This is an optimization exercise on Yosys and OpenROAD, whose aim is small area and a short achievable clock period, not a production implementation.
RTL that was checked went through simulation tests only; none was proved equivalent to the original.
Not every run is shown, and edits may drop behaviour that the tests do not exercise.
For runs 2 to 6, only the layout was checked, not whether the RTL still works.
Power figures rest on the tool's default switching activity, not on a simulated workload.

**flow/design.v**
```verilog
module alu #(parameter DATA_WIDTH = 8, CMD_WIDTH = 4)(
        input clk, rst, MODE, CE,
        input [1:0]INP_VALID,
        input [CMD_WIDTH-1:0]CMD,
        input [DATA_WIDTH-1:0]OPA,OPB,
        input CIN,
        output reg [2*DATA_WIDTH:0]res,
        output reg cout, oflow, g, l, e, err
);
        localparam ADD = 4'b0000,  
                        SUB = 4'b0001,
                        ADD_CIN = 4'b0010,
                        SUB_CIN = 4'b0011,
                        INC_A = 4'b0100,
                        DEC_A = 4'b0101,
                        INC_B = 4'b0110,
                        DEC_B = 4'b0111,
                        CMP = 4'b1000,
                        MUL_1 = 4'b1001,
                        MUL_2 = 4'b1010,
                        ADD_S = 4'b1011,
                        SUB_S = 4'b1100,
                        AND = 4'b0000,  
                        NAND = 4'b0001,
                        OR = 4'b0010,
                        NOR = 4'b0011,
                        XOR = 4'b0100,
                        XNOR = 4'b0101,
                        NOT_A = 4'b0110,
                        NOT_B = 4'b0111,
                        SHR1_A = 4'b1000,
                        SHL1_A = 4'b1001,
                        SHR1_B = 4'b1010,
                        SHL1_B = 4'b1011,
                        ROL_A_B = 4'b1100,
                        ROR_A_B = 4'b1101;
        localparam N = $clog2(DATA_WIDTH);
        localparam signed [DATA_WIDTH:0] MAX_POS = (1 << (DATA_WIDTH - 1)) - 1;
        localparam signed [DATA_WIDTH:0] MIN_NEG = -(1 << (DATA_WIDTH - 1));
        reg [DATA_WIDTH-1:0]opa_reg, opb_reg;
        reg [CMD_WIDTH-1:0] cmd_reg;
        reg mode_reg, ce_reg;
        reg [1:0] inp_valid_reg;
        reg cin_reg;
        reg [DATA_WIDTH-1:0] mul_opa, mul_opb;
        reg mul_reg1;
        reg [2*DATA_WIDTH:0] mul_res;
        reg mul_reg2;
        reg [N-1:0]shift_amount;
        reg [2*DATA_WIDTH:0] RES;
        reg COUT, OFLOW, G, L, E, ERR;
        wire signed [DATA_WIDTH-1:0] opa_s = opa_reg;
        wire signed [DATA_WIDTH-1:0] opb_s = opb_reg;
        reg signed [2*DATA_WIDTH:0] res_s;
    	always@(posedge clk or posedge rst) begin
		if(rst) begin
			opa_reg <= 0;
			opb_reg <= 0;
			ce_reg <= 0;
			mode_reg <= 0;
			cmd_reg <= 0;
			inp_valid_reg <= 0;
			cin_reg <= 0;
		end
		else begin
			opa_reg <= OPA;
			opb_reg <= OPB;
			cmd_reg <= CMD;
			mode_reg <= MODE;
			ce_reg <= CE;
			inp_valid_reg <= INP_VALID;
			cin_reg <= CIN;
		end
	end
	always @(*) begin
        RES = 0;
        COUT = 0;
        OFLOW = 0;
        G = 0;
        L = 0;
        E = 0;
        ERR = 0;
        res_s = 0;
        shift_amount = 0;
        if(ce_reg) begin
            if(mode_reg) begin
                if(inp_valid_reg == 2'b11)begin
                    case(cmd_reg)
                        ADD : begin
                            RES = opa_reg + opb_reg;
                            COUT = RES[DATA_WIDTH]?1:0;
                        end
                        SUB : begin
                            OFLOW = (opa_reg < opb_reg)?1:0;
                            RES = opa_reg - opb_reg;
                        end
                        ADD_CIN : begin
                            RES = opa_reg + opb_reg + cin_reg;
                            COUT = RES[DATA_WIDTH]?1:0;
                        end
                        SUB_CIN : begin
                            OFLOW = (opa_reg < opb_reg)?1:0;
                            RES = opa_reg - opb_reg - cin_reg;
                        end
                        CMP : begin
                            if(opa_reg == opb_reg)
                            begin
                                E = 1'b1;
                            end
                            else if(opa_reg > opb_reg)
                            begin
                                G = 1'b1;
                            end
                            else if(opa_reg < opb_reg)
                            begin
                                L = 1'b1;
                            end
                            else
                            begin
                                E = 0;
                                G = 0;
                                L = 0;
                            end
                        end
                        MUL_1 : begin
                                if(mul_reg2) begin
                                    RES = mul_res;
                                end else begin
                                    RES = 0;
                                end
                        end
                        MUL_2 : begin
                                if(mul_reg2) begin
                                   RES = mul_res;
                                end else begin
                                    RES = 0;
                                end
                        end
                        ADD_S : begin
                                res_s = opa_s + opb_s;
                                RES = res_s;
                                COUT = res_s[DATA_WIDTH];
                                OFLOW = (res_s > MAX_POS) || (res_s < MIN_NEG);
                                E = (opa_s == opb_s)?1:0;
                                G = (opa_s > opb_s)?1:0;
                                L = (opa_s < opb_s)?1:0;
                        end
					    SUB_S : begin
                                res_s = opa_s - opb_s;
                                RES = res_s;
                                COUT = res_s[DATA_WIDTH];
                                OFLOW = (res_s > MAX_POS) || (res_s < MIN_NEG);
                                E = (opa_s == opb_s)?1:0;
                                G = (opa_s > opb_s)?1:0;
                                L = (opa_s < opb_s)?1:0;
                        end
                        default : begin
                                    RES = 0;
                                    COUT = 0;
                                    OFLOW = 0;
                                    G = 0;
                                    L = 0;
                                    E = 0;
                                    ERR = 1;
                               end
                    endcase
                end
                else if(inp_valid_reg == 2'b10) begin
                    case(cmd_reg)
                        INC_A : begin
                            RES = opa_reg + 1;
                            OFLOW = RES[DATA_WIDTH]?1:0;
                        end
                        DEC_A : begin
                            RES = opa_reg - 1;
                            OFLOW = (opa_reg < 1)?1:0;
                        end
                        default : begin
                            RES = 0;
                            COUT = 0;
                            OFLOW = 0;
                            G = 0;
                            L = 0;
                            E = 0;
                            ERR = 1;
                        end
                    endcase
                end
                else if(inp_valid_reg == 2'b01) begin
                    case(cmd_reg)
                        INC_B : begin
                            RES = opb_reg + 1;
                            OFLOW = RES[DATA_WIDTH]?1:0;
                        end
                        DEC_B : begin
                            RES = opb_reg - 1;
                            OFLOW = (opb_reg < 1)?1:0;
                        end
                        default : begin
                            RES = 0;
                            COUT = 0;
                            OFLOW = 0;
                            E = 0;
                            G = 0;
                            L = 0;
                            ERR = 1;
                        end
                    endcase
                end
				else begin
                        RES = 0;
                        COUT = 0;
                        OFLOW = 0;
                        G = 0;
                        L = 0;
                        E = 0;
                        ERR = 1;
                end
            end
            else begin
                if(inp_valid_reg == 2'b11) begin
                    case(cmd_reg)
                        AND : RES = {1'b0, opa_reg & opb_reg};
                        NAND : RES = {1'b0, ~(opa_reg & opb_reg)};
                        OR : RES = {1'b0, opa_reg | opb_reg};
                        NOR : RES = {1'b0, ~(opa_reg | opb_reg)};
                        XOR : RES = {1'b0, opa_reg ^ opb_reg};
                        XNOR : RES = {1'b0, ~(opa_reg ^ opb_reg)};
                        SHR1_A : RES = {1'b0, opa_reg >> 1};
                        SHL1_A : RES = {1'b0, opa_reg << 1};
                        SHR1_B : RES = {1'b0, opb_reg >> 1};
                        SHL1_B : RES = {1'b0, opb_reg << 1};
                        ROL_A_B : begin
                            ERR = (opb_reg[7] | opb_reg[6] | opb_reg[5] | opb_reg[4]);
                            shift_amount = opb_reg[N-1:0];
                            if(shift_amount == 0) begin
                                RES = opa_reg;
                            end
                            else begin
                                RES = (opa_reg << shift_amount) | (opa_reg >> (DATA_WIDTH - shift_amount));
                            end
                        end
			            ROR_A_B : begin
                            ERR = (opb_reg[7] | opb_reg[6] | opb_reg[5] | opb_reg[4]);
                            shift_amount = opb_reg[N-1:0];
                            if(shift_amount == 0)begin
                                RES = opa_reg;
                            end
                            else begin
                                RES = (opa_reg >> shift_amount) | (opa_reg << (DATA_WIDTH - shift_amount));
                            end
                        end
                        default : begin
                            RES = 0;
                            COUT = 0;
                            OFLOW = 0;
                            E = 0;
                            G = 0;
                            L = 0;
                            ERR = 1;
                        end
                    endcase
                end
                else if(inp_valid_reg == 2'b10) begin
                    case(cmd_reg)
                        NOT_A : RES = {1'b0, ~opa_reg};
                        default : ERR = 1;
                    endcase
                end
                else if(inp_valid_reg == 2'b01) begin
                    case(cmd_reg)
                        NOT_B : RES = {1'b0, ~opb_reg};
                        default : ERR = 1;
                    endcase
                end
                else begin
                    RES = 0;
                    COUT = 0;
                    OFLOW = 0;
                    E = 0;
                    G = 0;
                    L = 0;
                    ERR = 1;
                end
            end
        end
    end
    always@(posedge clk  or posedge rst) begin
        if(rst) begin
            mul_opa <= 0;
            mul_opb <= 0;
            mul_reg1 <= 0;
        end
        else begin
            if(ce_reg && mode_reg && inp_valid_reg == 2'b11) begin
                case(cmd_reg)
                    MUL_1 : begin
                        mul_opa <= opa_reg + 1;
                        mul_opb <= opb_reg + 1;
                    end
                    MUL_2 : begin
                        mul_opa <= opa_reg >> 1;
                        mul_opb <= opb_reg;
                    end
                    default : begin
                        mul_opa <= opa_reg;
                        mul_opb <= opb_reg;
                    end
                endcase
                mul_reg1 <= 1;
            end else begin
                mul_reg1 <= 0;
            end
        end
    end  
    always @(posedge clk or posedge rst) begin
        if(rst) begin
            mul_res <= 0;
            mul_reg2 <= 0;
        end else begin
            if(mul_reg1) begin
                mul_res <= mul_opa * mul_opb;
                mul_reg2 <= 1;
            end else begin
                mul_reg2 <= 0;
            end
        end
    end
    always@(posedge clk or posedge rst) begin
        if(rst) begin
            res <= 0;
            cout <= 0;
            oflow <= 0;
            g <= 0;
            l <= 0;
            e <= 0;
            err <= 0;
        end 
        else begin
            res <= RES;
            cout <= COUT;
            oflow <= OFLOW;
            g <= G;
            l <= L;
            e <= E;
            err <= ERR;
        end
    end
endmodule
```
**flow/run.sh**
```bash
#!/bin/bash
# synth_recipe.tcl (not shown) runs the flow's synth.tcl, then flattens the netlist and writes it again
# the make line also repeats each setting of config.mk as NAME=value (left out here)
make -C /OpenROAD-flow-scripts/flow DESIGN_CONFIG=/design/flow/config.mk WORK_HOME=/design/flow/orfs CLKGATE_MAP_FILE= SYNTH_SCRIPT=/design/flow/synth_recipe.tcl finish
```
**flow/config.mk**
```make
export PLATFORM = sky130hd
export DESIGN_NAME = alu
export DESIGN_NICKNAME = alu
export VERILOG_FILES = /design/flow/design.v
export SDC_FILE = /design/flow/constraint.sdc
export NUM_CORES = 4
export LEC_CHECK = 0
export CAP_MARGIN = 20
export CORE_MARGIN = 2
export CORE_UTILIZATION = 40
export SLEW_MARGIN = 20
```
**flow/constraint.sdc**
```tcl
create_clock -name core_clock -period 5.0 [get_ports {clk}]
set_input_delay 1.0000 -clock core_clock [delete_from_list [all_inputs] [get_ports {clk}]]
set_output_delay 1.0000 -clock core_clock [all_outputs]
set_load 0.01 [all_outputs]
```
### Signal wires by layer, run 1

Drawn at 4 px/um.
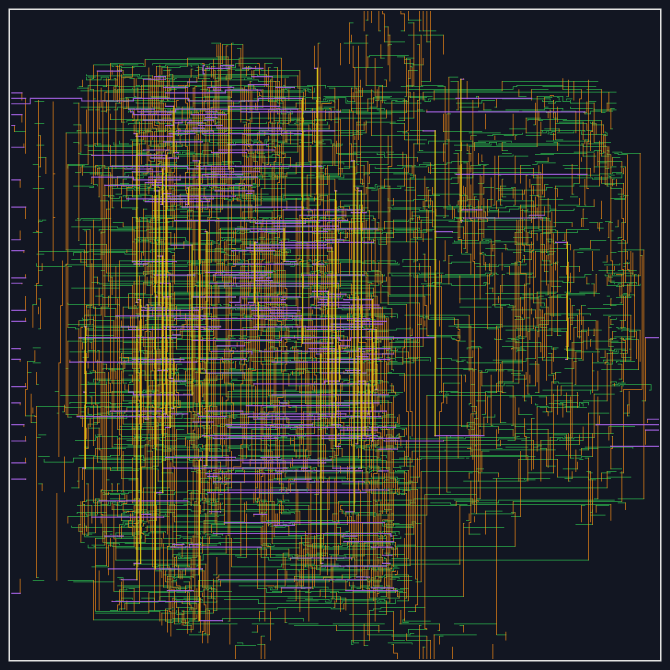
| layer | colour | wire length |
|---|---|---|
| M2 | orange | 15900 um |
| M1 | green | 14900 um |
| M4 | yellow | 1550 um |
| M3 | purple | 3160 um |

### Port wiring, run 1

Drawn at 4 px/um.
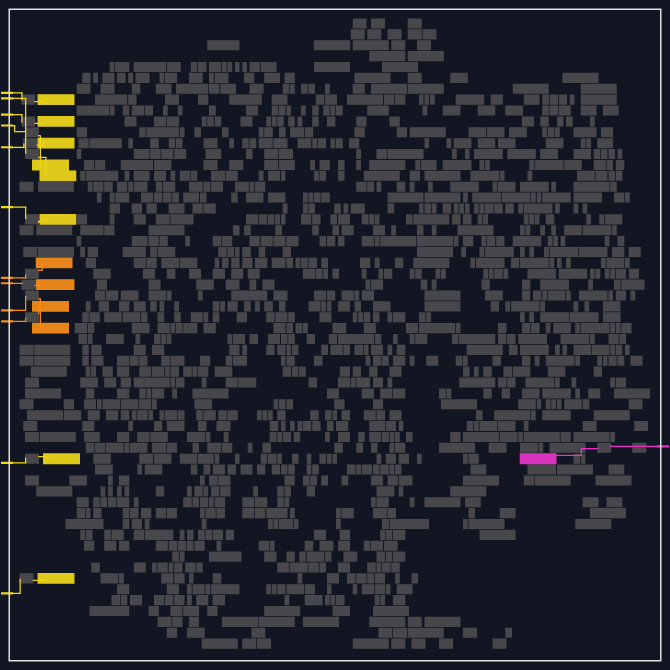
| port | colour | bits | direction | edge | end cells | buffers | wire |
|---|---|---|---|---|---|---|---|
| `OPA` | yellow | 8 | input | west | 8 | 8 | 80.6 um |
| `l` | magenta | 1 | output | east | 1 | 1 | 24.4 um |
| `CMD` | orange | 4 | input | west | 4 | 4 | 32.9 um |

### Sequential cells coloured by netlist name, run 1

Drawn at 4 px/um.
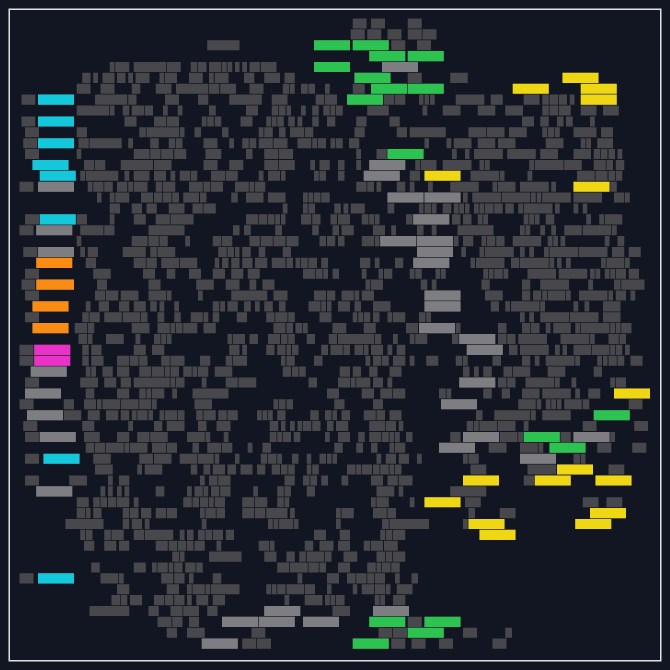
| name in the netlist | colour | flops |
|---|---|---|
| `opa_reg` | cyan | 8 |
| `mul_res` | yellow | 16 |
| `res` | green | 17 |
| `cmd_reg` | orange | 4 |
| `inp_valid_reg` | magenta | 2 |
not coloured: 35

-- run 1: layout make-up --
cell class,instances,area (sq um),area share (%)
Timing Repair Buffer,88,783,7.02
Clock inverter,6,48.8,0.437
Clock buffer,10,229,2.05
Tap cell,330,413,3.70
Multi-Input combinational cell,963,7290,65.3
Sequential cell,82,2050,18.4
Inverter,93,350,3.14
-- run 1: power groups by stage --
stage | clock [W] | sequential [W] | combinational (W)
2_1_floorplan | 0 | 0.000829 | 0.00163
3_3_place_gp | 0 | 0.000921 | 0.00207
3_5_place_dp | 0 | 0.000926 | 0.00210
4_1_cts | 0.000685 | 0.000916 | 0.00212
5_1_grt | 0.000717 | 0.000934 | 0.00242
6_report | 0.000669 | 0.000917 | 0.00211
-- run 1: layer usage --
layer	track usage [%]	vias up	share of wire (%)
met5	0	-	0
li1	-	4472	-
met2	42.8	540	45
met1	37.7	4675	42
met4	11.6	0	4.4
met3	3.69	90	8.9
-- run 1: cell families after synthesis --
| group | synth area share (%) |
|---|---|
| xor+xnor | 4.41 |
| flops | 20.4 |
| simple gates | 21.2 |
| compound gates | 22.8 |
| buf+inv | 7.40 |
| fa+ha+maj | 16.8 |
| mux | 7.01 |
-- run 1: through the flow --
step                instance area, sq um  setup slack, ns  util, %  total power (W)  std cells
floorplan                          10000            0.594        -          0.00245       1233
global placement                   10900            0.347     43.7          0.00299       1556
detailed placement                 10900            0.233     43.7          0.00303       1556
CTS                                11100            0.188     44.8          0.00372       1572
global route                       11200           0.0943     44.9          0.00407       1572
finish                             11200            0.423     44.9          0.00370       1572
-- run 1: worst reg2reg max path, cell delays in order, from the launching register on --
cell	delay, ns
dfrtp_1	0.51
nand2_1	0.11
fa_1	0.48
fa_1	0.55
inv_1	0.05
fa_1	0.52
inv_1	0.05
fa_1	0.52
inv_1	0.04
ha_1	0.32
o21a_1	0.15
o31a_1	0.19
o211ai_1	0.14
a21oi_1	0.23
nor3_1	0.10
or3_1	0.36
a31oi_1	0.16
-- run 1: worst paths after layout --
kind	from	to	slack, ns
worst max register to register	mul_opa[2]$_DFFE_PP0P_	mul_res[15]$_DFFE_PP0P_	0.42
worst min register to register	mul_res[10]$_DFFE_PP0P_	mul_res[10]$_DFFE_PP0P_	0.52
min in group asynchronous	rst	cout$_DFF_PP0_	1.09
worst max-delay path	mul_opa[2]$_DFFE_PP0P_	mul_res[15]$_DFFE_PP0P_	0.42
worst min-delay path	mul_res[10]$_DFFE_PP0P_	mul_res[10]$_DFFE_PP0P_	0.52
max in group asynchronous	rst	res[9]$_DFF_PP0_	2.95
-- run 1: timing repair --
item,4_1_cts,5_1_grt
buffers inserted,0,0
gates resized for setup,0,2
endpoints found under the setup margin,0,1
hold buffers,0,0
-- run 1: cell usage in the layout (no fill, tap or decap), types with 5 or more instances in the layout --
master	netlist	final
or3_1	10	10
o21a_1	9	9
a31oi_1	15	15
a21o_1	7	7
nand4_1	7	7
clkdlybuf4s50_1	0	49
xor2_1	13	13
ha_1	74	74
nand2_1	130	130
a22oi_1	12	12
a21oi_1	54	54
and3_1	5	5
mux4_2	10	10
nor4_1	12	12
o221ai_1	10	10
a211oi_1	16	16
fa_1	38	38
o22ai_1	21	21
nand3_1	32	32
nor3_1	32	32
a32oi_1	12	12
clkbuf_16	0	9
a22o_1	7	7
o211ai_1	15	15
mux2_2	23	23
dfrtp_1	82	81
nand2b_1	10	10
nor2b_1	15	15
or2_2	6	6
xnor2_1	35	35
o2111ai_1	5	5
a221oi_1	19	19
nor2_1	97	97
a222oi_1	5	5
buf_4	1	39
mux2i_1	22	22
and2_1	38	38
inv_1	91	90
o21ai_0	58	58
==> summary.txt, run 1 <==
Status -> timing/DRC/antenna clean
Max FFs per register -> 17
FMAX -> 218 MHz
Root buf cell -> clkbuf_16
Switching power -> 0.00169 W
Internal power -> 0.00201 W
Synth Instances -> 1233
Crit-path leading delay family -> adder cells
Count of unique library cells instantiated by Yosys -> 91
Min Clock Period, post-route -> 4.58 ns
Sw Ratio -> 45.8%
Reg clk slew, reported paths -> 0.08 ns
Pwr Density -> 331 mW/mm^2
Max-Cap Viols -> 0
Placer congestion estimate -> 0.999
Levels on crit path -> 16
Top-count cell post-synth -> nand2_1
CTS tree -> built
Clock power share -> 18.1%
Combinational Power Share -> 57.1%
Share of total power in sequential cells -> 24.8%
Worst Setup Start Kind -> flop
1st-iter DRT viols -> 1357
TritonCTS Buffers -> 9
Mapped Area -> 0.0100 sq mm
# diodes -> 0
Worst hold path stage count -> 1
Area growth syn-to-layout -> 11.1%
Synthesized net count -> 1372
Max stage delay on crit path -> 0.54 ns
Chip height -> 162 um
Data required, critical path -> 5.28 ns
Row count -> 58
Congestion Overflow GR -> 0
Most frequent cell on the critical path -> fa_1
Largest area contributor in the netlist -> dfrtp_1
Total Routed Length -> 35500 um
Rel. slew slack -> 29.5%
Boundary pin count -> 50
Fin. Hold Viols -> 0
Largest cells by area after synthesis -> dfrtp_1 20%, ha_1 9.2%, fa_1 7.6%, nand2_1 4.9%, nor2_1 3.6%
Arr. time, crit path -> 4.86 ns
Worst-margin pin slew -> 1.04 ns
Fillers -> 2481
Fin nets -> 1376
Most used DFF post-synth -> dfrtp_1
Drt drc -> 0
Slowest stage cell, crit path -> fa_1
Total leakage power -> 4.61 nW
Post-DRT Antenna Nets -> 0
CP Cell Sequence -> nand2_1 > fa_1 > fa_1 > inv_1 > fa_1 > inv_1 > fa_1 > inv_1 > ha_1 > o21a_1 > o31a_1 > o211ai_1 > a21oi_1 > nor3_1 > or3_1 > a31oi_1
Ys async rst share -> 100%
CORE AREA -> 0.0249 sq mm
Avg Cell Area, Syn -> 8.15 sq um
Via-to-Cell Ratio -> 6.22
Setup_tns -> 0 ns
Top reg by flops -> res
HP Class -> flop to flop
DR pass1 iterations -> 6
Worst skew pair latency -> 0.37 ns
Final Cycle Share -> 91.5%
Final number of max-transition violations -> 0
GRT Util Overall -> 27.2%
Finish-stage setup viols -> 0
Die ar. -> 0.0264 sq mm
Clock H-tree levels -> 3
Crit path kind -> flop to flop
Yosys warnings -> 1
Vias -> 9777
Port bufs -> 49
Largest net degree at the start of global routing -> 48
Worst reg2reg path depth -> 16
# clock sinks -> 82
Post-synth top area share -> 20.4%
First-pass GRT wire length -> 54900 um
Buf/Inv on CP -> 3
Biggest regs -> res (17), mul_res (16)
Initial antenna violation count -> 0
### Placement by cell class, run 1

Drawn at 2 px/um.
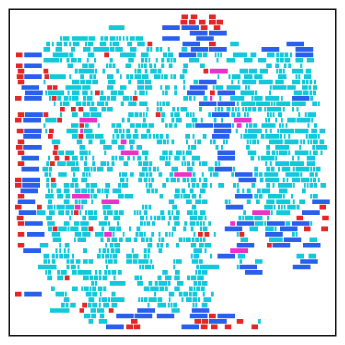

--- run 2 (changed files replaced; the others as in run 1) ---
==> flow/design.v <==
module alu #(parameter DATA_WIDTH = 8, CMD_WIDTH = 4)(
        input clk, rst, MODE, CE,
        input [1:0]INP_VALID,
        input [CMD_WIDTH-1:0]CMD,
        input [DATA_WIDTH-1:0]OPA,OPB,
        input CIN,
        output reg [2*DATA_WIDTH:0]res,
        output reg cout, oflow, g, l, e, err
);
        reg ce_r;
        reg mode_r, cin_r;
        reg [1:0] iv_r;
        reg [3:0] cmd_r;
        reg [7:0] a_r, b_r;
        reg [15:0] p1, p2;
        reg s1, s2;
        wire mul1_in = MODE & (CMD == 4'd9);
        wire mul2_in = MODE & (CMD == 4'd10);
        always @(posedge clk or posedge rst)
                if (rst) ce_r <= 1'b0;
                else ce_r <= CE;
        always @(posedge clk) begin
                mode_r <= MODE;
                cin_r  <= CIN;
                iv_r   <= INP_VALID;
                cmd_r  <= CMD;
                a_r    <= mul1_in ? OPA + 8'd1 : mul2_in ? {1'b0, OPA[7:1]} : OPA;
                b_r    <= mul1_in ? OPB + 8'd1 : OPB;
                p1     <= a_r * b_r;
                p2     <= p1;
        end
        wire start = ce_r & mode_r & (iv_r == 2'b11);
        always @(posedge clk or posedge rst)
                if (rst) begin
                        s1 <= 1'b0;
                        s2 <= 1'b0;
                end else begin
                        s1 <= start;
                        s2 <= s1;
                end
        wire v11 = iv_r == 2'b11, v10 = iv_r == 2'b10, v01 = iv_r == 2'b01;
        wire am = ce_r & mode_r, lm = ce_r & ~mode_r;
        wire [15:0] c = 16'd1 << cmd_r;
        wire op_add  = am & v11 & c[0];
        wire op_sub  = am & v11 & c[1];
        wire op_addc = am & v11 & c[2];
        wire op_subc = am & v11 & c[3];
        wire op_cmp  = am & v11 & c[8];
        wire op_mul  = am & v11 & (c[9] | c[10]);
        wire op_adds = am & v11 & c[11];
        wire op_subs = am & v11 & c[12];
        wire op_inca = am & v10 & c[4];
        wire op_deca = am & v10 & c[5];
        wire op_incb = am & v01 & c[6];
        wire op_decb = am & v01 & c[7];
        wire op_rol  = lm & v11 & c[12];
        wire op_ror  = lm & v11 & c[13];
        wire err_a = am & (v11 ? (c[4] | c[5] | c[6] | c[7] | c[13] | c[14] | c[15]) :
                           v10 ? ~(c[4] | c[5]) : v01 ? ~(c[6] | c[7]) : 1'b1);
        wire err_l = lm & (v11 ? (c[6] | c[7] | c[14] | c[15]) :
                           v10 ? ~c[6] : v01 ? ~c[7] : 1'b1);
        wire err_r = (op_rol | op_ror) & (|b_r[7:4]);
        wire sgn   = op_adds | op_subs;
        wire use_a = op_add | op_sub | op_addc | op_subc | op_adds | op_subs | op_inca | op_deca;
        wire use_b = op_add | op_sub | op_addc | op_subc | op_adds | op_subs | op_incb | op_decb;
        wire inv_b = op_sub | op_subc | op_subs;
        wire [8:0] x9 = ({9{use_a}} & {sgn & a_r[7], a_r}) | {9{op_decb}};
        wire [8:0] y9 = (({9{use_b}} & {sgn & b_r[7], b_r}) ^ {9{inv_b}}) | {9{op_deca}};
        wire ci = op_sub | op_subs | op_inca | op_incb | (op_addc & cin_r) | (op_subc & ~cin_r);
        wire [8:0] s9 = x9 + y9 + ci;
        wire sext = op_sub | op_subc | op_deca | op_decb | op_adds | op_subs;
        wire [7:0] ca = {a_r[7] ^ sgn, a_r[6:0]};
        wire [7:0] cb = {b_r[7] ^ sgn, b_r[6:0]};
        wire eq = a_r == b_r;
        wire lt = ca < cb;
        wire cmpop = op_cmp | op_adds | op_subs;
        wire [2:0] sh = op_ror ? (3'd0 - b_r[2:0]) : b_r[2:0];
        wire [15:0] rx = {8'd0, a_r} << sh;
        wire rot = op_rol | op_ror;
        wire l11 = lm & v11;
        wire [7:0] lres =
                ({8{l11 & c[0]}} & (a_r & b_r)) |
                ({8{l11 & c[1]}} & ~(a_r & b_r)) |
                ({8{l11 & c[2]}} & (a_r | b_r)) |
                ({8{l11 & c[3]}} & ~(a_r | b_r)) |
                ({8{l11 & c[4]}} & (a_r ^ b_r)) |
                ({8{l11 & c[5]}} & ~(a_r ^ b_r)) |
                ({8{lm & v10 & c[6]}} & ~a_r) |
                ({8{lm & v01 & c[7]}} & ~b_r) |
                ({8{l11 & c[8]}} & {1'b0, a_r[7:1]}) |
                ({8{l11 & c[9]}} & {a_r[6:0], 1'b0}) |
                ({8{l11 & c[10]}} & {1'b0, b_r[7:1]}) |
                ({8{l11 & c[11]}} & {b_r[6:0], 1'b0}) |
                ({8{rot}} & (rx[7:0] | rx[15:8]));
        wire [15:0] mres = {16{op_mul & s2}} & p2;
        wire [16:0] RES = {{8{sext & s9[8]}}, {9{use_a | use_b}} & s9} |
                          {1'b0, {8{rot}} & rx[15:8], lres} |
                          {1'b0, mres};
        wire COUT  = (op_add | op_addc | op_adds | op_subs) & s9[8];
        wire OFLOW = ((op_sub | op_subc) & lt) |
                     ((op_inca | op_incb | op_deca | op_decb) & s9[8]) |
                     ((op_adds | op_subs) & (s9[8] ^ s9[7]));
        wire E = cmpop & eq;
        wire L = cmpop & lt;
        wire G = cmpop & ~eq & ~lt;
        wire ERR = err_a | err_l | err_r;
        always @(posedge clk or posedge rst)
                if (rst) begin
                        res <= 0;
                        cout <= 0;
                        oflow <= 0;
                        g <= 0;
                        l <= 0;
                        e <= 0;
                        err <= 0;
                end else begin
                        res <= RES;
                        cout <= COUT;
                        oflow <= OFLOW;
                        g <= G;
                        l <= L;
                        e <= E;
                        err <= ERR;
                end
endmodule
### Placement by cell class, run 2

Drawn at 3 px/um.
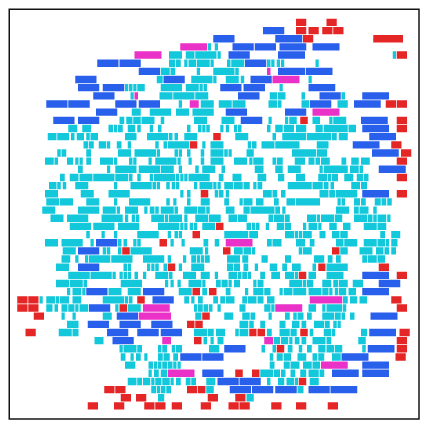
| class | colour | cells |
|---|---|---|
| registers | blue | 82 |
| clock drivers and dummy loads | magenta | 16 |
| remaining logic cells | cyan | 680 |
| remaining buffers and delay cells | red | 79 |

### Port wiring, run 2

Drawn at 4 px/um.
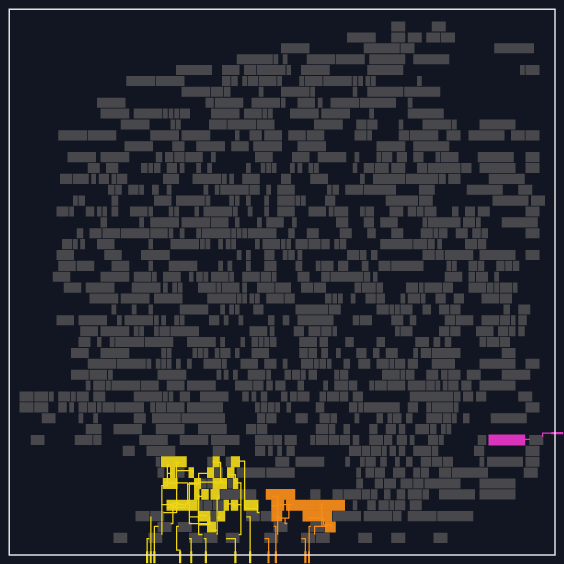
| port | colour | bits | direction | edge | end cells | buffers | wire |
|---|---|---|---|---|---|---|---|
| `OPA` | yellow | 8 | input | south | 27 | 8 | 241 um |
| `l` | magenta | 1 | output | east | 1 | 1 | 5.10 um |
| `CMD` | orange | 4 | input | south | 7 | 4 | 65.6 um |

==> run 2 against run 1 <==
  * Still clean on timing, DRC and antenna
  * Register-to-register slack lost 0.14 ns
  * Power shrank 32%
  * Non-clock buffer count shrank 9
  * Worst hold slack lost 0.20 ns
  * Maximum frequency shrank 2.9%
  * Die area shrank 30%
  * First-iteration DRC count shrank 56%
  * Flip-flop and latch count is the same
  * Clock power grew 6.6%
  * Largest cell class unchanged
==> summary.txt, run 2 <==
Status -> timing/DRC/antenna clean
# clock sinks -> 82 (unchanged)
Biggest regs -> res (17), p1 (16), p2 (16)
Fillers -> 1681 (-32%)
Setup repair bufs after CTS -> 0 (unchanged)
Via-to-Cell Ratio -> 5.49 (-12%)
DR pass1 iterations -> 5 (-1)
Starting Density -> 40.6%
Die ar. -> 0.0185 sq mm (-30%)
Avg Cell Area, Syn -> 8.72 sq um (+7.0%)
Max FFs per register -> 17 (unchanged)
Yosys warnings -> 1 (unchanged)
Reg2Reg Setup Slack -> 0.29 ns (-0.14 ns)
Placer congestion estimate -> 0.954 (-4.5%)
Post-synthesis mux area share -> 5.00% (-2.0 points)
Mapped Area -> 0.00698 sq mm (-31%)
Worst reg2reg path depth -> 15 (-1)
Initial antenna violation count -> 0 (unchanged)
Row count -> 48 (-17%)
Congestion Overflow GR -> 0 (unchanged)
Chip height -> 136 um (-16%)
Fraction of layout cells with a size suffix above 1 -> 8.63%
Data required, critical path -> 5.24 ns (-0.04 ns)
Drt drc -> 0 (unchanged)
Top-count cell post-synth -> nor2_1
Rel. slew slack -> 37.8% (+8.3 points)
First-pass GRT wire length -> 31000 um (-44%)
Xor/xnor share of the synthesized area -> 4.88% (+0.47 points)
Most frequent cells in the layout -> 96 x nor2_1, 77 x inv_1, 72 x ha_1
Final number of max-transition violations -> 0 (unchanged)
Max-Cap Viols -> 0 (unchanged)
Total leakage power -> 3.79 nW (-18%)
Pwr Density -> 311 mW/mm^2 (-6.1%)
1st-iter DRT viols -> 596 (-56%)
Final Cycle Share -> 94.3% (+2.7 points)
Post-CTS Hold Buffers -> 0 (unchanged)
CP Capture Type -> flop
Arr. time, crit path -> 4.96 ns (+0.10 ns)
Root buf cell -> clkbuf_16
Worst skew pair latency -> 0.36 ns (about the same)
Largest net degree at the start of global routing -> 30 (-38%)
# diodes -> 0 (unchanged)
Top reg by flops -> res
Synth Area in Compound Gates -> 16.0% (-6.8 points)
Origin of the critical flop-to-flop path -> b_r[6]$_DFF_P_
Yosys reg bits -> 82
Worst Setup Start Kind -> flop
Largest area contributor in the netlist -> dfxtp_1
Adder-cell area share of the yosys netlist -> 23.8% (+7.0 points)
Total Routed Length -> 19000 um (-46%)
Max clock buf depth -> 2
Fin. Hold Viols -> 0 (unchanged)
Synth top cells by count -> 96 x nor2_1, 77 x inv_1, 72 x ha_1
HP Class -> flop to flop
R2r endpoint -> p1[14]$_DFF_P_
Ys async rst share -> 31.7% (-68 points)
Boundary pin count -> 50 (unchanged)
Main combinational cell family by area after synthesis -> adder cells
Post-synth EDFFs -> 0
Count of unique library cells instantiated by Yosys -> 78 (-14%)
Hold WS -> 0.320 ns
Setup_tns -> 0 ns (unchanged)
DR WL/cell -> 17.6 um
Crit path kind -> flop to flop
Critical path endpoint -> p1[14]$_DFF_P_
Worst-path fanout max -> 10
Vias -> 5936 (-39%)
CTS tree -> built
Simple-gate portion of the synthesized area -> 18.0% (-3.1 points)
Min Clock Period, post-route -> 4.71 ns (+0.136 ns)
Fin nets -> 989 (-28%)
Post-Place Cells -> 1065 (-32%)
GRT Util Overall -> 22.0% (-5.3 points)
Post-DRT Antenna Nets -> 0 (unchanged)
Reg clk slew, reported paths -> 0.06 ns (-0.02 ns)
Port bufs -> 49 (unchanged)
Synthesized net count -> 937 (-32%)
Largest cells by area after synthesis -> dfxtp_1 16%, ha_1 13%, fa_1 11%, dfrtp_1 9.3%, nor2_1 5.2%
Non-filler instance count after layout -> 1082 (-31%)
Vias in the first global route -> 5809
CTS resizes -> 0 (unchanged)
Post-synth top area share -> 16.1% (-4.3 points)
RSZ-0062 raised after global routing -> no
Sequential fraction of the synthesis area -> 25.4%
CORE AREA -> 0.0172 sq mm (-31%)
Clock Skews -> 0.00813 ns
Crit path launch -> b_r[6]$_DFF_P_
Worst-margin pin slew -> 0.926 ns (-0.119 ns)
Commonest non-fill, non-tap cell in the layout -> nor2_1
TritonCTS Buffers -> 9 (unchanged)
Finish-stage setup viols -> 0 (unchanged)
Max rail drop VDD -> 0.157 mV
Synth Instances -> 800 (-35%)
Post-DP HPWL -> 15100 um
Area growth syn-to-layout -> 16.8%
Die Wd -> 136 um
FMAX -> 212 MHz (-2.9%)
Clock H-tree levels -> 3 (unchanged)
Most used DFF post-synth -> dfxtp_1
### Sequential cells coloured by netlist name, run 2

Drawn at 4 px/um.
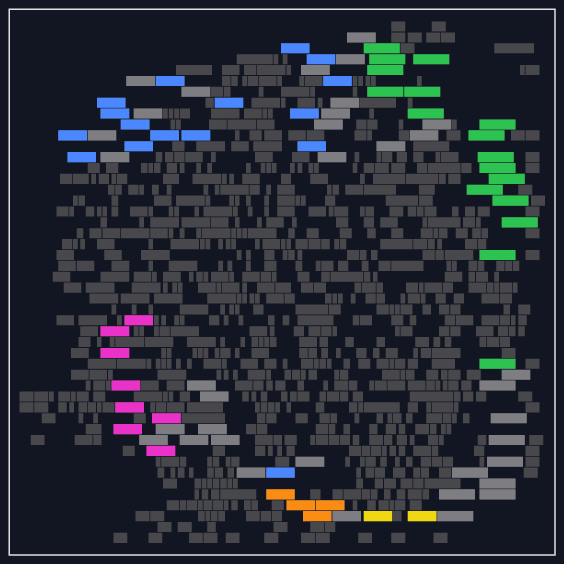
| name in the netlist | colour | flops |
|---|---|---|
| `res` | green | 17 |
| `cmd_r` | orange | 4 |
| `p1` | blue | 16 |
| `iv_r` | yellow | 2 |
| `b_r` | magenta | 8 |

-- run 2: cell count changes after synthesis, sizes merged, moves of 12 or more --
cell,previous run,this run
clkbuf,73,27
dfxtp,0,56
mux2,23,3
a21oi,54,27
inv,92,79
a211oi,17,5
mux2i,22,9
o21ai,58,34
dfrtp,82,26
and2,40,3
a221oi,21,4
nor3,35,20
nand2,130,67
-- run 2: cells by family (layout without fill, tap and decap cells) --
group,after synthesis,count (layout)
buffers and inverters,121,178
XOR/XNOR,38,38
AND/OR/NAND/NOR,265,265
multiplexers,22,22
AO/OA/AOI/OAI,162,162
flip-flops,82,82
adder cells (fa/ha/maj),110,110
-- run 2: per-layer routing --
layer	up-vias	track usage (%)	share of wire, %
met4	0	9.95	3.7
met3	45	4.44	5.8
met1	2811	29.1	44
met2	212	34.5	46
met5	-	0	0
li1	2868	-	-
-- run 2: worst min-delay path by stage --
| stage | startpoint | to | cells past startpoint |
|---|---|---|---|
| 2_1_floorplan | p1[0]$_DFF_P_ | p2[0]$_DFF_P_ | 0 |
| 3_3_place_gp | p1[2]$_DFF_P_ | p2[2]$_DFF_P_ | 0 |
| 3_5_place_dp | p1[13]$_DFF_P_ | p2[13]$_DFF_P_ | 0 |
| 4_1_cts | p1[0]$_DFF_P_ | p2[0]$_DFF_P_ | 0 |
| 5_1_grt | p1[1]$_DFF_P_ | p2[1]$_DFF_P_ | 0 |
| 6_report | p1[0]$_DFF_P_ | p2[0]$_DFF_P_ | 0 |
-- run 2: critical path: stages (launching register included) --
cell     delay, ns
dfxtp_1       0.57
inv_1         0.22
nor2_1        0.20
fa_1          0.45
inv_1         0.08
fa_1          0.43
fa_1          0.46
fa_1          0.49
inv_1         0.04
ha_1          0.22
or3_1         0.35
o221a_2       0.29
o21a_1        0.18
o21a_1        0.18
o41a_1        0.32
xor2_1        0.15
-- run 2: cell type report --
class / count / area, sq um / area share [%]
Tap cell: 225 / 282 / 3.46
Multi-Input combinational cell: 597 / 4720 / 58.0
Clock buffer: 10 / 229 / 2.81
Sequential cell: 82 / 1770 / 21.8
Clock inverter: 6 / 90.1 / 1.11
Inverter: 83 / 312 / 3.83
Timing Repair Buffer: 79 / 736 / 9.03
-- run 2: report_power, final --
part | leakage [nW] | internal (W) | switching [W]
sequential | 0.830 | 0.000793 | 0.0000883
combinational | 2.81 | 0.000432 | 0.000507
clock | 0.155 | 0.000439 | 0.000274
total | 3.79 | 0.00166 | 0.000869
-- run 2: metrics by stage --
step	util [%]	setup slack (ns)	power (W)	area [sq um]
after global placement	45.4	0.388	0.00183	7800
after CTS	47.3	0.300	0.00256	8120
final	47.4	0.286	0.00253	8140
after floorplan	-	0.354	0.00156	6980
after detailed placement	45.4	0.321	0.00184	7800
after global routing	47.4	0.0428	0.00274	8140
### Signal wires by layer, run 2

Drawn at 6 px/um.
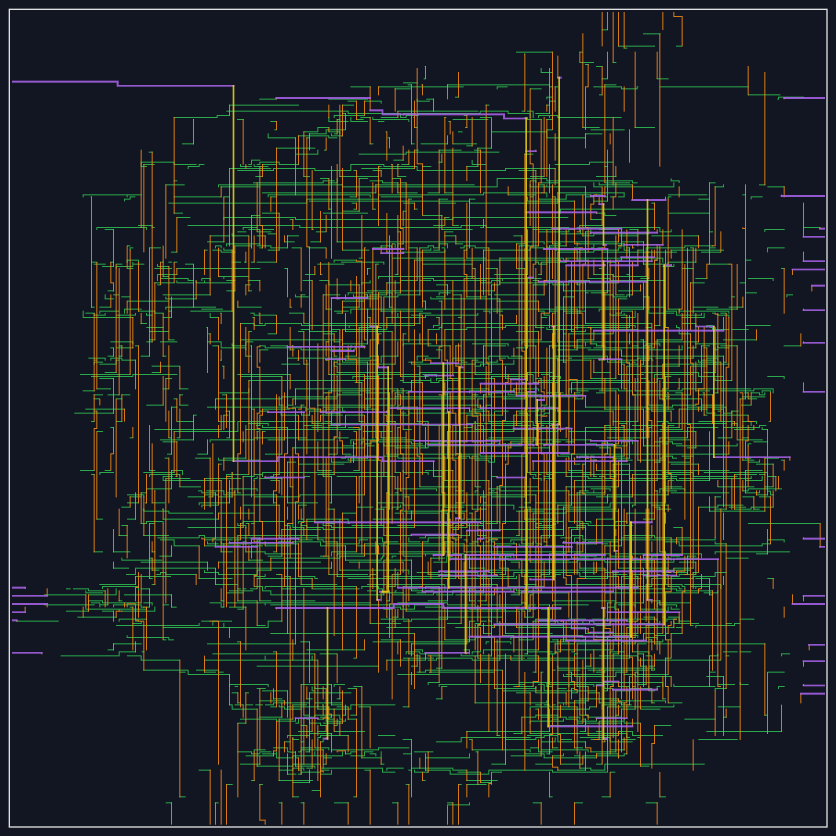

==> run 2 -> run 3 <==
--- a/flow/config.mk
+++ b/flow/config.mk
@@ -6,6 +6,8 @@
 export NUM_CORES = 4
 export LEC_CHECK = 0
+export ABC_CLOCK_PERIOD_IN_PS = 2500
 export CAP_MARGIN = 20
 export CORE_MARGIN = 2
-export CORE_UTILIZATION = 40
+export CORE_UTILIZATION = 60
+export SETUP_SLACK_MARGIN = 2.5
 export SLEW_MARGIN = 20
### Signal wires by layer, run 3

Drawn at 6 px/um.
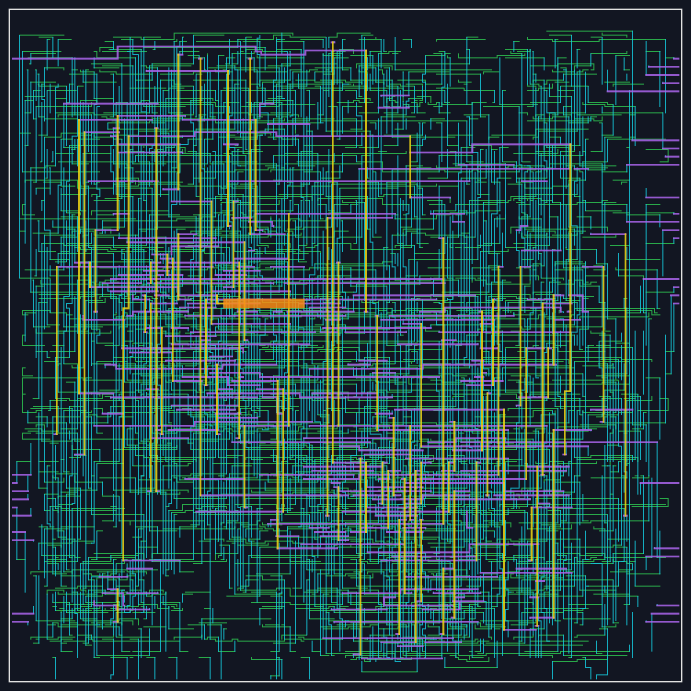
| layer | colour | wire length |
|---|---|---|
| M2 | cyan | 12100 um |
| M3 | purple | 2660 um |
| M4 | yellow | 1720 um |
| M5 | orange | 12.0 um |
| M1 | green | 9470 um |

### Placement by cell class, run 3

Drawn at 3 px/um.
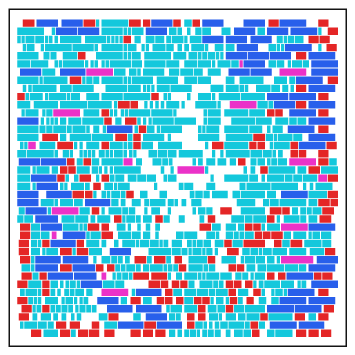
| class | colour | cells |
|---|---|---|
| remaining buffers and delay cells | red | 171 |
| remaining logic cells | cyan | 681 |
| registers | blue | 82 |
| clock drivers and dummy loads | magenta | 16 |

### Sequential cells coloured by netlist name, run 3

Drawn at 4 px/um.
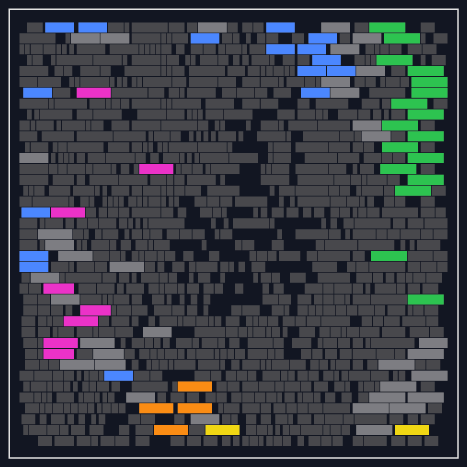
| name in the netlist | colour | flops |
|---|---|---|
| `res` | green | 17 |
| `cmd_r` | orange | 4 |
| `p1` | blue | 16 |
| `iv_r` | yellow | 2 |
| `b_r` | magenta | 8 |

==> run 3 against run 2 <==
  * Sequential power down 1%
  * Highest routed layer is now met5
  * Clock power shrank 5.5%
  * Final area rose by 19%
  * Largest power group unchanged
  * Final cell count grew 1.0%
  * Via count increased by 21%
  * Utilization up 38 points
  * Routed wire length increased by 36%
  * Non-clock buffer count is 92 higher
  * Critical path type unchanged
  * Critical endpoint unchanged
  * Clock skew up 0.00052 ns
  * Register-to-register slack improved by 0.21 ns
  * Combinational power up 54%
==> summary.txt, run 3 <==
Placer congestion estimate -> 1.01 (+6.4%)
1st-iter DRT viols -> 969 (+63%)
FMAX -> 222 MHz (+4.6%)
First-pass GRT wire length -> 37400 um (+21%)
CORE AREA -> 0.0114 sq mm (-34%)
Yosys reg bits -> 82 (unchanged)
Sequential fraction of the synthesis area -> 25.4% (unchanged)
Most Crowded Layer GR -> met2
Top-count cell post-synth -> nor2_1
Arr. time, crit path -> 4.75 ns (-0.21 ns)
Post-CTS Hold Buffers -> 0 (unchanged)
RSZ-0062 raised after global routing -> yes
Congestion Overflow GR -> 0 (unchanged)
Clock Skews -> 0.00865 ns (+0.000521 ns)
Post-synth top area share -> 16.1% (unchanged)
Rel. slew slack -> 29.7% (-8.2 points)
Starting Density -> 61.4% (+21 points)
Worst Setup Start Kind -> flop
Port bufs -> 49 (unchanged)
Vias -> 7161 (+21%)
Total leakage power -> 4.35 nW (+15%)
Most used DFF post-synth -> dfxtp_1
Count of unique library cells instantiated by Yosys -> 78 (unchanged)
DR WL/cell -> 23.7 um (+35%)
Die ar. -> 0.0125 sq mm (-32%)
Clock H-tree levels -> 3 (unchanged)
Die Wd -> 112 um (-18%)
Fraction of layout cells with a size suffix above 1 -> 34.3% (+26 points)
Worst skew pair latency -> 0.36 ns (about the same)
Commonest non-fill, non-tap cell in the layout -> buf_4
DR pass1 iterations -> 6 (+1)
Post-DP HPWL -> 15700 um (+4.2%)
HP Class -> flop to flop
Max-Cap Viols -> 0 (unchanged)
Synth Instances -> 800 (unchanged)
Status -> timing/DRC/antenna clean
Buf/Inv on CP -> 6 (+3)
Met2 Use GR -> 63.8% (+29 points)
Finish-stage setup viols -> 0 (unchanged)
Mapped Area -> 0.00698 sq mm (unchanged)
# clock sinks -> 82 (unchanged)
Max clock buf depth -> 2 (unchanged)
CP Cell Sequence -> inv_6 > buf_6 > nor2_1 > ha_1 > inv_1 > fa_1 > inv_1 > fa_1 > inv_1 > fa_1 > inv_1 > ha_4 > or3_4 > o221a_4 > o21a_1 > o21a_1 > o41a_1 > xor2_1
Most frequent cells in the layout -> 87 x buf_4, 76 x nor2_1, 58 x inv_1, 58 x nand2_1, 56 x ha_1
Synth top cells by count -> 96 x nor2_1, 77 x inv_1, 72 x ha_1
Fin nets -> 1082 (+9.4%)
Drt drc -> 0 (unchanged)
Crit-path leading delay family -> adder cells
Worst-margin pin slew -> 1.05 ns (+0.123 ns)
TritonCTS Buffers -> 9 (unchanged)
Post-synth EDFFs -> 0 (unchanged)
Avg Cell Area, Syn -> 8.72 sq um (unchanged)
Largest net degree at the start of global routing -> 28 (-6.7%)
CTS tree -> built
Ys async rst share -> 31.7% (unchanged)
## run 3: cell count changes in the layout (fill, tap and decap cells not counted), moves of 12 or more
cell,change
dfxtp_1,-21
ha_4,+13
buf_4,+58
nor2_2,+15
inv_1,-19
o21ai_0,-12
dfxtp_4,+16
ha_1,-16
nor2_1,-20
buf_6,+30
## run 3: where the power goes
| part | switching, W | internal [W] |
|---|---|---|
| sequential | 0.0000789 | 0.000791 |
| clock | 0.000288 | 0.000386 |
| combinational | 0.000757 | 0.000694 |
| total | 0.00112 | 0.00187 |
## run 3: final timing paths
check / start / to / slack [ns] / cells after the start
setup / recovery: a_r[1]$_DFF_P_ / p1[14]$_DFF_P_ / 0.50 / 18
max in group asynchronous: rst / oflow$_DFF_PP0_ / 3.55 / 2
setup reg to reg: a_r[1]$_DFF_P_ / p1[14]$_DFF_P_ / 0.50 / 18
hold reg to reg: p1[9]$_DFF_P_ / p2[9]$_DFF_P_ / 0.32 / 0
min in group asynchronous: rst / res[11]$_DFF_PP0_ / 1.03 / 2
hold / removal: p1[9]$_DFF_P_ / p2[9]$_DFF_P_ / 0.32 / 0
## run 3: stage by stage
stage	hold slack (ns)	area [sq um]	std cells	power, W	worst slack [ns]
after CTS	0.324	9150	1065	0.00273	0.580
final	0.324	9670	1093	0.00299	0.495
after floorplan	0.310	7310	800	0.00164	0.666
after global routing	0.329	9670	1093	0.00313	0.442
after global placement	0.310	7790	971	0.00187	0.412
after detailed placement	0.312	7790	971	0.00192	0.285
## run 3: logic make-up after synthesis
| group | Yosys count | share of synthesized area, % |
|---|---|---|
| compound gates | 162 | 16.0 |
| fa+ha+maj | 110 | 23.8 |
| mux | 22 | 5.00 |
| simple gates | 265 | 18.0 |
| flops | 82 | 25.4 |
| buf+inv | 121 | 6.87 |
| xor+xnor | 38 | 4.88 |
## run 3: timing repair
| item | 4_1_cts | 5_1_grt |
|---|---|---|
| setup endpoints to repair | 34 | 36 |
| cloned | 1 | 0 |
| endpoints found under the hold margin | 0 | 0 |
| resized for setup | 124 | 80 |
| buffers inserted | 77 | 28 |
| pin swaps | 36 | 52 |
## run 3: worst reg2reg max path, stage by stage, from the launching register on
cell	delay [ns]
dfxtp_4	0.39
inv_6	0.04
buf_6	0.13
nor2_1	0.17
ha_1	0.21
inv_1	0.07
fa_1	0.55
inv_1	0.07
fa_1	0.50
inv_1	0.07
fa_1	0.48
inv_1	0.06
ha_4	0.16
or3_4	0.38
o221a_4	0.27
o21a_1	0.18
o21a_1	0.18
o41a_1	0.33
xor2_1	0.15
## run 3: final cells by class
cell class / count / area, sq um / area share, %
multi-input combinational: 598 / 5440 / 56.2
sequential: 82 / 1840 / 19.0
timing repair buffer: 171 / 1560 / 16.1
inverter: 83 / 360 / 3.73
clock buffer: 9 / 225 / 2.33
tap: 143 / 179 / 1.85
clock inverter: 7 / 68.8 / 0.712
## run 3: per-layer routing
layer / wire (um) / vias up
met5: 11 / -
met4: 1720 / 2
met3: 2660 / 161
met2: 12100 / 517
met1: 9470 / 3410
li1: - / 3071
### Port wiring, run 3

Drawn at 4 px/um.
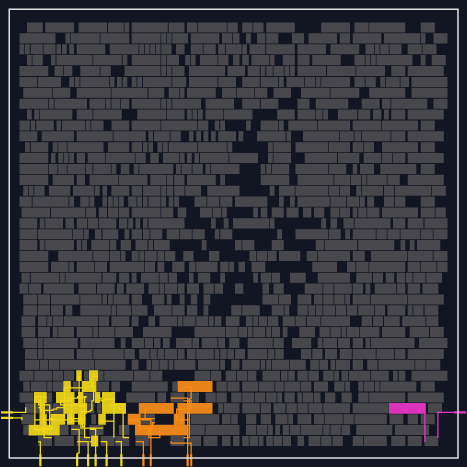

==> run 4: a larger rewrite; changed files in full <==
==> flow/design.v <==
module alu #(parameter DATA_WIDTH = 8, CMD_WIDTH = 4)(
        input clk, rst, MODE, CE,
        input [1:0]INP_VALID,
        input [CMD_WIDTH-1:0]CMD,
        input [DATA_WIDTH-1:0]OPA,OPB,
        input CIN,
        output reg [2*DATA_WIDTH:0]res,
        output reg cout, oflow, g, l, e, err
);
        wire iv11 = INP_VALID == 2'b11, iv10 = INP_VALID == 2'b10, iv01 = INP_VALID == 2'b01;
        wire i_sub  = MODE & iv11 & (CMD == 4'd1 || CMD == 4'd3 || CMD == 4'd8 || CMD == 4'd12);
        wire i_adds = MODE & iv11 & (CMD == 4'd11 || CMD == 4'd12);
        wire i_inca = MODE & iv10 & (CMD == 4'd4);
        wire i_deca = MODE & iv10 & (CMD == 4'd5);
        wire i_incb = MODE & iv01 & (CMD == 4'd6);
        wire i_decb = MODE & iv01 & (CMD == 4'd7);
        wire i_ror  = ~MODE & (CMD == 4'd13);
        wire m1 = MODE & (CMD == 4'd9);
        wire m2 = MODE & (CMD == 4'd10);
        wire [7:0] a_in = m1 ? OPA + 8'd1 : m2 ? {1'b0, OPA[7:1]} :
                          ({8{~(i_incb | i_decb)}} & OPA) | {8{i_decb}};
        wire [7:0] b_in = m1 ? OPB + 8'd1 :
                          i_ror ? {OPB[7:3], 3'd0 - OPB[2:0]} :
                          ({8{~(i_inca | i_deca)}} & OPB) | {8{i_deca}};
        reg ce_r;
        reg mode_r, cin_r;
        reg [1:0] iv_r;
        reg [3:0] cmd_r;
        reg [7:0] a_r, b_r;
        reg xe_r, ye_r, inv_r, ci_r;
        reg st1, st2;
        always @(posedge clk or posedge rst)
                if (rst) ce_r <= 1'b0;
                else ce_r <= CE;
        always @(posedge clk) begin
                mode_r <= MODE;
                cin_r  <= CIN;
                iv_r   <= INP_VALID;
                cmd_r  <= CMD;
                a_r    <= a_in;
                b_r    <= b_in;
                xe_r   <= i_adds & OPA[7] | i_decb;
                ye_r   <= i_adds & OPB[7] | i_deca;
                inv_r  <= i_sub;
                ci_r   <= (i_sub & ~(CMD == 4'd3)) | i_inca | i_incb | (MODE & (CMD == 4'd2) & CIN) | (MODE & (CMD == 4'd3) & ~CIN);
        end
        wire [15:0] c = 16'd1 << cmd_r;
        wire v11 = iv_r == 2'b11, v10 = iv_r == 2'b10, v01 = iv_r == 2'b01;
        wire am = ce_r & mode_r, lm = ce_r & ~mode_r;
        wire a11 = am & v11, l11 = lm & v11;
        wire op_add  = a11 & c[0];
        wire op_sub  = a11 & c[1];
        wire op_addc = a11 & c[2];
        wire op_subc = a11 & c[3];
        wire op_cmp  = a11 & c[8];
        wire op_mul  = a11 & (c[9] | c[10]);
        wire op_adds = a11 & c[11];
        wire op_subs = a11 & c[12];
        wire op_inca = am & v10 & c[4];
        wire op_deca = am & v10 & c[5];
        wire op_incb = am & v01 & c[6];
        wire op_decb = am & v01 & c[7];
        wire op_rot  = l11 & (c[12] | c[13]);
        wire sel_add  = op_add | op_sub | op_addc | op_subc | op_adds | op_subs |
                        op_inca | op_deca | op_incb | op_decb;
        wire sel_sext = op_sub | op_subc | op_deca | op_decb | op_adds | op_subs;
        wire sel_cout = op_add | op_addc | op_adds | op_subs;
        wire sel_ovc  = op_sub | (op_subc & ~cin_r) | op_inca | op_deca | op_incb | op_decb;
        wire sel_ovl  = op_subc & cin_r;
        wire sel_ovs  = op_adds | op_subs;
        wire sel_cmpu = op_cmp | op_subs;
        wire sel_mul  = op_mul & st2;
        wire ERR = (am & (v11 ? (c[4] | c[5] | c[6] | c[7] | c[13] | c[14] | c[15]) :
                          v10 ? ~(c[4] | c[5]) : v01 ? ~(c[6] | c[7]) : 1'b1)) |
                   (lm & (v11 ? (c[6] | c[7] | c[14] | c[15]) :
                          v10 ? ~c[6] : v01 ? ~c[7] : 1'b1)) |
                   (op_rot & (|b_r[7:4]));
        always @(posedge clk or posedge rst)
                if (rst) begin
                        st1 <= 1'b0;
                        st2 <= 1'b0;
                end else begin
                        st1 <= a11;
                        st2 <= st1;
                end
        reg [9:0] u0, u1, u2, u3;
        reg [11:0] w0, w1;
        always @(posedge clk) begin
                u0 <= a_r * b_r[1:0];
                u1 <= a_r * b_r[3:2];
                u2 <= a_r * b_r[5:4];
                u3 <= a_r * b_r[7:6];
                w0 <= u0 + {u1, 2'b0};
                w1 <= u2 + {u3, 2'b0};
        end
        wire [15:0] prod = {4'd0, w0} + {w1, 4'd0};
        wire [8:0] y9 = {ye_r, b_r} ^ {9{inv_r}};
        wire [8:0] s9 = {xe_r, a_r} + y9 + ci_r;
        wire eq = a_r == b_r;
        wire lt_s = {~a_r[7], a_r[6:0]} < {~b_r[7], b_r[6:0]};
        wire [15:0] rx = {8'd0, a_r} << b_r[2:0];
        wire [7:0] lres =
                ({8{l11 & c[0]}} & (a_r & b_r)) |
                ({8{l11 & c[1]}} & ~(a_r & b_r)) |
                ({8{l11 & c[2]}} & (a_r | b_r)) |
                ({8{l11 & c[3]}} & ~(a_r | b_r)) |
                ({8{l11 & c[4]}} & (a_r ^ b_r)) |
                ({8{l11 & c[5]}} & ~(a_r ^ b_r)) |
                ({8{lm & v10 & c[6]}} & ~a_r) |
                ({8{lm & v01 & c[7]}} & ~b_r) |
                ({8{l11 & c[8]}} & {1'b0, a_r[7:1]}) |
                ({8{l11 & c[9]}} & {a_r[6:0], 1'b0}) |
                ({8{l11 & c[10]}} & {1'b0, b_r[7:1]}) |
                ({8{l11 & c[11]}} & {b_r[6:0], 1'b0}) |
                ({8{op_rot}} & (rx[7:0] | rx[15:8]));
        wire [16:0] RES = {{8{sel_sext & s9[8]}}, {9{sel_add}} & s9} |
                          {1'b0, {8{op_rot}} & rx[15:8], lres} |
                          {1'b0, {16{sel_mul}} & prod};
        wire COUT  = sel_cout & s9[8];
        wire OFLOW = (sel_ovc & s9[8]) | (sel_ovl & s9[8] & ~eq) | (sel_ovs & (s9[8] ^ s9[7]));
        wire E = (sel_cmpu | op_adds) & eq;
        wire L = (sel_cmpu & s9[8]) | (op_adds & lt_s);
        wire G = (sel_cmpu & ~eq & ~s9[8]) | (op_adds & ~eq & ~lt_s);
        always @(posedge clk or posedge rst)
                if (rst) begin
                        res <= 0;
                        cout <= 0;
                        oflow <= 0;
                        g <= 0;
                        l <= 0;
                        e <= 0;
                        err <= 0;
                end else begin
                        res <= RES;
                        cout <= COUT;
                        oflow <= OFLOW;
                        g <= G;
                        l <= L;
                        e <= E;
                        err <= ERR;
                end
endmodule
==> flow/config.mk <==
export PLATFORM = sky130hd
export DESIGN_NAME = alu
export DESIGN_NICKNAME = alu
export VERILOG_FILES = /design/flow/design.v
export SDC_FILE = /design/flow/constraint.sdc
export NUM_CORES = 4
export LEC_CHECK = 0
export CAP_MARGIN = 20
export CORE_MARGIN = 2
export CORE_UTILIZATION = 60
export SETUP_SLACK_MARGIN = 2.5
export SLEW_MARGIN = 20
### Port wiring, run 4

Drawn at 4 px/um.
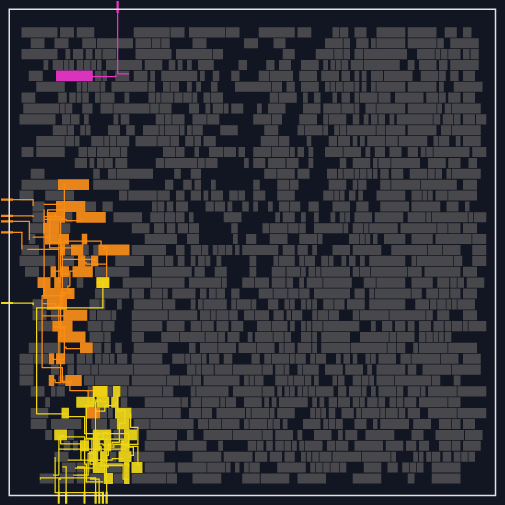
| port | colour | bits | direction | edge | end cells | buffers | wire |
|---|---|---|---|---|---|---|---|
| `OPA` | yellow | 8 | input | 7 south, 1 west | 28 | 8 | 421 um |
| `CMD` | orange | 4 | input | west | 35 | 4 | 328 um |
| `l` | magenta | 1 | output | north | 1 | 1 | 24.8 um |

### Placement by cell class, run 4

Drawn at 3 px/um.
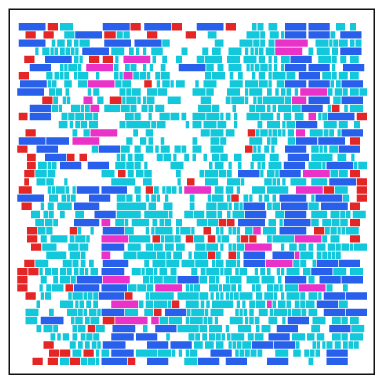
| class | colour | cells |
|---|---|---|
| registers | blue | 118 |
| clock drivers and dummy loads | magenta | 32 |
| remaining logic cells | cyan | 813 |
| remaining buffers and delay cells | red | 79 |

==> run 4 against run 3 <==
  * Still clean on timing, DRC and antenna
  * Clock skew grew 0.0029 ns
  * Combinational power shrank 22%
  * Worst hold slack better by 0.0065 ns
  * Sequential power increased by 38%
  * First-iteration DRC count fell by 18%
  * Count of clock-buffer cells in the layout grew 10
  * Largest power group is now the clock network
  * Highest routed layer is now met4
==> summary.txt, run 4 <==
Status -> timing/DRC/antenna clean
First-pass GRT wire length -> 38900 um (+3.9%)
Worst Setup Start Kind -> flop
Ys async rst share -> 22.0% (-9.7 points)
Rel. slew slack -> 43.4% (+14 points)
Die Wd -> 121 um (+8.4%)
Crit path kind -> flop to flop
Internal power -> 0.00235 W (+26%)
Total leakage power -> 4.46 nW (+2.5%)
Placed Area -> 0.00880 sq mm (+13%)
Yosys reg bits -> 118 (+44%)
HP Class -> flop to flop
Sw Ratio -> 34.1% (-3.4 points)
Synth top cells by count -> 109 x nor2_1, 92 x dfxtp_1, 87 x ha_1
Drt drc -> 0 (unchanged)
Clock Skews -> 0.0116 ns (+0.00294 ns)
Starting Density -> 61.7% (+0.38 points)
Max-Cap Viols -> 0 (unchanged)
Post-synth EDFFs -> 0 (unchanged)
Mapped Area -> 0.00824 sq mm (+18%)
DR WL/cell -> 20.3 um (-15%)
Vias -> 7656 (+6.9%)
Post-synth top area share -> 22.4% (+6.3 points)
Post-CTS Hold Buffers -> 0 (unchanged)
Synth Instances -> 963 (+20%)
Multi-input gate area -> 0.00544 sq mm (about the same)
TritonCTS Buffers -> 17 (+8)
FMAX -> 384 MHz (+73%)
Slowest stage cell, crit path -> fa_2
Die ar. -> 0.0147 sq mm (+17%)
Final instance area -> 0.00979 sq mm (+1.3%)
Count of unique library cells instantiated by Yosys -> 81 (+3.8%)
PnR Total Power -> 0.00357 W (+19%)
# clock sinks -> 118 (+44%)
Combinational Power Share -> 31.6% (-17 points)
Biggest regs -> res (17), w0 (12), w1 (12)
Post-DP HPWL -> 17500 um (+11%)
Congestion Overflow GR -> 0 (unchanged)
Worst-margin pin slew -> 0.846 ns (-0.202 ns)
CP Cell Sequence -> xnor2_2 > fa_2 > inv_2 > fa_2 > a211oi_4 > nor2_2 > o211a_4 > nor2_8 > xor2_4 > a21o_4 > buf_4 > inv_2
Worst reg2reg path depth -> 12 (-6)
Worst skew pair latency -> 0.43 ns (+0.07 ns)
Worst hold path stage count -> 0 (unchanged)
Finish-stage setup viols -> 0 (unchanged)
DR pass1 iterations -> 6 (unchanged)
CORE AREA -> 0.0133 sq mm (+17%)
Switching power -> 0.00122 W (+8.5%)
RSZ-0062 raised after global routing -> yes
Largest net degree at the start of global routing -> 31 (+11%)
1st-iter DRT viols -> 795 (-18%)
Arr. time, crit path -> 2.92 ns (-1.83 ns)
Sequential fraction of the synthesis area -> 30.2% (+4.8 points)
Avg Cell Area, Syn -> 8.56 sq um (-1.9%)
Register Area -> 0.00254 sq mm (+38%)
Clock H-tree levels -> 4 (+1)
Share of total power in sequential cells -> 33.6% (+4.6 points)
Port bufs -> 49 (unchanged)
Initial antenna violation count -> 0
Placer congestion estimate -> 0.983 (-3.1%)
Largest cells by area after synthesis -> dfxtp_1 22%, ha_1 13%, dfrtp_1 7.9%, nor2_1 5.0%, xnor2_1 4.5%
Fin nets -> 1152 (+6.5%)
Post-Place Cells -> 1159 (+19%)
Commonest non-fill, non-tap cell in the layout -> nor2_1
Most frequent cells in the layout -> 106 x nor2_1, 87 x ha_1, 73 x nand2_1, 73 x dfxtp_1, 52 x a21oi_1
Fraction of layout cells with a size suffix above 1 -> 14.1% (-20 points)
CTS tree -> built
Yosys warnings -> 1
### Sequential cells coloured by netlist name, run 4

Drawn at 4 px/um.
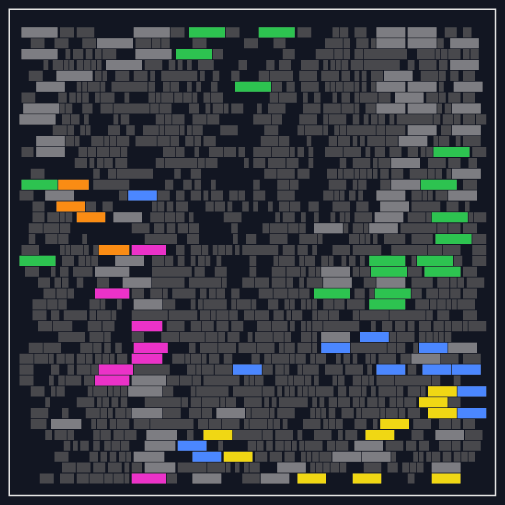
| name in the netlist | colour | flops |
|---|---|---|
| `w0` | blue | 12 |
| `res` | green | 17 |
| `b_r` | magenta | 8 |
| `u1` | yellow | 10 |
| `cmd_r` | orange | 4 |
not coloured: 67

==> run 4: worst max-delay path, delay by kind of cell, from the launching register on <==
family,cells,cell delay [ns]
AO/OA/AOI/OAI,3,0.72
adder cells (fa/ha/maj),2,0.63
XOR/XNOR,2,0.38
flip-flops,1,0.36
AND/OR/NAND/NOR,2,0.22
buffers and inverters,3,0.20
==> run 4: layer usage <==
metal	global-route usage [%]	vias to the layer above	routed length [um]	part of all wire, %
li1	-	3521	-	-
met1	39.8	3638	9680	39
met2	60.1	396	11900	48
met3	6.53	101	1700	6.9
met4	18.5	0	1390	5.6
met5	0	-	0	0
==> run 4: cell type report <==
class	instances	share of cell area (%)
clock inverter	13	1.48
timing repair buffer	79	7.36
multi-input combinational	748	55.5
clock buffer	19	4.74
tap	176	2.25
sequential	118	25.9
inverter	65	2.75
==> run 4: what timing repair did <==
action,CTS,global route
setup buffers,12,15
pin swaps,10,5
endpoints found under the setup margin,48,30
gates resized for setup,49,28
==> run 4: final timing paths <==
path	start	endpoint	slack (ns)
max in group asynchronous	rst	res[13]$_DFF_PP0_	3.61
min reg2reg	u0[0]$_DFF_P_	w0[0]$_DFF_P_	0.33
max	inv_r$_DFF_P_	res[16]$_DFF_PP0_	2.40
min in group asynchronous	rst	ce_r$_DFF_PP0_	0.97
max reg2reg	inv_r$_DFF_P_	res[16]$_DFF_PP0_	2.40
min	u0[0]$_DFF_P_	w0[0]$_DFF_P_	0.33
==> run 4: power groups by stage <==
stage / Clock, W / Sequential, W / Combinational (W)
final: 0.00124 / 0.00120 / 0.00113
after global routing: 0.00129 / 0.00121 / 0.00124
after CTS: 0.00125 / 0.00120 / 0.00108
after detailed placement: 0 / 0.00122 / 0.00103
after global placement: 0 / 0.00122 / 0.000986
after floorplan: 0 / 0.00116 / 0.000785
==> run 4: kinds of logic (layout without fill, tap and decap cells) <==
group	after synthesis	count (layout)	synth area share, %
compound gates	235	235	19.0
xor+xnor	78	78	8.52
flops	118	118	30.2
mux	19	19	2.85
fa+ha+maj	96	96	15.4
simple gates	320	320	18.8
buf+inv	97	176	5.18
==> run 4: metrics by stage <==
stage | worst slack, ns | utilization (%) | hold slack (ns)
global route | 2.32 | 73.4 | 0.342
global placement | 1.44 | 65.9 | 0.312
floorplan | 2.53 | - | 0.310
finish | 2.40 | 73.4 | 0.330
detailed placement | 1.31 | 65.9 | 0.317
CTS | 2.34 | 72.0 | 0.334
### Signal wires by layer, run 4

Drawn at 6 px/um.
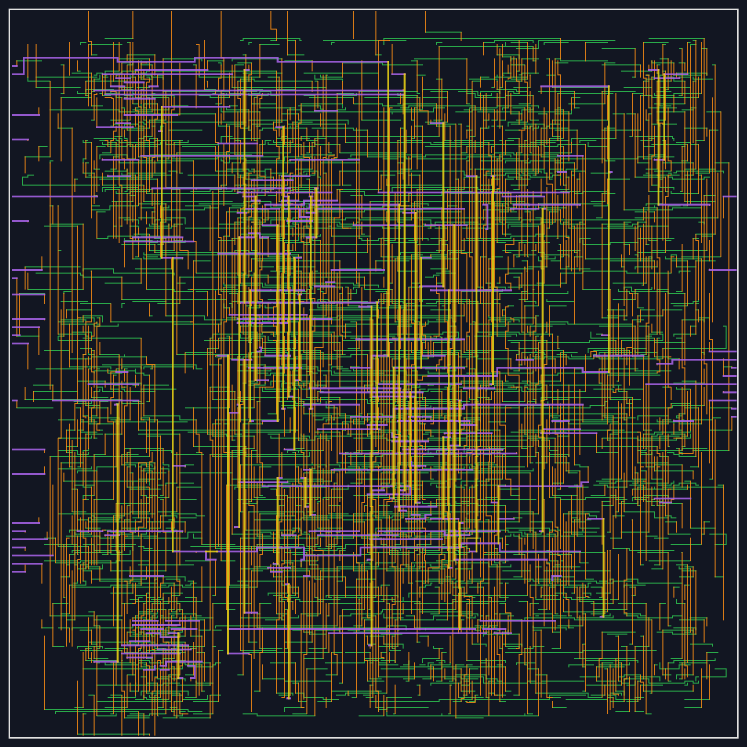

==> run 4 -> run 5 <==
--- a/flow/config.mk
+++ b/flow/config.mk
@@ -8,5 +8,8 @@
 export CAP_MARGIN = 20
 export CORE_MARGIN = 2
-export CORE_UTILIZATION = 60
+export CORE_UTILIZATION = 50
+export CTS_BUF_LIST = sky130_fd_sc_hd__clkbuf_4 sky130_fd_sc_hd__clkbuf_8
+export CTS_CLUSTER_DIAMETER = 80
+export CTS_CLUSTER_SIZE = 40
 export SETUP_SLACK_MARGIN = 2.5
 export SLEW_MARGIN = 20
### Signal wires by layer, run 5

Drawn at 6 px/um.
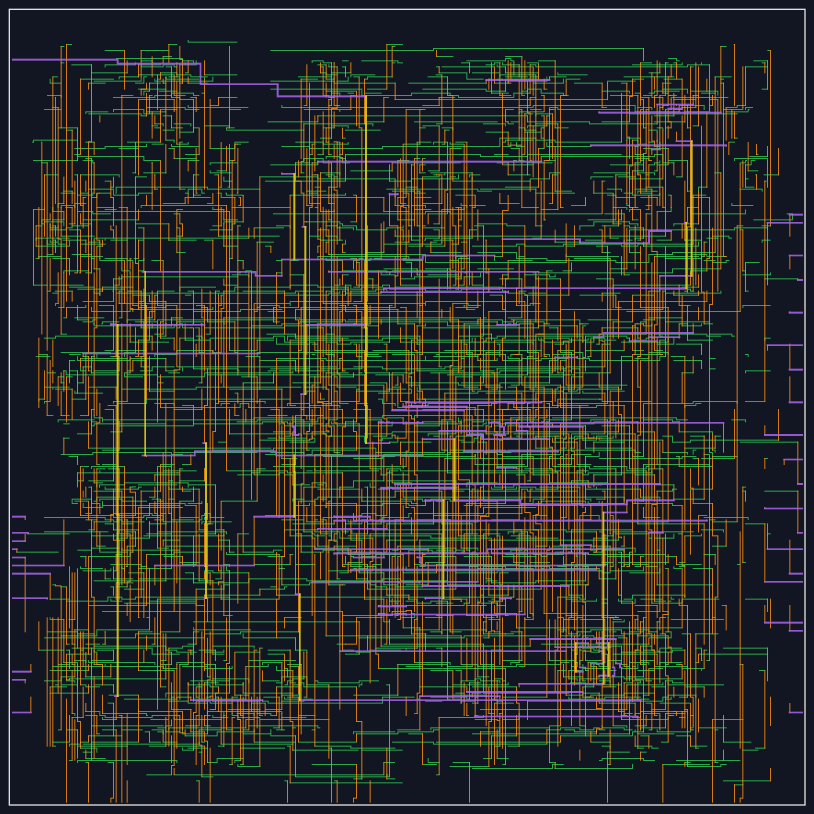
| layer | colour | wire length |
|---|---|---|
| M4 | yellow | 345 um |
| M2 | orange | 11100 um |
| M3 | purple | 1450 um |
| M1 | green | 10800 um |

### Placement by cell class, run 5

Drawn at 3 px/um.
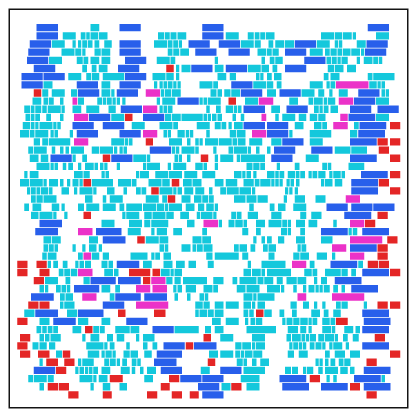
| class | colour | cells |
|---|---|---|
| remaining logic cells | cyan | 813 |
| registers | blue | 118 |
| remaining buffers and delay cells | red | 75 |
| clock drivers and dummy loads | magenta | 30 |

==> run 5 against run 4 <==
  * Via count decreased by 5.8%
  * Clock skew up 0.00067 ns
  * Worst setup slack improved by 0.097 ns
  * Highest routed layer unchanged
  * First-iteration DRC count decreased by 23%
  * Final area decreased by 1.7%
  * Count of clock-buffer cells in the layout up 3
  * Critical endpoint is now res[11]$_DFF_PP0_
==> summary.txt, run 5 <==
Ys async rst share -> 22.0% (unchanged)
WL met2 -> 11100 um (-7.2%)
Max-Cap Viols -> 0 (unchanged)
Synth top cells by count -> 109 x nor2_1, 92 x dfxtp_1, 87 x ha_1
Post-synth top area share -> 22.4% (unchanged)
Fraction of layout cells with a size suffix above 1 -> 12.8% (-1.3 points)
Rel. slew slack -> 37.4% (-5.9 points)
Die Wd -> 132 um (+9.2%)
CORE AREA -> 0.0160 sq mm (+20%)
RSZ-0062 raised after global routing -> yes
Vias -> 7213 (-5.8%)
Status -> timing/DRC/antenna clean
Worst Setup Start Kind -> flop
Clock Skews -> 0.0123 ns (+0.000668 ns)
Finish-stage setup viols -> 0 (unchanged)
DR top layer -> met4
Total leakage power -> 4.37 nW (-2.1%)
Hold WS -> 0.329 ns (-0.000742 ns)
Post-synth EDFFs -> 0 (unchanged)
Post-CTS Hold Buffers -> 0 (unchanged)
Die ar. -> 0.0175 sq mm (+19%)
Avg Cell Area, Syn -> 8.56 sq um (unchanged)
Most frequent cells in the layout -> 105 x nor2_1, 86 x ha_1, 75 x dfxtp_1
Clock H-tree levels -> 4 (unchanged)
Fin util -> 60.2% (-13 points)
Worst-margin pin slew -> 0.937 ns (+0.0909 ns)
# clock sinks -> 118 (unchanged)
Port bufs -> 49 (unchanged)
Crit path kind -> flop to flop
Count of unique library cells instantiated by Yosys -> 81 (unchanged)
FMAX -> 399 MHz (+3.9%)
Drt drc -> 0 (unchanged)
Yosys reg bits -> 118 (unchanged)
Synth Instances -> 963 (unchanged)
Largest cells by area after synthesis -> dfxtp_1 22%, ha_1 13%, dfrtp_1 7.9%, nor2_1 5.0%, xnor2_1 4.5%
Fin nets -> 1148 (-0.35%)
Arr. time, crit path -> 2.81 ns (-0.11 ns)
CTS tree -> built
TritonCTS Buffers -> 17 (unchanged)
1st-iter DRT viols -> 616 (-23%)
Congestion Overflow GR -> 0 (unchanged)
### Sequential cells coloured by netlist name, run 5

Drawn at 4 px/um.
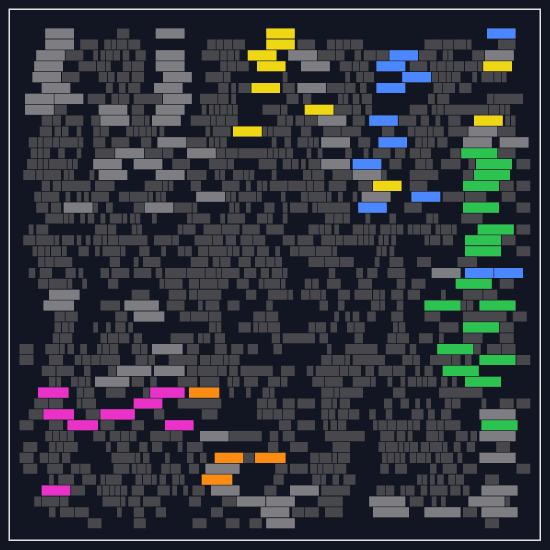
| name in the netlist | colour | flops |
|---|---|---|
| `res` | green | 17 |
| `u1` | yellow | 10 |
| `w0` | blue | 12 |
| `cmd_r` | orange | 4 |
| `b_r` | magenta | 8 |
not coloured: 67

## run 5: routing by layer
metal  up-vias  GRT usage [%]
met4         0           7.41
met1      3471           37.2
met2       196           44.0
met5         -              0
li1       3516              -
met3        30           6.23
## run 5: area by class of cell
| cell class | count | area [sq um] |
|---|---|---|
| clock inverters | 8 | 146 |
| repair buffers | 75 | 709 |
| clock buffers | 22 | 297 |
| inverters | 65 | 274 |
| multi-input cells | 748 | 5400 |
| fillers | 1443 | 6370 |
| flip-flops and latches | 118 | 2530 |
| well taps | 216 | 270 |
## run 5: report_power, final
part	switching [W]	total (W)	leakage [nW]	internal [W]
Combinational	0.000621	0.00110	3.01	0.000474
Clock	0.000375	0.000970	0.224	0.000595
Sequential	0.000123	0.00121	1.13	0.00109
## run 5: worst max-delay path: stages, from the launching register on
cell	delay, ns
dfxtp_4	0.36
xnor2_2	0.18
fa_2	0.24
inv_2	0.04
fa_2	0.37
a211oi_2	0.23
nor2_2	0.08
o211a_4	0.26
nor2_8	0.11
xor2_4	0.22
a21o_4	0.18
o221ai_2	0.10
## run 5: metrics by stage
| step | setup slack [ns] | power (W) | instances |
|---|---|---|---|
| floorplan | 2.53 | 0.00195 | 963 |
| global placement | 1.47 | 0.00225 | 1202 |
| detailed placement | 1.40 | 0.00228 | 1202 |
| CTS | 2.49 | 0.00327 | 1240 |
| global route | 2.40 | 0.00346 | 1252 |
| finish | 2.49 | 0.00328 | 1252 |
## run 5: path summary, 6_finish.rpt
| kind | cells after the start | startpoint | end | slack [ns] |
|---|---|---|---|---|
| max | 11 | b_r[0]$_DFF_P_ | res[11]$_DFF_PP0_ | 2.49 |
| min | 0 | u0[0]$_DFF_P_ | w0[0]$_DFF_P_ | 0.33 |
| min reg2reg | 0 | u0[0]$_DFF_P_ | w0[0]$_DFF_P_ | 0.33 |
| max reg2reg | 11 | b_r[0]$_DFF_P_ | res[11]$_DFF_PP0_ | 2.49 |
| min in group asynchronous | 2 | rst | g$_DFF_PP0_ | 1.08 |
| max in group asynchronous | 2 | rst | res[0]$_DFF_PP0_ | 3.34 |
## run 5: what timing repair did
item | 4_1_cts | 5_1_grt
setup endpoints to repair | 41 | 34
pin swaps | 2 | 5
gates resized for setup | 41 | 26
buffers inserted | 8 | 12
## run 5: logic make-up after synthesis
kind of cell	synth area share, %
AND/OR/NAND/NOR	18.8
multiplexers	2.85
flip-flops	30.2
XOR/XNOR	8.52
buffers and inverters	5.18
adder cells (fa/ha/maj)	15.4
AO/OA/AOI/OAI	19.0
### Port wiring, run 5

Drawn at 4 px/um.
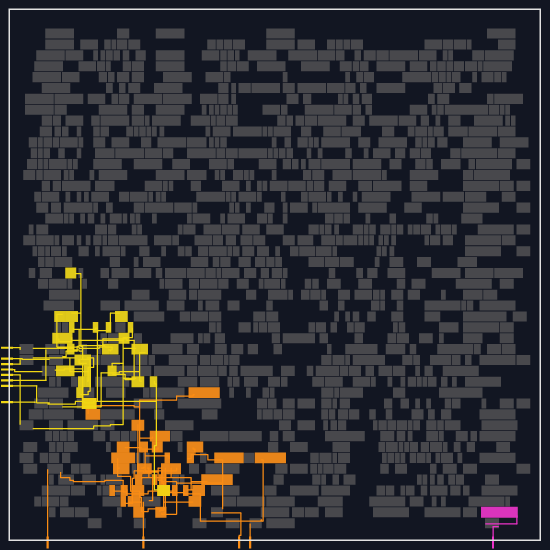

==> run 5 -> run 6 <==
--- a/flow/design.v
+++ b/flow/design.v
@@ -8,4 +8,29 @@
         output reg cout, oflow, g, l, e, err
 );
+        function [16:0] ks_add(input [15:0] x, input [15:0] y, input c);
+                reg [16:0] kg, kp, kg2, kp2;
+                integer i, d;
+                begin
+                        kg[0] = c;
+                        kp[0] = 1'b0;
+                        for (i = 0; i < 16; i = i + 1) begin
+                                kg[i+1] = x[i] & y[i];
+                                kp[i+1] = x[i] ^ y[i];
+                        end
+                        for (d = 1; d < 17; d = d * 2) begin
+                                kg2 = kg;
+                                kp2 = kp;
+                                for (i = d; i < 17; i = i + 1) begin
+                                        kg2[i] = kg[i] | (kp[i] & kg[i-d]);
+                                        kp2[i] = kp[i] & kp[i-d];
+                                end
+                                kg = kg2;
+                                kp = kp2;
+                        end
+                        for (i = 0; i < 16; i = i + 1)
+                                ks_add[i] = x[i] ^ y[i] ^ kg[i];
+                        ks_add[16] = kg[16];
+                end
+        endfunction
         wire iv11 = INP_VALID == 2'b11, iv10 = INP_VALID == 2'b10, iv01 = INP_VALID == 2'b01;
         wire i_sub  = MODE & iv11 & (CMD == 4'd1 || CMD == 4'd3 || CMD == 4'd8 || CMD == 4'd12);
@@ -21,6 +46,9 @@
                           ({8{~(i_incb | i_decb)}} & OPA) | {8{i_decb}};
         wire [7:0] b_in = m1 ? OPB + 8'd1 :
-                          i_ror ? {OPB[7:3], 3'd0 - OPB[2:0]} :
-                          ({8{~(i_inca | i_deca)}} & OPB) | {8{i_deca}};
+                          i_ror ? {OPB[7:3], 3'd0 - OPB[2:0]} : OPB;
+        wire use_b = MODE & ((iv11 & (CMD == 4'd0 || CMD == 4'd1 || CMD == 4'd2 || CMD == 4'd3 ||
+                                      CMD == 4'd8 || CMD == 4'd11 || CMD == 4'd12)) |
+                             (iv01 & (CMD == 4'd6 || CMD == 4'd7)));
+        wire [8:0] yb_in = ({9{use_b}} & ({i_adds & OPB[7], OPB} ^ {9{i_sub}})) | {9{i_deca}};
         reg ce_r;
         reg mode_r, cin_r;
@@ -28,5 +56,6 @@
         reg [3:0] cmd_r;
         reg [7:0] a_r, b_r;
-        reg xe_r, ye_r, inv_r, ci_r;
+        reg xe_r, ci_r;
+        reg [8:0] yb_r;
         reg st1, st2;
         always @(posedge clk or posedge rst)
@@ -41,6 +70,5 @@
                 b_r    <= b_in;
                 xe_r   <= i_adds & OPA[7] | i_decb;
-                ye_r   <= i_adds & OPB[7] | i_deca;
-                inv_r  <= i_sub;
+                yb_r   <= yb_in;
                 ci_r   <= (i_sub & ~(CMD == 4'd3)) | i_inca | i_incb | (MODE & (CMD == 4'd2) & CIN) | (MODE & (CMD == 4'd3) & ~CIN);
         end
@@ -86,15 +114,22 @@
         reg [9:0] u0, u1, u2, u3;
         reg [11:0] w0, w1;
+        wire [16:0] u0w = ks_add({8'd0, a_r & {8{b_r[0]}}}, {7'd0, a_r & {8{b_r[1]}}, 1'b0}, 1'b0);
+        wire [16:0] u1w = ks_add({8'd0, a_r & {8{b_r[2]}}}, {7'd0, a_r & {8{b_r[3]}}, 1'b0}, 1'b0);
+        wire [16:0] u2w = ks_add({8'd0, a_r & {8{b_r[4]}}}, {7'd0, a_r & {8{b_r[5]}}, 1'b0}, 1'b0);
+        wire [16:0] u3w = ks_add({8'd0, a_r & {8{b_r[6]}}}, {7'd0, a_r & {8{b_r[7]}}, 1'b0}, 1'b0);
+        wire [16:0] w0w = ks_add({6'd0, u0}, {4'd0, u1, 2'd0}, 1'b0);
+        wire [16:0] w1w = ks_add({6'd0, u2}, {4'd0, u3, 2'd0}, 1'b0);
         always @(posedge clk) begin
-                u0 <= a_r * b_r[1:0];
-                u1 <= a_r * b_r[3:2];
-                u2 <= a_r * b_r[5:4];
-                u3 <= a_r * b_r[7:6];
-                w0 <= u0 + {u1, 2'b0};
-                w1 <= u2 + {u3, 2'b0};
+                u0 <= u0w[9:0];
+                u1 <= u1w[9:0];
+                u2 <= u2w[9:0];
+                u3 <= u3w[9:0];
+                w0 <= w0w[11:0];
+                w1 <= w1w[11:0];
         end
-        wire [15:0] prod = {4'd0, w0} + {w1, 4'd0};
-        wire [8:0] y9 = {ye_r, b_r} ^ {9{inv_r}};
-        wire [8:0] s9 = {xe_r, a_r} + y9 + ci_r;
+        wire [16:0] prodw = ks_add({4'd0, w0}, {w1, 4'd0}, 1'b0);
+        wire [15:0] prod = prodw[15:0];
+        wire [16:0] s9w = ks_add({7'd0, xe_r, a_r}, {7'd0, yb_r}, ci_r);
+        wire [8:0] s9 = s9w[8:0];
         wire eq = a_r == b_r;
         wire lt_s = {~a_r[7], a_r[6:0]} < {~b_r[7], b_r[6:0]};
--- a/flow/config.mk
+++ b/flow/config.mk
@@ -12,4 +12,4 @@
 export CTS_CLUSTER_DIAMETER = 80
 export CTS_CLUSTER_SIZE = 40
-export SETUP_SLACK_MARGIN = 2.5
+export SETUP_SLACK_MARGIN = 2.7
 export SLEW_MARGIN = 20
### Port wiring, run 6

Drawn at 4 px/um.
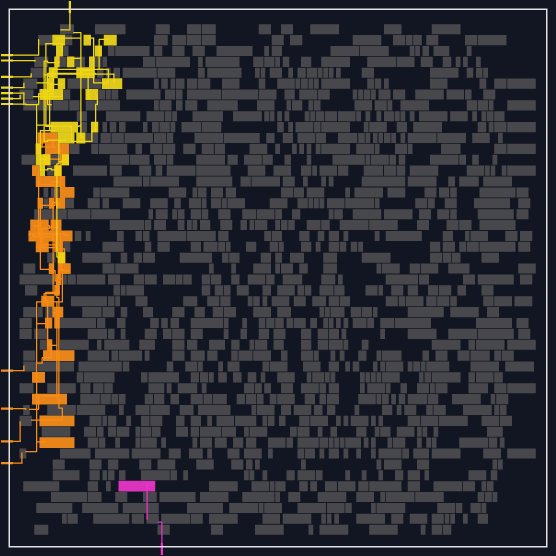
| port | colour | bits | direction | edge | end cells | buffers | wire |
|---|---|---|---|---|---|---|---|
| `l` | magenta | 1 | output | south | 1 | 1 | 17.2 um |
| `OPA` | yellow | 8 | input | 7 west, 1 north | 32 | 8 | 374 um |
| `CMD` | orange | 4 | input | west | 41 | 4 | 363 um |

### Placement by cell class, run 6

Drawn at 3 px/um.
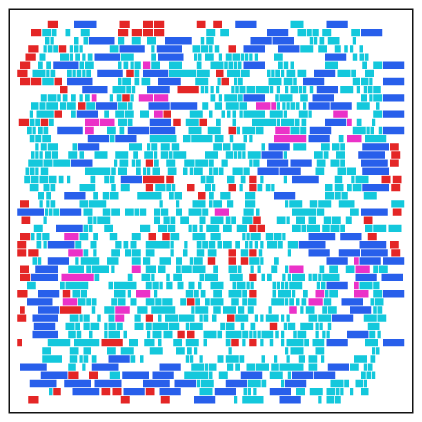
| class | colour | cells |
|---|---|---|
| remaining buffers and delay cells | red | 98 |
| remaining logic cells | cyan | 832 |
| registers | blue | 125 |
| clock drivers and dummy loads | magenta | 32 |

### Signal wires by layer, run 6

Drawn at 6 px/um.
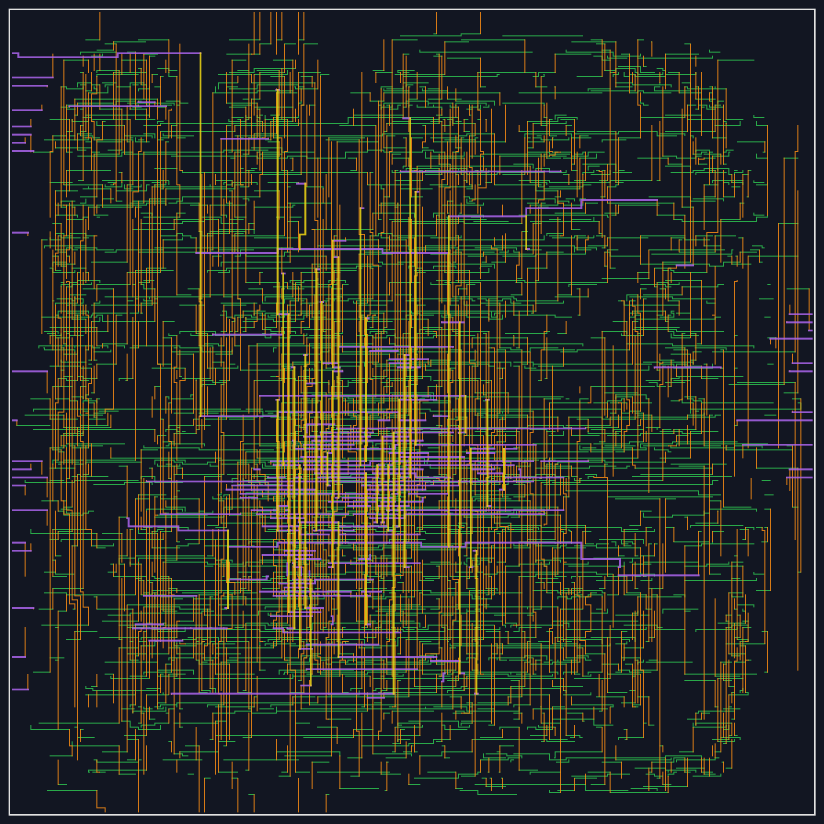
| layer | colour | wire length |
|---|---|---|
| M1 | green | 10400 um |
| M4 | yellow | 1080 um |
| M2 | orange | 11600 um |
| M3 | purple | 1530 um |

==> run 6 against run 5 <==
  * Still clean on timing, DRC and antenna
  * Combinational power is essentially flat
  * Clock power shrank 9.7%
  * Worst hold slack lost 0.00082 ns
  * Worst setup slack gained 0.25 ns
  * Final area grew 5.1%
  * Sequential share of layout area grew 0.37 points
  * Final cell count grew 4.4%
  * Count of clock-buffer cells in the layout shrank 4
  * Largest cell class unchanged
==> summary.txt, run 6 <==
Post-synth EDFFs -> 0 (unchanged)
# clock sinks -> 125 (+5.9%)
Synth Instances -> 992 (+3.0%)
Crit path launch -> a_r[2]$_DFF_P_
Rel. slew slack -> 54.2% (+17 points)
FMAX -> 443 MHz (+11%)
Worst skew pair latency -> 0.45 ns
Avg Cell Area, Syn -> 8.52 sq um (-0.45%)
Vias -> 7545 (+4.6%)
Worst Setup Start Kind -> flop
Congestion Overflow GR -> 0 (unchanged)
Fraction of layout cells with a size suffix above 1 -> 16.3% (+3.4 points)
Die Wd -> 134 um (+1.2%)
Largest cells by area after synthesis -> dfxtp_1 23%, ha_1 13%, dfrtp_1 7.7%, nor2_1 5.6%, xnor2_1 5.6%
Synth top cells by count -> 127 x nor2_1, 99 x dfxtp_1, 88 x ha_1
Count of unique library cells instantiated by Yosys -> 86 (+6.2%)
CTS tree -> built
Most frequent cells in the layout -> 122 x nor2_1, 84 x ha_1, 80 x dfxtp_1
CORE AREA -> 0.0165 sq mm (+3.3%)
Drt drc -> 0 (unchanged)
Post-synth top area share -> 23.5% (+1.1 points)
Status -> timing/DRC/antenna clean
Ys async rst share -> 20.8% (-1.2 points)
Fillers -> 1537 (+6.5%)
Port bufs -> 49 (unchanged)
Final worst setup slack -> 2.74 ns (+0.251 ns)
Fin nets -> 1197 (+4.3%)
Finish-stage setup viols -> 0 (unchanged)
Worst-margin pin slew -> 0.682 ns (-0.255 ns)
Pre-CTS WS -> 1.71 ns (+0.313 ns)
Die ar. -> 0.0180 sq mm (+2.5%)
Arr. time, crit path -> 2.54 ns (-0.27 ns)
RSZ-0062 raised after global routing -> yes
Crit path kind -> flop to flop
Hold Path Origin -> u2[1]$_DFF_P_
TritonCTS Buffers -> 17 (unchanged)
1st-iter DRT viols -> 650 (+5.5%)
Yosys reg bits -> 125 (+5.9%)
Total leakage power -> 4.46 nW (+2.2%)
Clock H-tree levels -> 4 (unchanged)
## run 6: changes by cell type in the layout (fill, tap and decap cells not counted), sizes merged, moves of 12 or more
cell,previous run,this run
buf,26,49
clkdlybuf4s50,44,21
dlygate4sd2,3,25
a22oi,17,4
nand2b,15,3
xnor2,42,54
nor2,114,129
## run 6: layout make-up
| class | instances | area, sq um | share of cell area (%) |
|---|---|---|---|
| multi-input combinational | 762 | 5580 | 55.2 |
| sequential | 125 | 2690 | 26.6 |
| timing repair buffer | 98 | 867 | 8.57 |
| inverter | 70 | 307 | 3.03 |
| tap | 220 | 275 | 2.72 |
| clock buffer | 18 | 248 | 2.45 |
| clock inverter | 14 | 144 | 1.42 |
## run 6: through the flow
stage	instance area [sq um]	util [%]	hold slack, ns	total power [W]	std cells
floorplan	8460	-	0.310	0.00202	992
global placement	9090	55.0	0.310	0.00232	1231
detailed placement	9090	55.0	0.316	0.00232	1231
CTS	9730	58.9	0.333	0.00323	1281
global route	10100	61.2	0.337	0.00348	1307
finish	10100	61.2	0.328	0.00327	1307
## run 6: path summary, 6_finish.rpt
kind / endpoint / slack (ns) / depth (start not counted)
setup reg to reg: res[2]$_DFF_PP0_ / 2.74 / 7
max in group asynchronous: res[4]$_DFF_PP0_ / 3.74 / 3
setup / recovery: res[2]$_DFF_PP0_ / 2.74 / 7
hold reg to reg: w1[1]$_DFF_P_ / 0.33 / 0
min in group asynchronous: ce_r$_DFF_PP0_ / 0.94 / 3
hold / removal: w1[1]$_DFF_P_ / 0.33 / 0
## run 6: timing repair
item / CTS / global route
setup buffers: 18 / 26
gates resized for setup: 88 / 65
pin swaps: 3 / 16
endpoints found under the setup margin: 88 / 46
hold buffers: 0 / 0
## run 6: logic make-up (layout without fill, tap and decap cells)
kind of cell             Yosys count  after routing  share of synthesized area [%]
buffers and inverters            105            200                           5.14
flip-flops                       125            125                           31.2
XOR/XNOR                          82             82                           8.50
multiplexers                      18             18                           2.62
AND/OR/NAND/NOR                  324            324                           18.9
adder cells (fa/ha/maj)           96             96                           14.9
AO/OA/AOI/OAI                    242            242                           18.8
## run 6: worst max-delay path: stages (launching register included)
cell and delay [ns]:
dfxtp_4 0.47, clkinvlp_4 0.23, buf_4 0.20, ha_1 0.31, xor2_1 0.16, a222oi_1 0.19
nor3b_2 0.31, o311ai_0 0.22
## run 6: power by group
part           internal (W)  leakage, nW  switching [W]  total [W]
Combinational      0.000505         3.08       0.000617    0.00112
Clock              0.000455        0.199       0.000421   0.000876
Sequential          0.00115         1.19       0.000121    0.00127
Total               0.00211         4.46        0.00116    0.00327
## run 6: metal layers
metal | wire length [um] | vias to the layer above | GRT usage [%] | part of all wire (%)
li1 | - | 3682 | - | -
met4 | 1080 | 0 | 12.0 | 4.4
met5 | 0 | - | 0 | 0
met2 | 11600 | 302 | 46.0 | 47
met3 | 1530 | 83 | 6.16 | 6.2
met1 | 10400 | 3478 | 34.1 | 42
### Sequential cells coloured by netlist name, run 6

Drawn at 4 px/um.
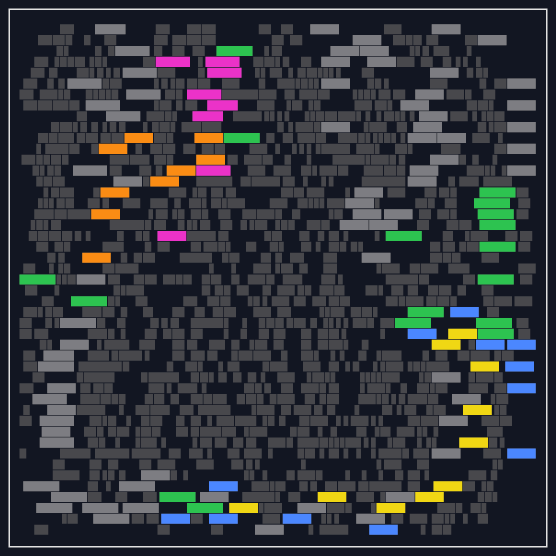

==> run 6 -> run 7 <==
--- a/flow/design.v
+++ b/flow/design.v
@@ -112,17 +112,26 @@
                         st2 <= st1;
                 end
-        reg [9:0] u0, u1, u2, u3;
+        reg [7:0] mx;
+        reg [3:0] d1, d2, d3;
+        reg [9:0] m3;
         reg [11:0] w0, w1;
-        wire [16:0] u0w = ks_add({8'd0, a_r & {8{b_r[0]}}}, {7'd0, a_r & {8{b_r[1]}}, 1'b0}, 1'b0);
-        wire [16:0] u1w = ks_add({8'd0, a_r & {8{b_r[2]}}}, {7'd0, a_r & {8{b_r[3]}}, 1'b0}, 1'b0);
-        wire [16:0] u2w = ks_add({8'd0, a_r & {8{b_r[4]}}}, {7'd0, a_r & {8{b_r[5]}}, 1'b0}, 1'b0);
-        wire [16:0] u3w = ks_add({8'd0, a_r & {8{b_r[6]}}}, {7'd0, a_r & {8{b_r[7]}}, 1'b0}, 1'b0);
+        wire [16:0] m3w = ks_add({8'd0, a_r}, {7'd0, a_r, 1'b0}, 1'b0);
+        always @(posedge clk) begin
+                mx <= a_r;
+                d1 <= {b_r[7:6] == 2'd1, b_r[5:4] == 2'd1, b_r[3:2] == 2'd1, b_r[1:0] == 2'd1};
+                d2 <= {b_r[7:6] == 2'd2, b_r[5:4] == 2'd2, b_r[3:2] == 2'd2, b_r[1:0] == 2'd2};
+                d3 <= {b_r[7:6] == 2'd3, b_r[5:4] == 2'd3, b_r[3:2] == 2'd3, b_r[1:0] == 2'd3};
+                m3 <= m3w[9:0];
+        end
+        function [9:0] digit(input e1, input e2, input e3, input [7:0] x, input [9:0] x3);
+                digit = ({10{e1}} & {2'd0, x}) | ({10{e2}} & {1'b0, x, 1'b0}) | ({10{e3}} & x3);
+        endfunction
+        wire [9:0] u0 = digit(d1[0], d2[0], d3[0], mx, m3);
+        wire [9:0] u1 = digit(d1[1], d2[1], d3[1], mx, m3);
+        wire [9:0] u2 = digit(d1[2], d2[2], d3[2], mx, m3);
+        wire [9:0] u3 = digit(d1[3], d2[3], d3[3], mx, m3);
         wire [16:0] w0w = ks_add({6'd0, u0}, {4'd0, u1, 2'd0}, 1'b0);
         wire [16:0] w1w = ks_add({6'd0, u2}, {4'd0, u3, 2'd0}, 1'b0);
         always @(posedge clk) begin
-                u0 <= u0w[9:0];
-                u1 <= u1w[9:0];
-                u2 <= u2w[9:0];
-                u3 <= u3w[9:0];
                 w0 <= w0w[11:0];
                 w1 <= w1w[11:0];
--- a/flow/config.mk
+++ b/flow/config.mk
@@ -10,6 +10,6 @@
 export CORE_UTILIZATION = 50
 export CTS_BUF_LIST = sky130_fd_sc_hd__clkbuf_4 sky130_fd_sc_hd__clkbuf_8
-export CTS_CLUSTER_DIAMETER = 80
-export CTS_CLUSTER_SIZE = 40
-export SETUP_SLACK_MARGIN = 2.7
+export CTS_CLUSTER_DIAMETER = 150
+export CTS_CLUSTER_SIZE = 60
+export SETUP_SLACK_MARGIN = 2.8
 export SLEW_MARGIN = 20
### Sequential cells coloured by netlist name, run 7

Drawn at 4 px/um.
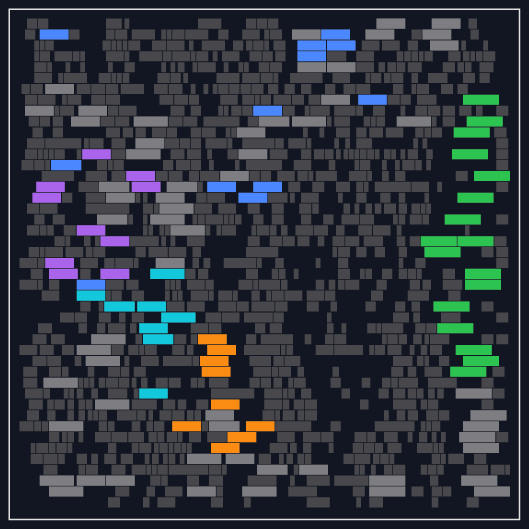
| name in the netlist | colour | flops |
|---|---|---|
| `m3` | purple | 10 |
| `b_r` | cyan | 8 |
| `w0` | blue | 12 |
| `yb_r` | orange | 9 |
| `res` | green | 17 |
not coloured: 58

### Port wiring, run 7

Drawn at 4 px/um.
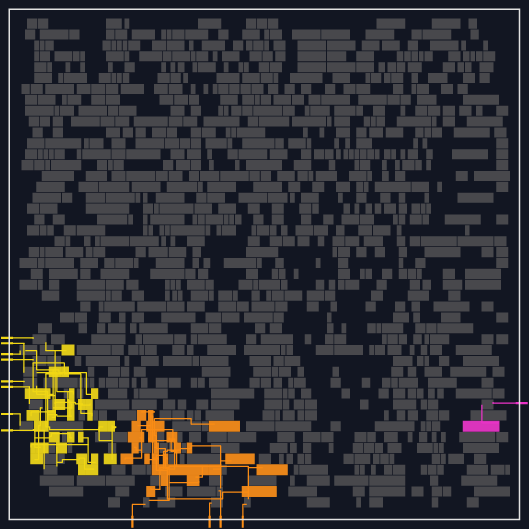
| port | colour | bits | direction | edge | end cells | buffers | wire |
|---|---|---|---|---|---|---|---|
| `CMD` | orange | 4 | input | south | 27 | 4 | 277 um |
| `l` | magenta | 1 | output | east | 1 | 1 | 14.5 um |
| `OPA` | yellow | 8 | input | west | 31 | 8 | 350 um |

==> run 7 against run 6 <==
  * Critical path depth rose by 5
  * Still clean on timing, DRC and antenna
  * Count of clock-buffer cells in the layout is 1 lower
  * Via count down 6.8%
  * Combinational power is 4% lower
  * Sequential share of layout area fell by 0.31 points
  * Utilization rose by 1.8 points
  * Largest cell class unchanged
==> summary.txt, run 7 <==
Sequential fraction of the synthesis area -> 31.8%
Crit path kind -> flop to flop
Post-synth top area share -> 23.2% (-0.23 points)
Switching power -> 0.00115 W (-0.65%)
Reg2Reg Setup Slack -> 2.53 ns (-0.21 ns)
Largest net degree at the start of global routing -> 36
Avg Cell Area, Syn -> 8.62 sq um (+1.2%)
Yosys warnings -> 1
1st-iter DRT viols -> 828 (+27%)
Finish-stage setup viols -> 0 (unchanged)
Final worst setup slack -> 2.53 ns (-0.213 ns)
TritonCTS Buffers -> 17 (unchanged)
Combinational Power Share -> 34.4% (about the same)
Synth top cells by count -> 88 x dfxtp_1, 76 x inv_1, 71 x nand2_1
Drt drc -> 0 (unchanged)
Fillers -> 1302 (-15%)
CORE AREA -> 0.0150 sq mm (-9.0%)
Critical path endpoint -> w0[10]$_DFF_P_
R2r endpoint -> w0[10]$_DFF_P_
Fin nets -> 1061 (-11%)
Die Wd -> 127 um (-5.1%)
Worst Setup Start Kind -> flop
Fraction of layout cells with a size suffix above 1 -> 22.1% (+5.8 points)
Clock power share -> 28.2% (+1.4 points)
Total leakage power -> 4.35 nW (-2.5%)
CTS tree -> built
# clock sinks -> 114 (-8.8%)
Crit path launch -> d2[0]$_DFF_P_
Worst skew pair latency -> 0.45 ns (about the same)
Yosys reg bits -> 114 (-8.8%)
Internal power -> 0.00198 W (-6.0%)
Arr. time, crit path -> 2.80 ns (+0.26 ns)
Synth Instances -> 880 (-11%)
Count of unique library cells instantiated by Yosys -> 76 (-12%)
Status -> timing/DRC/antenna clean
Sw Ratio -> 36.7% (+1.3 points)
Post-CTS Hold Buffers -> 0 (unchanged)
Worst reg2reg path depth -> 12 (+5)
RSZ-0062 raised after global routing -> yes
Clock H-tree levels -> 4 (unchanged)
Congestion Overflow GR -> 0 (unchanged)
Pre-CTS WS -> 1.91 ns (+0.197 ns)
FMAX -> 405 MHz (-8.6%)
Die ar. -> 0.0162 sq mm (-9.9%)
Vias -> 7030 (-6.8%)
Most frequent cells in the layout -> 70 x inv_1, 68 x nand2_1, 60 x dfxtp_1
Fin util -> 63.1% (+1.8 points)
Post-synth EDFFs -> 0 (unchanged)
Largest cells by area after synthesis -> dfxtp_1 23%, ha_1 11%, dfrtp_1 8.6%, xnor2_1 5.5%, a222oi_1 3.8%
Hold WS -> 0.359 ns (+0.0308 ns)
### Placement by cell class, run 7

Drawn at 3 px/um.
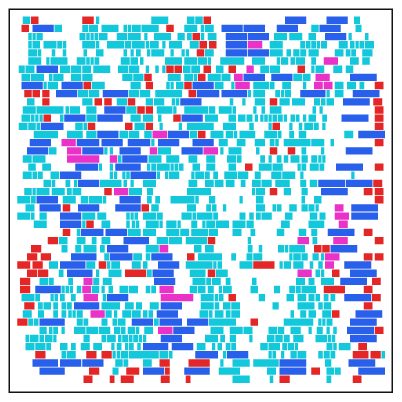
| class | colour | cells |
|---|---|---|
| remaining buffers and delay cells | red | 110 |
| registers | blue | 114 |
| clock drivers and dummy loads | magenta | 32 |
| remaining logic cells | cyan | 717 |

run 7: power by group through the flow:
stage / logic (W) / registers (W) / clock network [W]
after floorplan: 0.000703 / 0.00111 / 0
after global placement: 0.000884 / 0.00119 / 0
after detailed placement: 0.000902 / 0.00120 / 0
after CTS: 0.000989 / 0.00117 / 0.000903
after global routing: 0.00118 / 0.00118 / 0.000942
final: 0.00108 / 0.00117 / 0.000883
run 7: logic make-up (layout without fill, tap and decap cells):
| group | after synthesis | after routing | share of synthesized area (%) |
|---|---|---|---|
| DFF | 114 | 114 | 31.8 |
| muxes | 17 | 17 | 2.62 |
| AOI/OAI and AO/OA | 258 | 258 | 23.8 |
| and+or+nand+nor | 217 | 219 | 14.0 |
| buffers and inverters | 128 | 219 | 6.75 |
| xor gates and xnor gates | 72 | 72 | 8.31 |
| adders and majority gates | 74 | 74 | 12.7 |
run 7: area by class of cell:
type,count,area (sq um),share of cell area [%]
Clock inverter,15,173,1.82
Sequential cell,114,2490,26.3
Multi-Input combinational cell,640,5080,53.6
Timing Repair Buffer,110,971,10.2
Clock buffer,17,234,2.47
Inverter,77,294,3.10
Tap cell,188,235,2.48
run 7: stage by stage:
step                power, W  cells  instance area, sq um
finish               0.00313   1161                  9480
global route         0.00330   1161                  9480
CTS                  0.00307   1132                  9030
detailed placement   0.00210   1071                  8170
global placement     0.00208   1071                  8170
floorplan            0.00181    880                  7670
run 7: critical path, stage by stage (launching register included):
cell	delay, ns
dfxtp_4	0.37
a222oi_1	0.36
inv_1	0.09
ha_2	0.19
inv_2	0.06
fa_2	0.21
inv_2	0.03
a21o_1	0.16
a21oi_2	0.16
o21bai_1	0.09
a21o_1	0.18
a31oi_1	0.18
xor2_1	0.28
run 7: how the worst min path moves through the flow:
stage,startpoint,to,slack (ns),cells past startpoint
5_1_grt,st1$_DFF_PP0_,st2$_DFF_PP0_,0.38,0
6_report,st1$_DFF_PP0_,st2$_DFF_PP0_,0.36,0
3_3_place_gp,st1$_DFF_PP0_,st2$_DFF_PP0_,0.34,0
3_5_place_dp,st1$_DFF_PP0_,st2$_DFF_PP0_,0.34,0
2_1_floorplan,st1$_DFF_PP0_,st2$_DFF_PP0_,0.33,0
4_1_cts,st1$_DFF_PP0_,st2$_DFF_PP0_,0.36,0
run 7: timing repair:
action,in CTS,in global routing
resized for setup,110,64
pin swaps,40,36
buffers inserted,28,27
cloned,1,1
setup endpoints to repair,83,53
run 7: routing by layer:
layer / vias to the layer above / GRT usage, % / share of wire, %
li1: 3330 / - / -
met1: 3338 / 39.2 / 44
met2: 314 / 45.3 / 46
met3: 48 / 6.66 / 6.8
met4: 0 / 11.2 / 2.4
met5: - / 0 / 0
### Signal wires by layer, run 7

Drawn at 6 px/um.
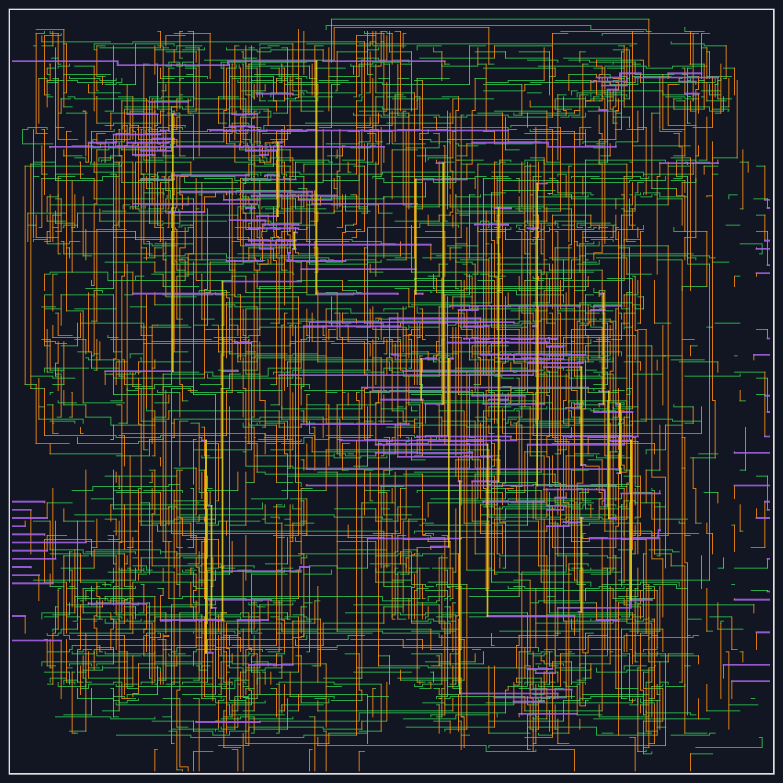

==> run 7 -> run 8 <==
==> flow/flow/run.sh (new file) <==
#!/bin/bash
# The standard layout, with plain buffers (buf_2) as the port buffers
# instead of the delay buffers buffer_ports picks by default.
set -euo pipefail
export BUFFER_PORTS_ARGS="-buffer_cell sky130_fd_sc_hd__buf_2"
bash standard.sh > standard.log 2>&1
==> flow/standard.sh (new file) <==
#!/bin/bash
# synth_recipe.tcl (not shown) runs the flow's synth.tcl, then flattens the netlist and writes it again
# the make line also repeats each setting of config.mk as NAME=value (left out here)
make -C /OpenROAD-flow-scripts/flow DESIGN_CONFIG=/design/flow/config.mk WORK_HOME=/design/flow/orfs CLKGATE_MAP_FILE= SYNTH_SCRIPT=/design/flow/synth_recipe.tcl "${@:-finish}"
removed: flow/run.sh
### Signal wires by layer, run 8

Drawn at 6 px/um.
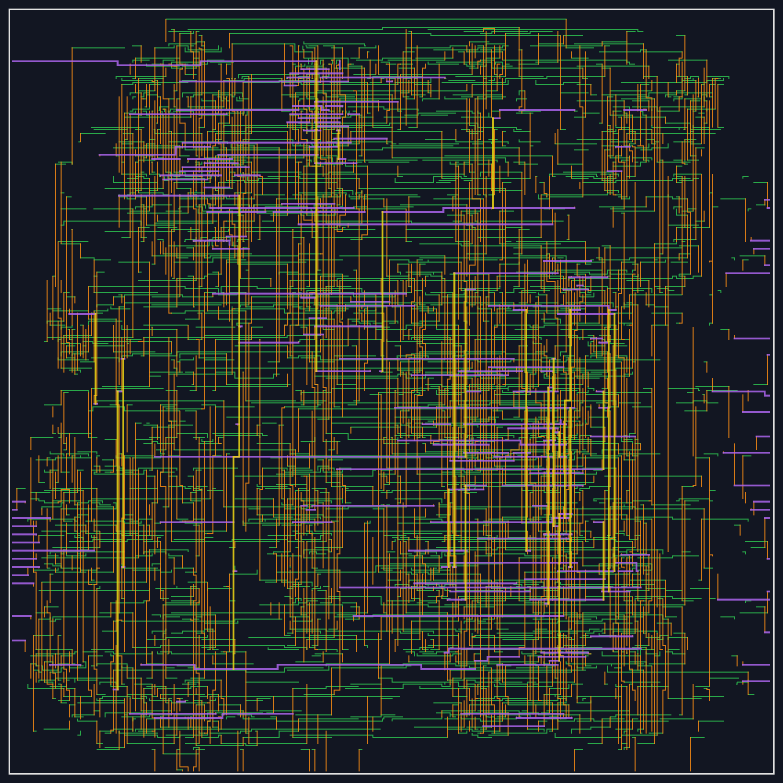
| layer | colour | wire length |
|---|---|---|
| M1 | green | 10100 um |
| M3 | purple | 1720 um |
| M4 | yellow | 696 um |
| M2 | orange | 10500 um |

### Sequential cells coloured by netlist name, run 8

Drawn at 4 px/um.
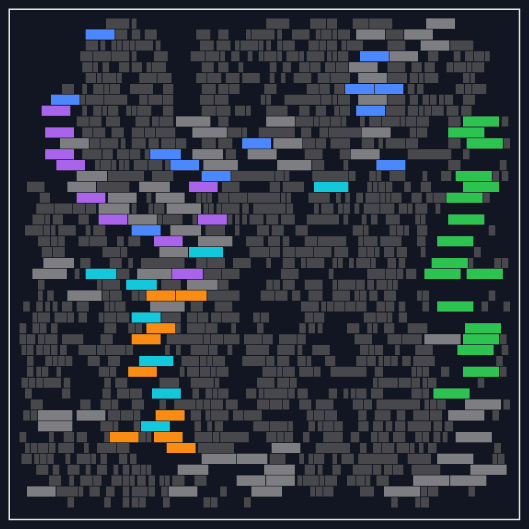
| name in the netlist | colour | flops |
|---|---|---|
| `b_r` | cyan | 8 |
| `res` | green | 17 |
| `w0` | blue | 12 |
| `m3` | purple | 10 |
| `yb_r` | orange | 9 |

### Placement by cell class, run 8

Drawn at 3 px/um.
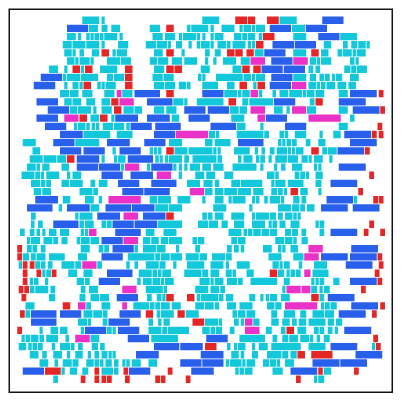
| class | colour | cells |
|---|---|---|
| remaining logic cells | cyan | 715 |
| registers | blue | 114 |
| remaining buffers and delay cells | red | 98 |
| clock drivers and dummy loads | magenta | 32 |

==> run 8 against run 7 <==
  * Still clean
  * Final cell count shrank 1.2%
  * Final area fell by 3.8%
  * Clock power grew 8.5%
==> summary.txt, run 8 <==
Finish-stage setup viols -> 0 (unchanged)
Reg2Reg Setup Slack -> 2.58 ns (+0.05 ns)
Fraction of layout cells with a size suffix above 1 -> 25.4% (+3.3 points)
Post-CTS Hold Buffers -> 0 (unchanged)
Pre-CTS WS -> 1.98 ns (+0.0664 ns)
Avg Cell Area, Syn -> 8.62 sq um (unchanged)
FMAX -> 413 MHz (+2.0%)
CP Capture Type -> flop
Largest area contributor in the netlist -> dfxtp_1
Worst reg2reg path depth -> 12 (unchanged)
Largest cells by area after synthesis -> dfxtp_1 23%, ha_1 11%, dfrtp_1 8.6%, xnor2_1 5.5%, a222oi_1 3.8%
# diodes -> 0
Max rail drop VDD -> 0.213 mV
Status -> timing/DRC/antenna clean
Final worst setup slack -> 2.58 ns (+0.0487 ns)
Fin. Hold Viols -> 0
Crit path kind -> flop to flop
Worst-margin pin slew -> 0.909 ns
Placed Area -> 0.00792 sq mm (-3.0%)
Total leakage power -> 4.17 nW (-4.1%)
CTS tree -> built
Worst-path fanout max -> 8
Most frequent cells in the layout -> 69 x nand2_1, 68 x inv_1, 59 x ha_1
Worst skew pair latency -> 0.45 ns (about the same)
Count of unique library cells instantiated by Yosys -> 76 (unchanged)
Clock H-tree levels -> 4 (unchanged)
Biggest regs -> res (17), w0 (12), w1 (12)
Largest net degree at the start of global routing -> 27 (-25%)
HP Class -> flop to flop
CORE AREA -> 0.0150 sq mm (unchanged)
Arr. time, crit path -> 2.76 ns (-0.04 ns)
Vias in the first global route -> 6604
Boundary pin count -> 50
Die ar. -> 0.0162 sq mm (unchanged)
Pwr Density -> 349 mW/mm^2
Die Wd -> 127 um (unchanged)
R2r endpoint -> w0[10]$_DFF_P_
Max clock buf depth -> 2
Drt drc -> 0 (unchanged)
Non-filler instance count after layout -> 1147 (-1.2%)
Post-Place Cells -> 1071 (unchanged)
Synth top cells by count -> 88 x dfxtp_1, 76 x inv_1, 71 x nand2_1
Worst Setup Start Kind -> flop
TritonCTS Buffers -> 17 (unchanged)
# clock sinks -> 114 (unchanged)
Starting Density -> 50.5%
Vias -> 7008 (-0.31%)
Post-DP HPWL -> 16800 um
Max FFs per register -> 17
Sequential fraction of the synthesis area -> 31.8% (unchanged)
PnR Total Power -> 0.00319 W (+1.7%)
Chip height -> 127 um
1st-iter DRT viols -> 894 (+8.0%)
Origin of the critical flop-to-flop path -> d1[0]$_DFF_P_
Port bufs -> 49
Top reg by flops -> res
Hold Path Origin -> st1$_DFF_PP0_
Fin nets -> 1047 (-1.3%)
Congestion Overflow GR -> 0 (unchanged)
Mapped Area -> 0.00759 sq mm
Commonest non-fill, non-tap cell in the layout -> nand2_1
Post-synth top area share -> 23.2% (unchanged)
Yosys reg bits -> 114 (unchanged)
Final Cycle Share -> 48.4%
Clock Skews -> 0.0100 ns
Rel. slew slack -> 39.4%
Hold endpoint -> st2$_DFF_PP0_
Final instance area -> 0.00912 sq mm (-3.8%)
RSZ-0062 raised after global routing -> yes
Data required, critical path -> 5.34 ns
Post-synth EDFFs -> 0 (unchanged)
Yosys warnings -> 1 (unchanged)
Top-count cell post-synth -> dfxtp_1
Worst hold path stage count -> 0 (unchanged)
Synth Instances -> 880 (unchanged)
## run 8: cell counts after synthesis
No cell type changed its count.
## run 8: logic make-up after synthesis
kind of cell | after synthesis | share of synthesized area, %
flops | 114 | 31.8
simple gates | 217 | 14.0
fa+ha+maj | 74 | 12.7
compound gates | 258 | 23.8
mux | 17 | 2.62
buf+inv | 128 | 6.75
xor+xnor | 72 | 8.31
## run 8: layout make-up
class	instances	area, sq um
multi-input cells	638	5000
fillers	1310	5910
inverters	77	295
clock inverters	13	183
well taps	188	235
clock buffers	19	262
flip-flops and latches	114	2490
repair buffers	98	652
## run 8: worst max path at each step
stage	from	end	slack, ns	cells after the start
3_3_place_gp	b_r[2]$_DFF_P_	res[2]$_DFF_PP0_	2.00	7
2_1_floorplan	mx[1]$_DFF_P_	w1[10]$_DFF_P_	2.77	13
3_5_place_dp	b_r[2]$_DFF_P_	res[2]$_DFF_PP0_	1.98	7
4_1_cts	d2[0]$_DFF_P_	w0[10]$_DFF_P_	2.63	12
6_report	d1[0]$_DFF_P_	w0[10]$_DFF_P_	2.58	12
5_1_grt	mx[1]$_DFF_P_	w0[10]$_DFF_P_	2.43	12
## run 8: per-stage QoR
step	utilization (%)	hold slack, ns
after CTS	58.0	0.354
after global routing	60.7	0.372
after detailed placement	52.7	0.347
after global placement	52.7	0.338
final	60.7	0.352
after floorplan	-	0.331
## run 8: layer usage
layer	GRT usage, %	routed length [um]	vias up	part of all wire, %
met2	45.7	10500	339	45
met3	6.53	1720	53	7.4
met1	39.3	10100	3304	44
met5	0	0	-	0
met4	10.5	696	0	3.0
li1	-	-	3312	-
## run 8: what timing repair did
action,CTS,global route
setup buffers,24,20
pin swaps,40,25
gates resized for setup,58,63
endpoints found under the setup margin,34,50
## run 8: worst max-delay path: stages, from the launching register on
cell	delay, ns
dfxtp_1	0.41
a222oi_1	0.29
inv_1	0.08
ha_2	0.20
inv_2	0.06
fa_2	0.21
inv_2	0.03
a21o_1	0.16
a21oi_2	0.15
o21bai_1	0.09
a21o_1	0.19
a31oi_1	0.16
xor2_1	0.29
## run 8: report_power, final
part           total (W)  switching, W  internal, W
clock network   0.000958      0.000390     0.000567
logic            0.00105      0.000562     0.000483
registers        0.00118      0.000152      0.00103
### Port wiring, run 8

Drawn at 4 px/um.
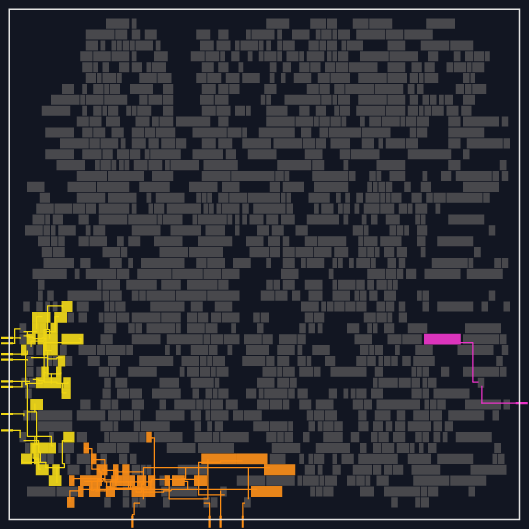

==> run 8 -> run 9 <==
--- a/flow/design.v
+++ b/flow/design.v
@@ -41,4 +41,6 @@
         wire i_decb = MODE & iv01 & (CMD == 4'd7);
         wire i_ror  = ~MODE & (CMD == 4'd13);
+        wire i_shra = ~MODE & (CMD == 4'd8);
+        wire i_shla = ~MODE & (CMD == 4'd9);
         wire m1 = MODE & (CMD == 4'd9);
         wire m2 = MODE & (CMD == 4'd10);
@@ -46,5 +48,6 @@
                           ({8{~(i_incb | i_decb)}} & OPA) | {8{i_decb}};
         wire [7:0] b_in = m1 ? OPB + 8'd1 :
-                          i_ror ? {OPB[7:3], 3'd0 - OPB[2:0]} : OPB;
+                          i_ror ? {OPB[7:3], 3'd0 - OPB[2:0]} :
+                          i_shla ? {OPB[7:3], 3'd1} : i_shra ? {OPB[7:3], 3'd7} : OPB;
         wire use_b = MODE & ((iv11 & (CMD == 4'd0 || CMD == 4'd1 || CMD == 4'd2 || CMD == 4'd3 ||
                                       CMD == 4'd8 || CMD == 4'd11 || CMD == 4'd12)) |
@@ -115,5 +118,5 @@
         reg [3:0] d1, d2, d3;
         reg [9:0] m3;
-        reg [11:0] w0, w1;
+        reg [15:0] w0, w1;
         wire [16:0] m3w = ks_add({8'd0, a_r}, {7'd0, a_r, 1'b0}, 1'b0);
         always @(posedge clk) begin
@@ -131,11 +134,17 @@
         wire [9:0] u2 = digit(d1[2], d2[2], d3[2], mx, m3);
         wire [9:0] u3 = digit(d1[3], d2[3], d3[3], mx, m3);
-        wire [16:0] w0w = ks_add({6'd0, u0}, {4'd0, u1, 2'd0}, 1'b0);
-        wire [16:0] w1w = ks_add({6'd0, u2}, {4'd0, u3, 2'd0}, 1'b0);
+        wire [15:0] r0 = {6'd0, u0};
+        wire [15:0] r1 = {4'd0, u1, 2'd0};
+        wire [15:0] r2 = {2'd0, u2, 4'd0};
+        wire [15:0] r3 = {u3, 6'd0};
+        wire [15:0] cs1 = r0 ^ r1 ^ r2;
+        wire [15:0] cc1 = {(r0[14:0] & r1[14:0]) | (r0[14:0] & r2[14:0]) | (r1[14:0] & r2[14:0]), 1'b0};
+        wire [15:0] cs2 = cs1 ^ cc1 ^ r3;
+        wire [15:0] cc2 = {(cs1[14:0] & cc1[14:0]) | (cs1[14:0] & r3[14:0]) | (cc1[14:0] & r3[14:0]), 1'b0};
         always @(posedge clk) begin
-                w0 <= w0w[11:0];
-                w1 <= w1w[11:0];
+                w0 <= cs2;
+                w1 <= cc2;
         end
-        wire [16:0] prodw = ks_add({4'd0, w0}, {w1, 4'd0}, 1'b0);
+        wire [16:0] prodw = ks_add(w0, w1, 1'b0);
         wire [15:0] prod = prodw[15:0];
         wire [16:0] s9w = ks_add({7'd0, xe_r, a_r}, {7'd0, yb_r}, ci_r);
@@ -144,18 +153,18 @@
         wire lt_s = {~a_r[7], a_r[6:0]} < {~b_r[7], b_r[6:0]};
         wire [15:0] rx = {8'd0, a_r} << b_r[2:0];
-        wire [7:0] lres =
-                ({8{l11 & c[0]}} & (a_r & b_r)) |
-                ({8{l11 & c[1]}} & ~(a_r & b_r)) |
-                ({8{l11 & c[2]}} & (a_r | b_r)) |
-                ({8{l11 & c[3]}} & ~(a_r | b_r)) |
-                ({8{l11 & c[4]}} & (a_r ^ b_r)) |
-                ({8{l11 & c[5]}} & ~(a_r ^ b_r)) |
-                ({8{lm & v10 & c[6]}} & ~a_r) |
-                ({8{lm & v01 & c[7]}} & ~b_r) |
-                ({8{l11 & c[8]}} & {1'b0, a_r[7:1]}) |
-                ({8{l11 & c[9]}} & {a_r[6:0], 1'b0}) |
-                ({8{l11 & c[10]}} & {1'b0, b_r[7:1]}) |
-                ({8{l11 & c[11]}} & {b_r[6:0], 1'b0}) |
-                ({8{op_rot}} & (rx[7:0] | rx[15:8]));
+        wire [3:0] tt = ({4{l11 & c[0]}} & 4'b1000) |
+                        ({4{l11 & c[1]}} & 4'b0111) |
+                        ({4{l11 & c[2]}} & 4'b1110) |
+                        ({4{l11 & c[3]}} & 4'b0001) |
+                        ({4{l11 & c[4]}} & 4'b0110) |
+                        ({4{l11 & c[5]}} & 4'b1001) |
+                        ({4{lm & v10 & c[6]}} & 4'b0011) |
+                        ({4{lm & v01 & c[7]}} & 4'b0101);
+        wire sel_lo = op_rot | (l11 & c[9]);
+        wire sel_hi = op_rot | (l11 & c[8]);
+        wire [7:0] lres = (a_r & b_r & {8{tt[3]}}) | (a_r & ~b_r & {8{tt[2]}}) |
+                          (~a_r & b_r & {8{tt[1]}}) | (~a_r & ~b_r & {8{tt[0]}}) |
+                          ({8{l11 & c[10]}} & {1'b0, b_r[7:1]}) | ({8{l11 & c[11]}} & {b_r[6:0], 1'b0}) |
+                          ({8{sel_lo}} & rx[7:0]) | ({8{sel_hi}} & rx[15:8]);
         wire [16:0] RES = {{8{sel_sext & s9[8]}}, {9{sel_add}} & s9} |
                           {1'b0, {8{op_rot}} & rx[15:8], lres} |
--- a/flow/config.mk
+++ b/flow/config.mk
@@ -12,4 +12,4 @@
 export CTS_CLUSTER_DIAMETER = 150
 export CTS_CLUSTER_SIZE = 60
-export SETUP_SLACK_MARGIN = 2.8
+export SETUP_SLACK_MARGIN = 3.0
 export SLEW_MARGIN = 20
### Port wiring, run 9

Drawn at 4 px/um.
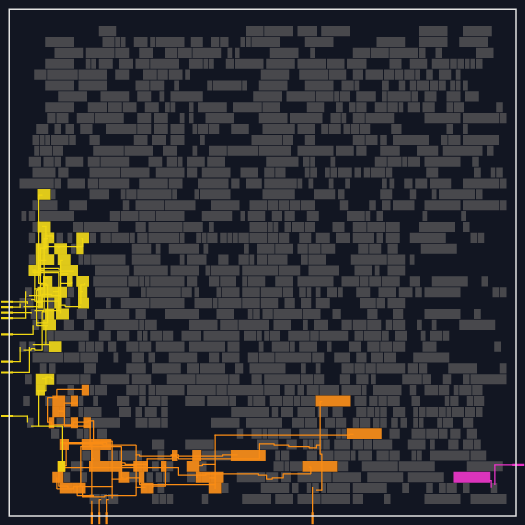
| port | colour | bits | direction | edge | end cells | buffers | wire |
|---|---|---|---|---|---|---|---|
| `l` | magenta | 1 | output | east | 1 | 1 | 11.5 um |
| `OPA` | yellow | 8 | input | west | 32 | 8 | 325 um |
| `CMD` | orange | 4 | input | south | 38 | 4 | 513 um |

### Sequential cells coloured by netlist name, run 9

Drawn at 4 px/um.
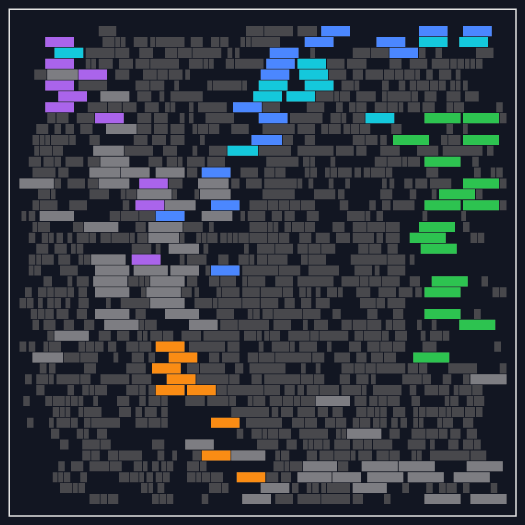
| name in the netlist | colour | flops |
|---|---|---|
| `yb_r` | orange | 9 |
| `m3` | purple | 10 |
| `w1` | cyan | 11 |
| `res` | green | 17 |
| `w0` | blue | 16 |
not coloured: 54

==> run 9 against run 8 <==
  * Still clean on timing, DRC and antenna
  * Critical path depth is 4 lower
  * Maximum frequency increased by 15%
  * Count of clock-buffer cells in the layout stayed put
  * Largest power group unchanged
  * Highest routed layer unchanged
==> summary.txt, run 9 <==
Boundary pin count -> 50 (unchanged)
Largest cells by area after synthesis -> dfxtp_1 24%, ha_1 12%, dfrtp_1 8.7%, fa_1 4.3%, a222oi_1 4.1%
Multi-input gate area -> 0.00504 sq mm (+0.68%)
Sw Ratio -> 36.5% (+1.8 points)
Non-filler instance count after layout -> 1097 (-4.4%)
CTS tree -> built
Arr. time, crit path -> 2.44 ns (-0.32 ns)
Post-synth top area share -> 24.4% (+1.1 points)
Largest area contributor in the netlist -> dfxtp_1
Die Wd -> 126 um (-0.67%)
Fillers -> 1224 (-6.6%)
Origin of the critical flop-to-flop path -> a_r[0]$_DFF_P_
Total leakage power -> 4.19 nW (+0.42%)
Post-DP HPWL -> 16300 um (-3.2%)
Clock H-tree levels -> 4 (unchanged)
Yosys reg bits -> 117 (+2.6%)
Port bufs -> 49 (unchanged)
Reg2Reg Setup Slack -> 2.89 ns (+0.31 ns)
Synth Instances -> 811 (-7.8%)
Placed Area -> 0.00784 sq mm (-1.0%)
CORE AREA -> 0.0146 sq mm (-3.0%)
Max rail drop VDD -> 0.213 mV (about the same)
Worst reg2reg path depth -> 8 (-4)
Levels on crit path -> 8 (-4)
Synth top cells by count -> 91 x dfxtp_1, 72 x ha_1, 64 x inv_1
Final worst setup slack -> 2.89 ns (+0.307 ns)
Crit path launch -> a_r[0]$_DFF_P_
Top-count cell post-synth -> dfxtp_1
Rel. slew slack -> 59.2% (+20 points)
Share of total power in sequential cells -> 41.0% (+3.9 points)
Congestion Overflow GR -> 0 (unchanged)
Worst-path fanout max -> 4 (-4)
Pre-CTS WS -> 2.15 ns (+0.176 ns)
Largest net degree at the start of global routing -> 27 (unchanged)
Vias in the first global route -> 6351 (-3.8%)
Final instance area -> 0.00930 sq mm (+2.0%)
Status -> timing/DRC/antenna clean
RSZ-0062 raised after global routing -> yes
Fraction of layout cells with a size suffix above 1 -> 31.0% (+5.6 points)
Clock power share -> 26.9% (-3.2 points)
Pwr Density -> 309 mW/mm^2 (-11%)
### Signal wires by layer, run 9

Drawn at 6 px/um.
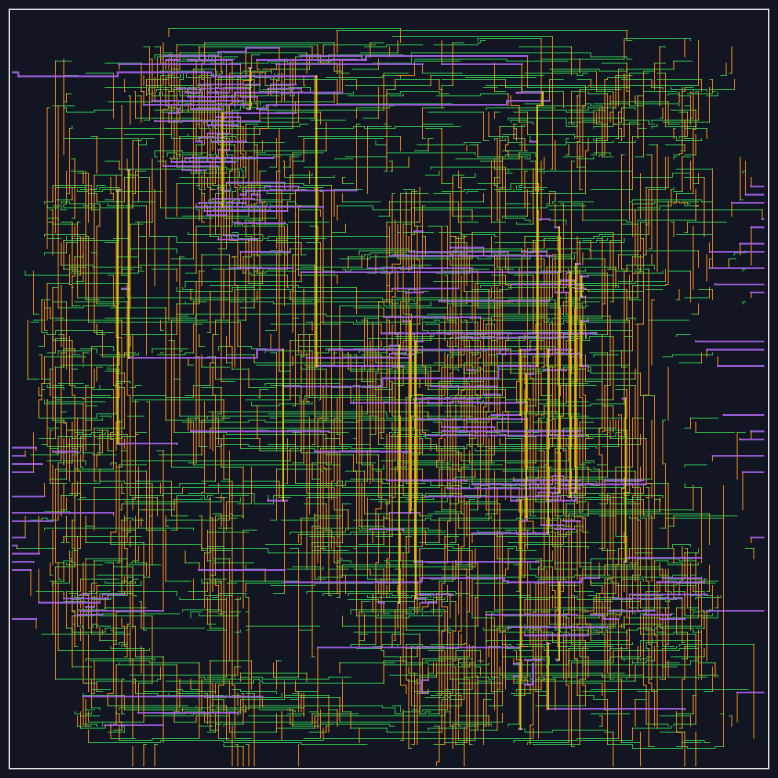
| layer | colour | wire length |
|---|---|---|
| M3 | purple | 1900 um |
| M2 | orange | 10300 um |
| M1 | green | 10400 um |
| M4 | yellow | 618 um |

[run 9: routing by layer]
metal	routed length [um]	track usage, %	vias up
met2	10300	42.9	358
met1	10400	39.7	3284
met5	0	0	-
met3	1900	5.90	49
met4	618	11.8	0
li1	-	-	3131
[run 9: cells by family after synthesis]
group / Yosys count / share of synthesized area (%)
compound gates: 224 / 22.3
simple gates: 210 / 14.1
flops: 117 / 33.0
buf+inv: 112 / 5.99
fa+ha+maj: 88 / 16.3
xor+xnor: 42 / 4.92
mux: 18 / 3.28
[run 9: power groups by stage]
stage,Sequential (W),Clock [W],Combinational (W)
4_1_cts,0.00118,0.000786,0.000842
6_report,0.00118,0.000773,0.000926
3_5_place_dp,0.00121,0,0.000756
3_3_place_gp,0.00121,0,0.000754
2_1_floorplan,0.00113,0,0.000598
5_1_grt,0.00119,0.000832,0.00102
[run 9: worst min path at each step]
stage / start / endpoint / slack (ns) / cells past startpoint
after floorplan: st1$_DFF_PP0_ / st2$_DFF_PP0_ / 0.33 / 0
after global placement: st1$_DFF_PP0_ / st2$_DFF_PP0_ / 0.33 / 0
after detailed placement: st1$_DFF_PP0_ / st2$_DFF_PP0_ / 0.35 / 0
after CTS: st1$_DFF_PP0_ / st2$_DFF_PP0_ / 0.36 / 0
after global routing: st1$_DFF_PP0_ / st2$_DFF_PP0_ / 0.36 / 0
final: st1$_DFF_PP0_ / st2$_DFF_PP0_ / 0.36 / 0
[run 9: layout make-up]
type / instances / area share, %
clock inverter: 13 / 1.08
sequential: 117 / 27.7
timing repair buffer: 116 / 9.06
multi-input combinational: 582 / 54.1
inverter: 66 / 2.81
clock buffer: 19 / 2.74
tap: 184 / 2.47
[run 9: through the flow]
| stage | util [%] | hold slack, ns |
|---|---|---|
| 3_3_place_gp | 53.7 | 0.334 |
| 2_1_floorplan | - | 0.331 |
| 6_report | 63.8 | 0.355 |
| 5_1_grt | 63.8 | 0.356 |
| 3_5_place_dp | 53.7 | 0.348 |
| 4_1_cts | 59.9 | 0.355 |
[run 9: what timing repair did]
item                                    in CTS  in global routing
gates cloned                                 0                  0
resized for setup                           73                 80
pin swaps                                   14                 45
endpoints found under the hold margin        0                  0
buffers inserted                            33                 31
endpoints found under the setup margin      37                 44

-- what the ideal ports hide --
The results above use ideal ports. As a check the final layouts listed here were re-extracted and re-timed, cells and wires unchanged.
Step 1 assumes that a clkbuf_16 drives the clock port and a buf_2 every other input.
Step 2 times the ports against the registers' clock, not the clock port: input delays grow and output delays shrink by t, the midpoint of the rising clock arrivals with the driver on.
Slacks: ideal / step 1 / step 2; pairs: ideal / step 1.
run	t, ns	setup WS [ns]	slew at the worst register clock pin (ns)
run 1	0.408	0.423 / 0.423 / 0.423	0.08 / 0.08
run 2	0.397	0.286 / 0.286 / 0.286	0.06 / 0.06
run 3	0.402	0.495 / 0.495 / 0.495	0.07 / 0.07
run 4	0.465	2.396 / 2.396 / 2.141	0.06 / 0.06
run 5	0.481	2.493 / 2.493 / 2.192	0.07 / 0.07
run 6	0.492	2.744 / 2.744 / 2.343	0.08 / 0.08
run 7	0.479	2.531 / 2.531 / 2.428	0.08 / 0.08
run 8	0.481	2.580 / 2.580 / 2.460	0.08 / 0.08
run 9	0.483	2.886 / 2.886 / 2.624	0.07 / 0.07
After both steps setup and hold are still met in every run listed. For run 6, which loses most, drivers alone change the setup slack by 0.000 ns; drivers and shift together by -0.401 ns.
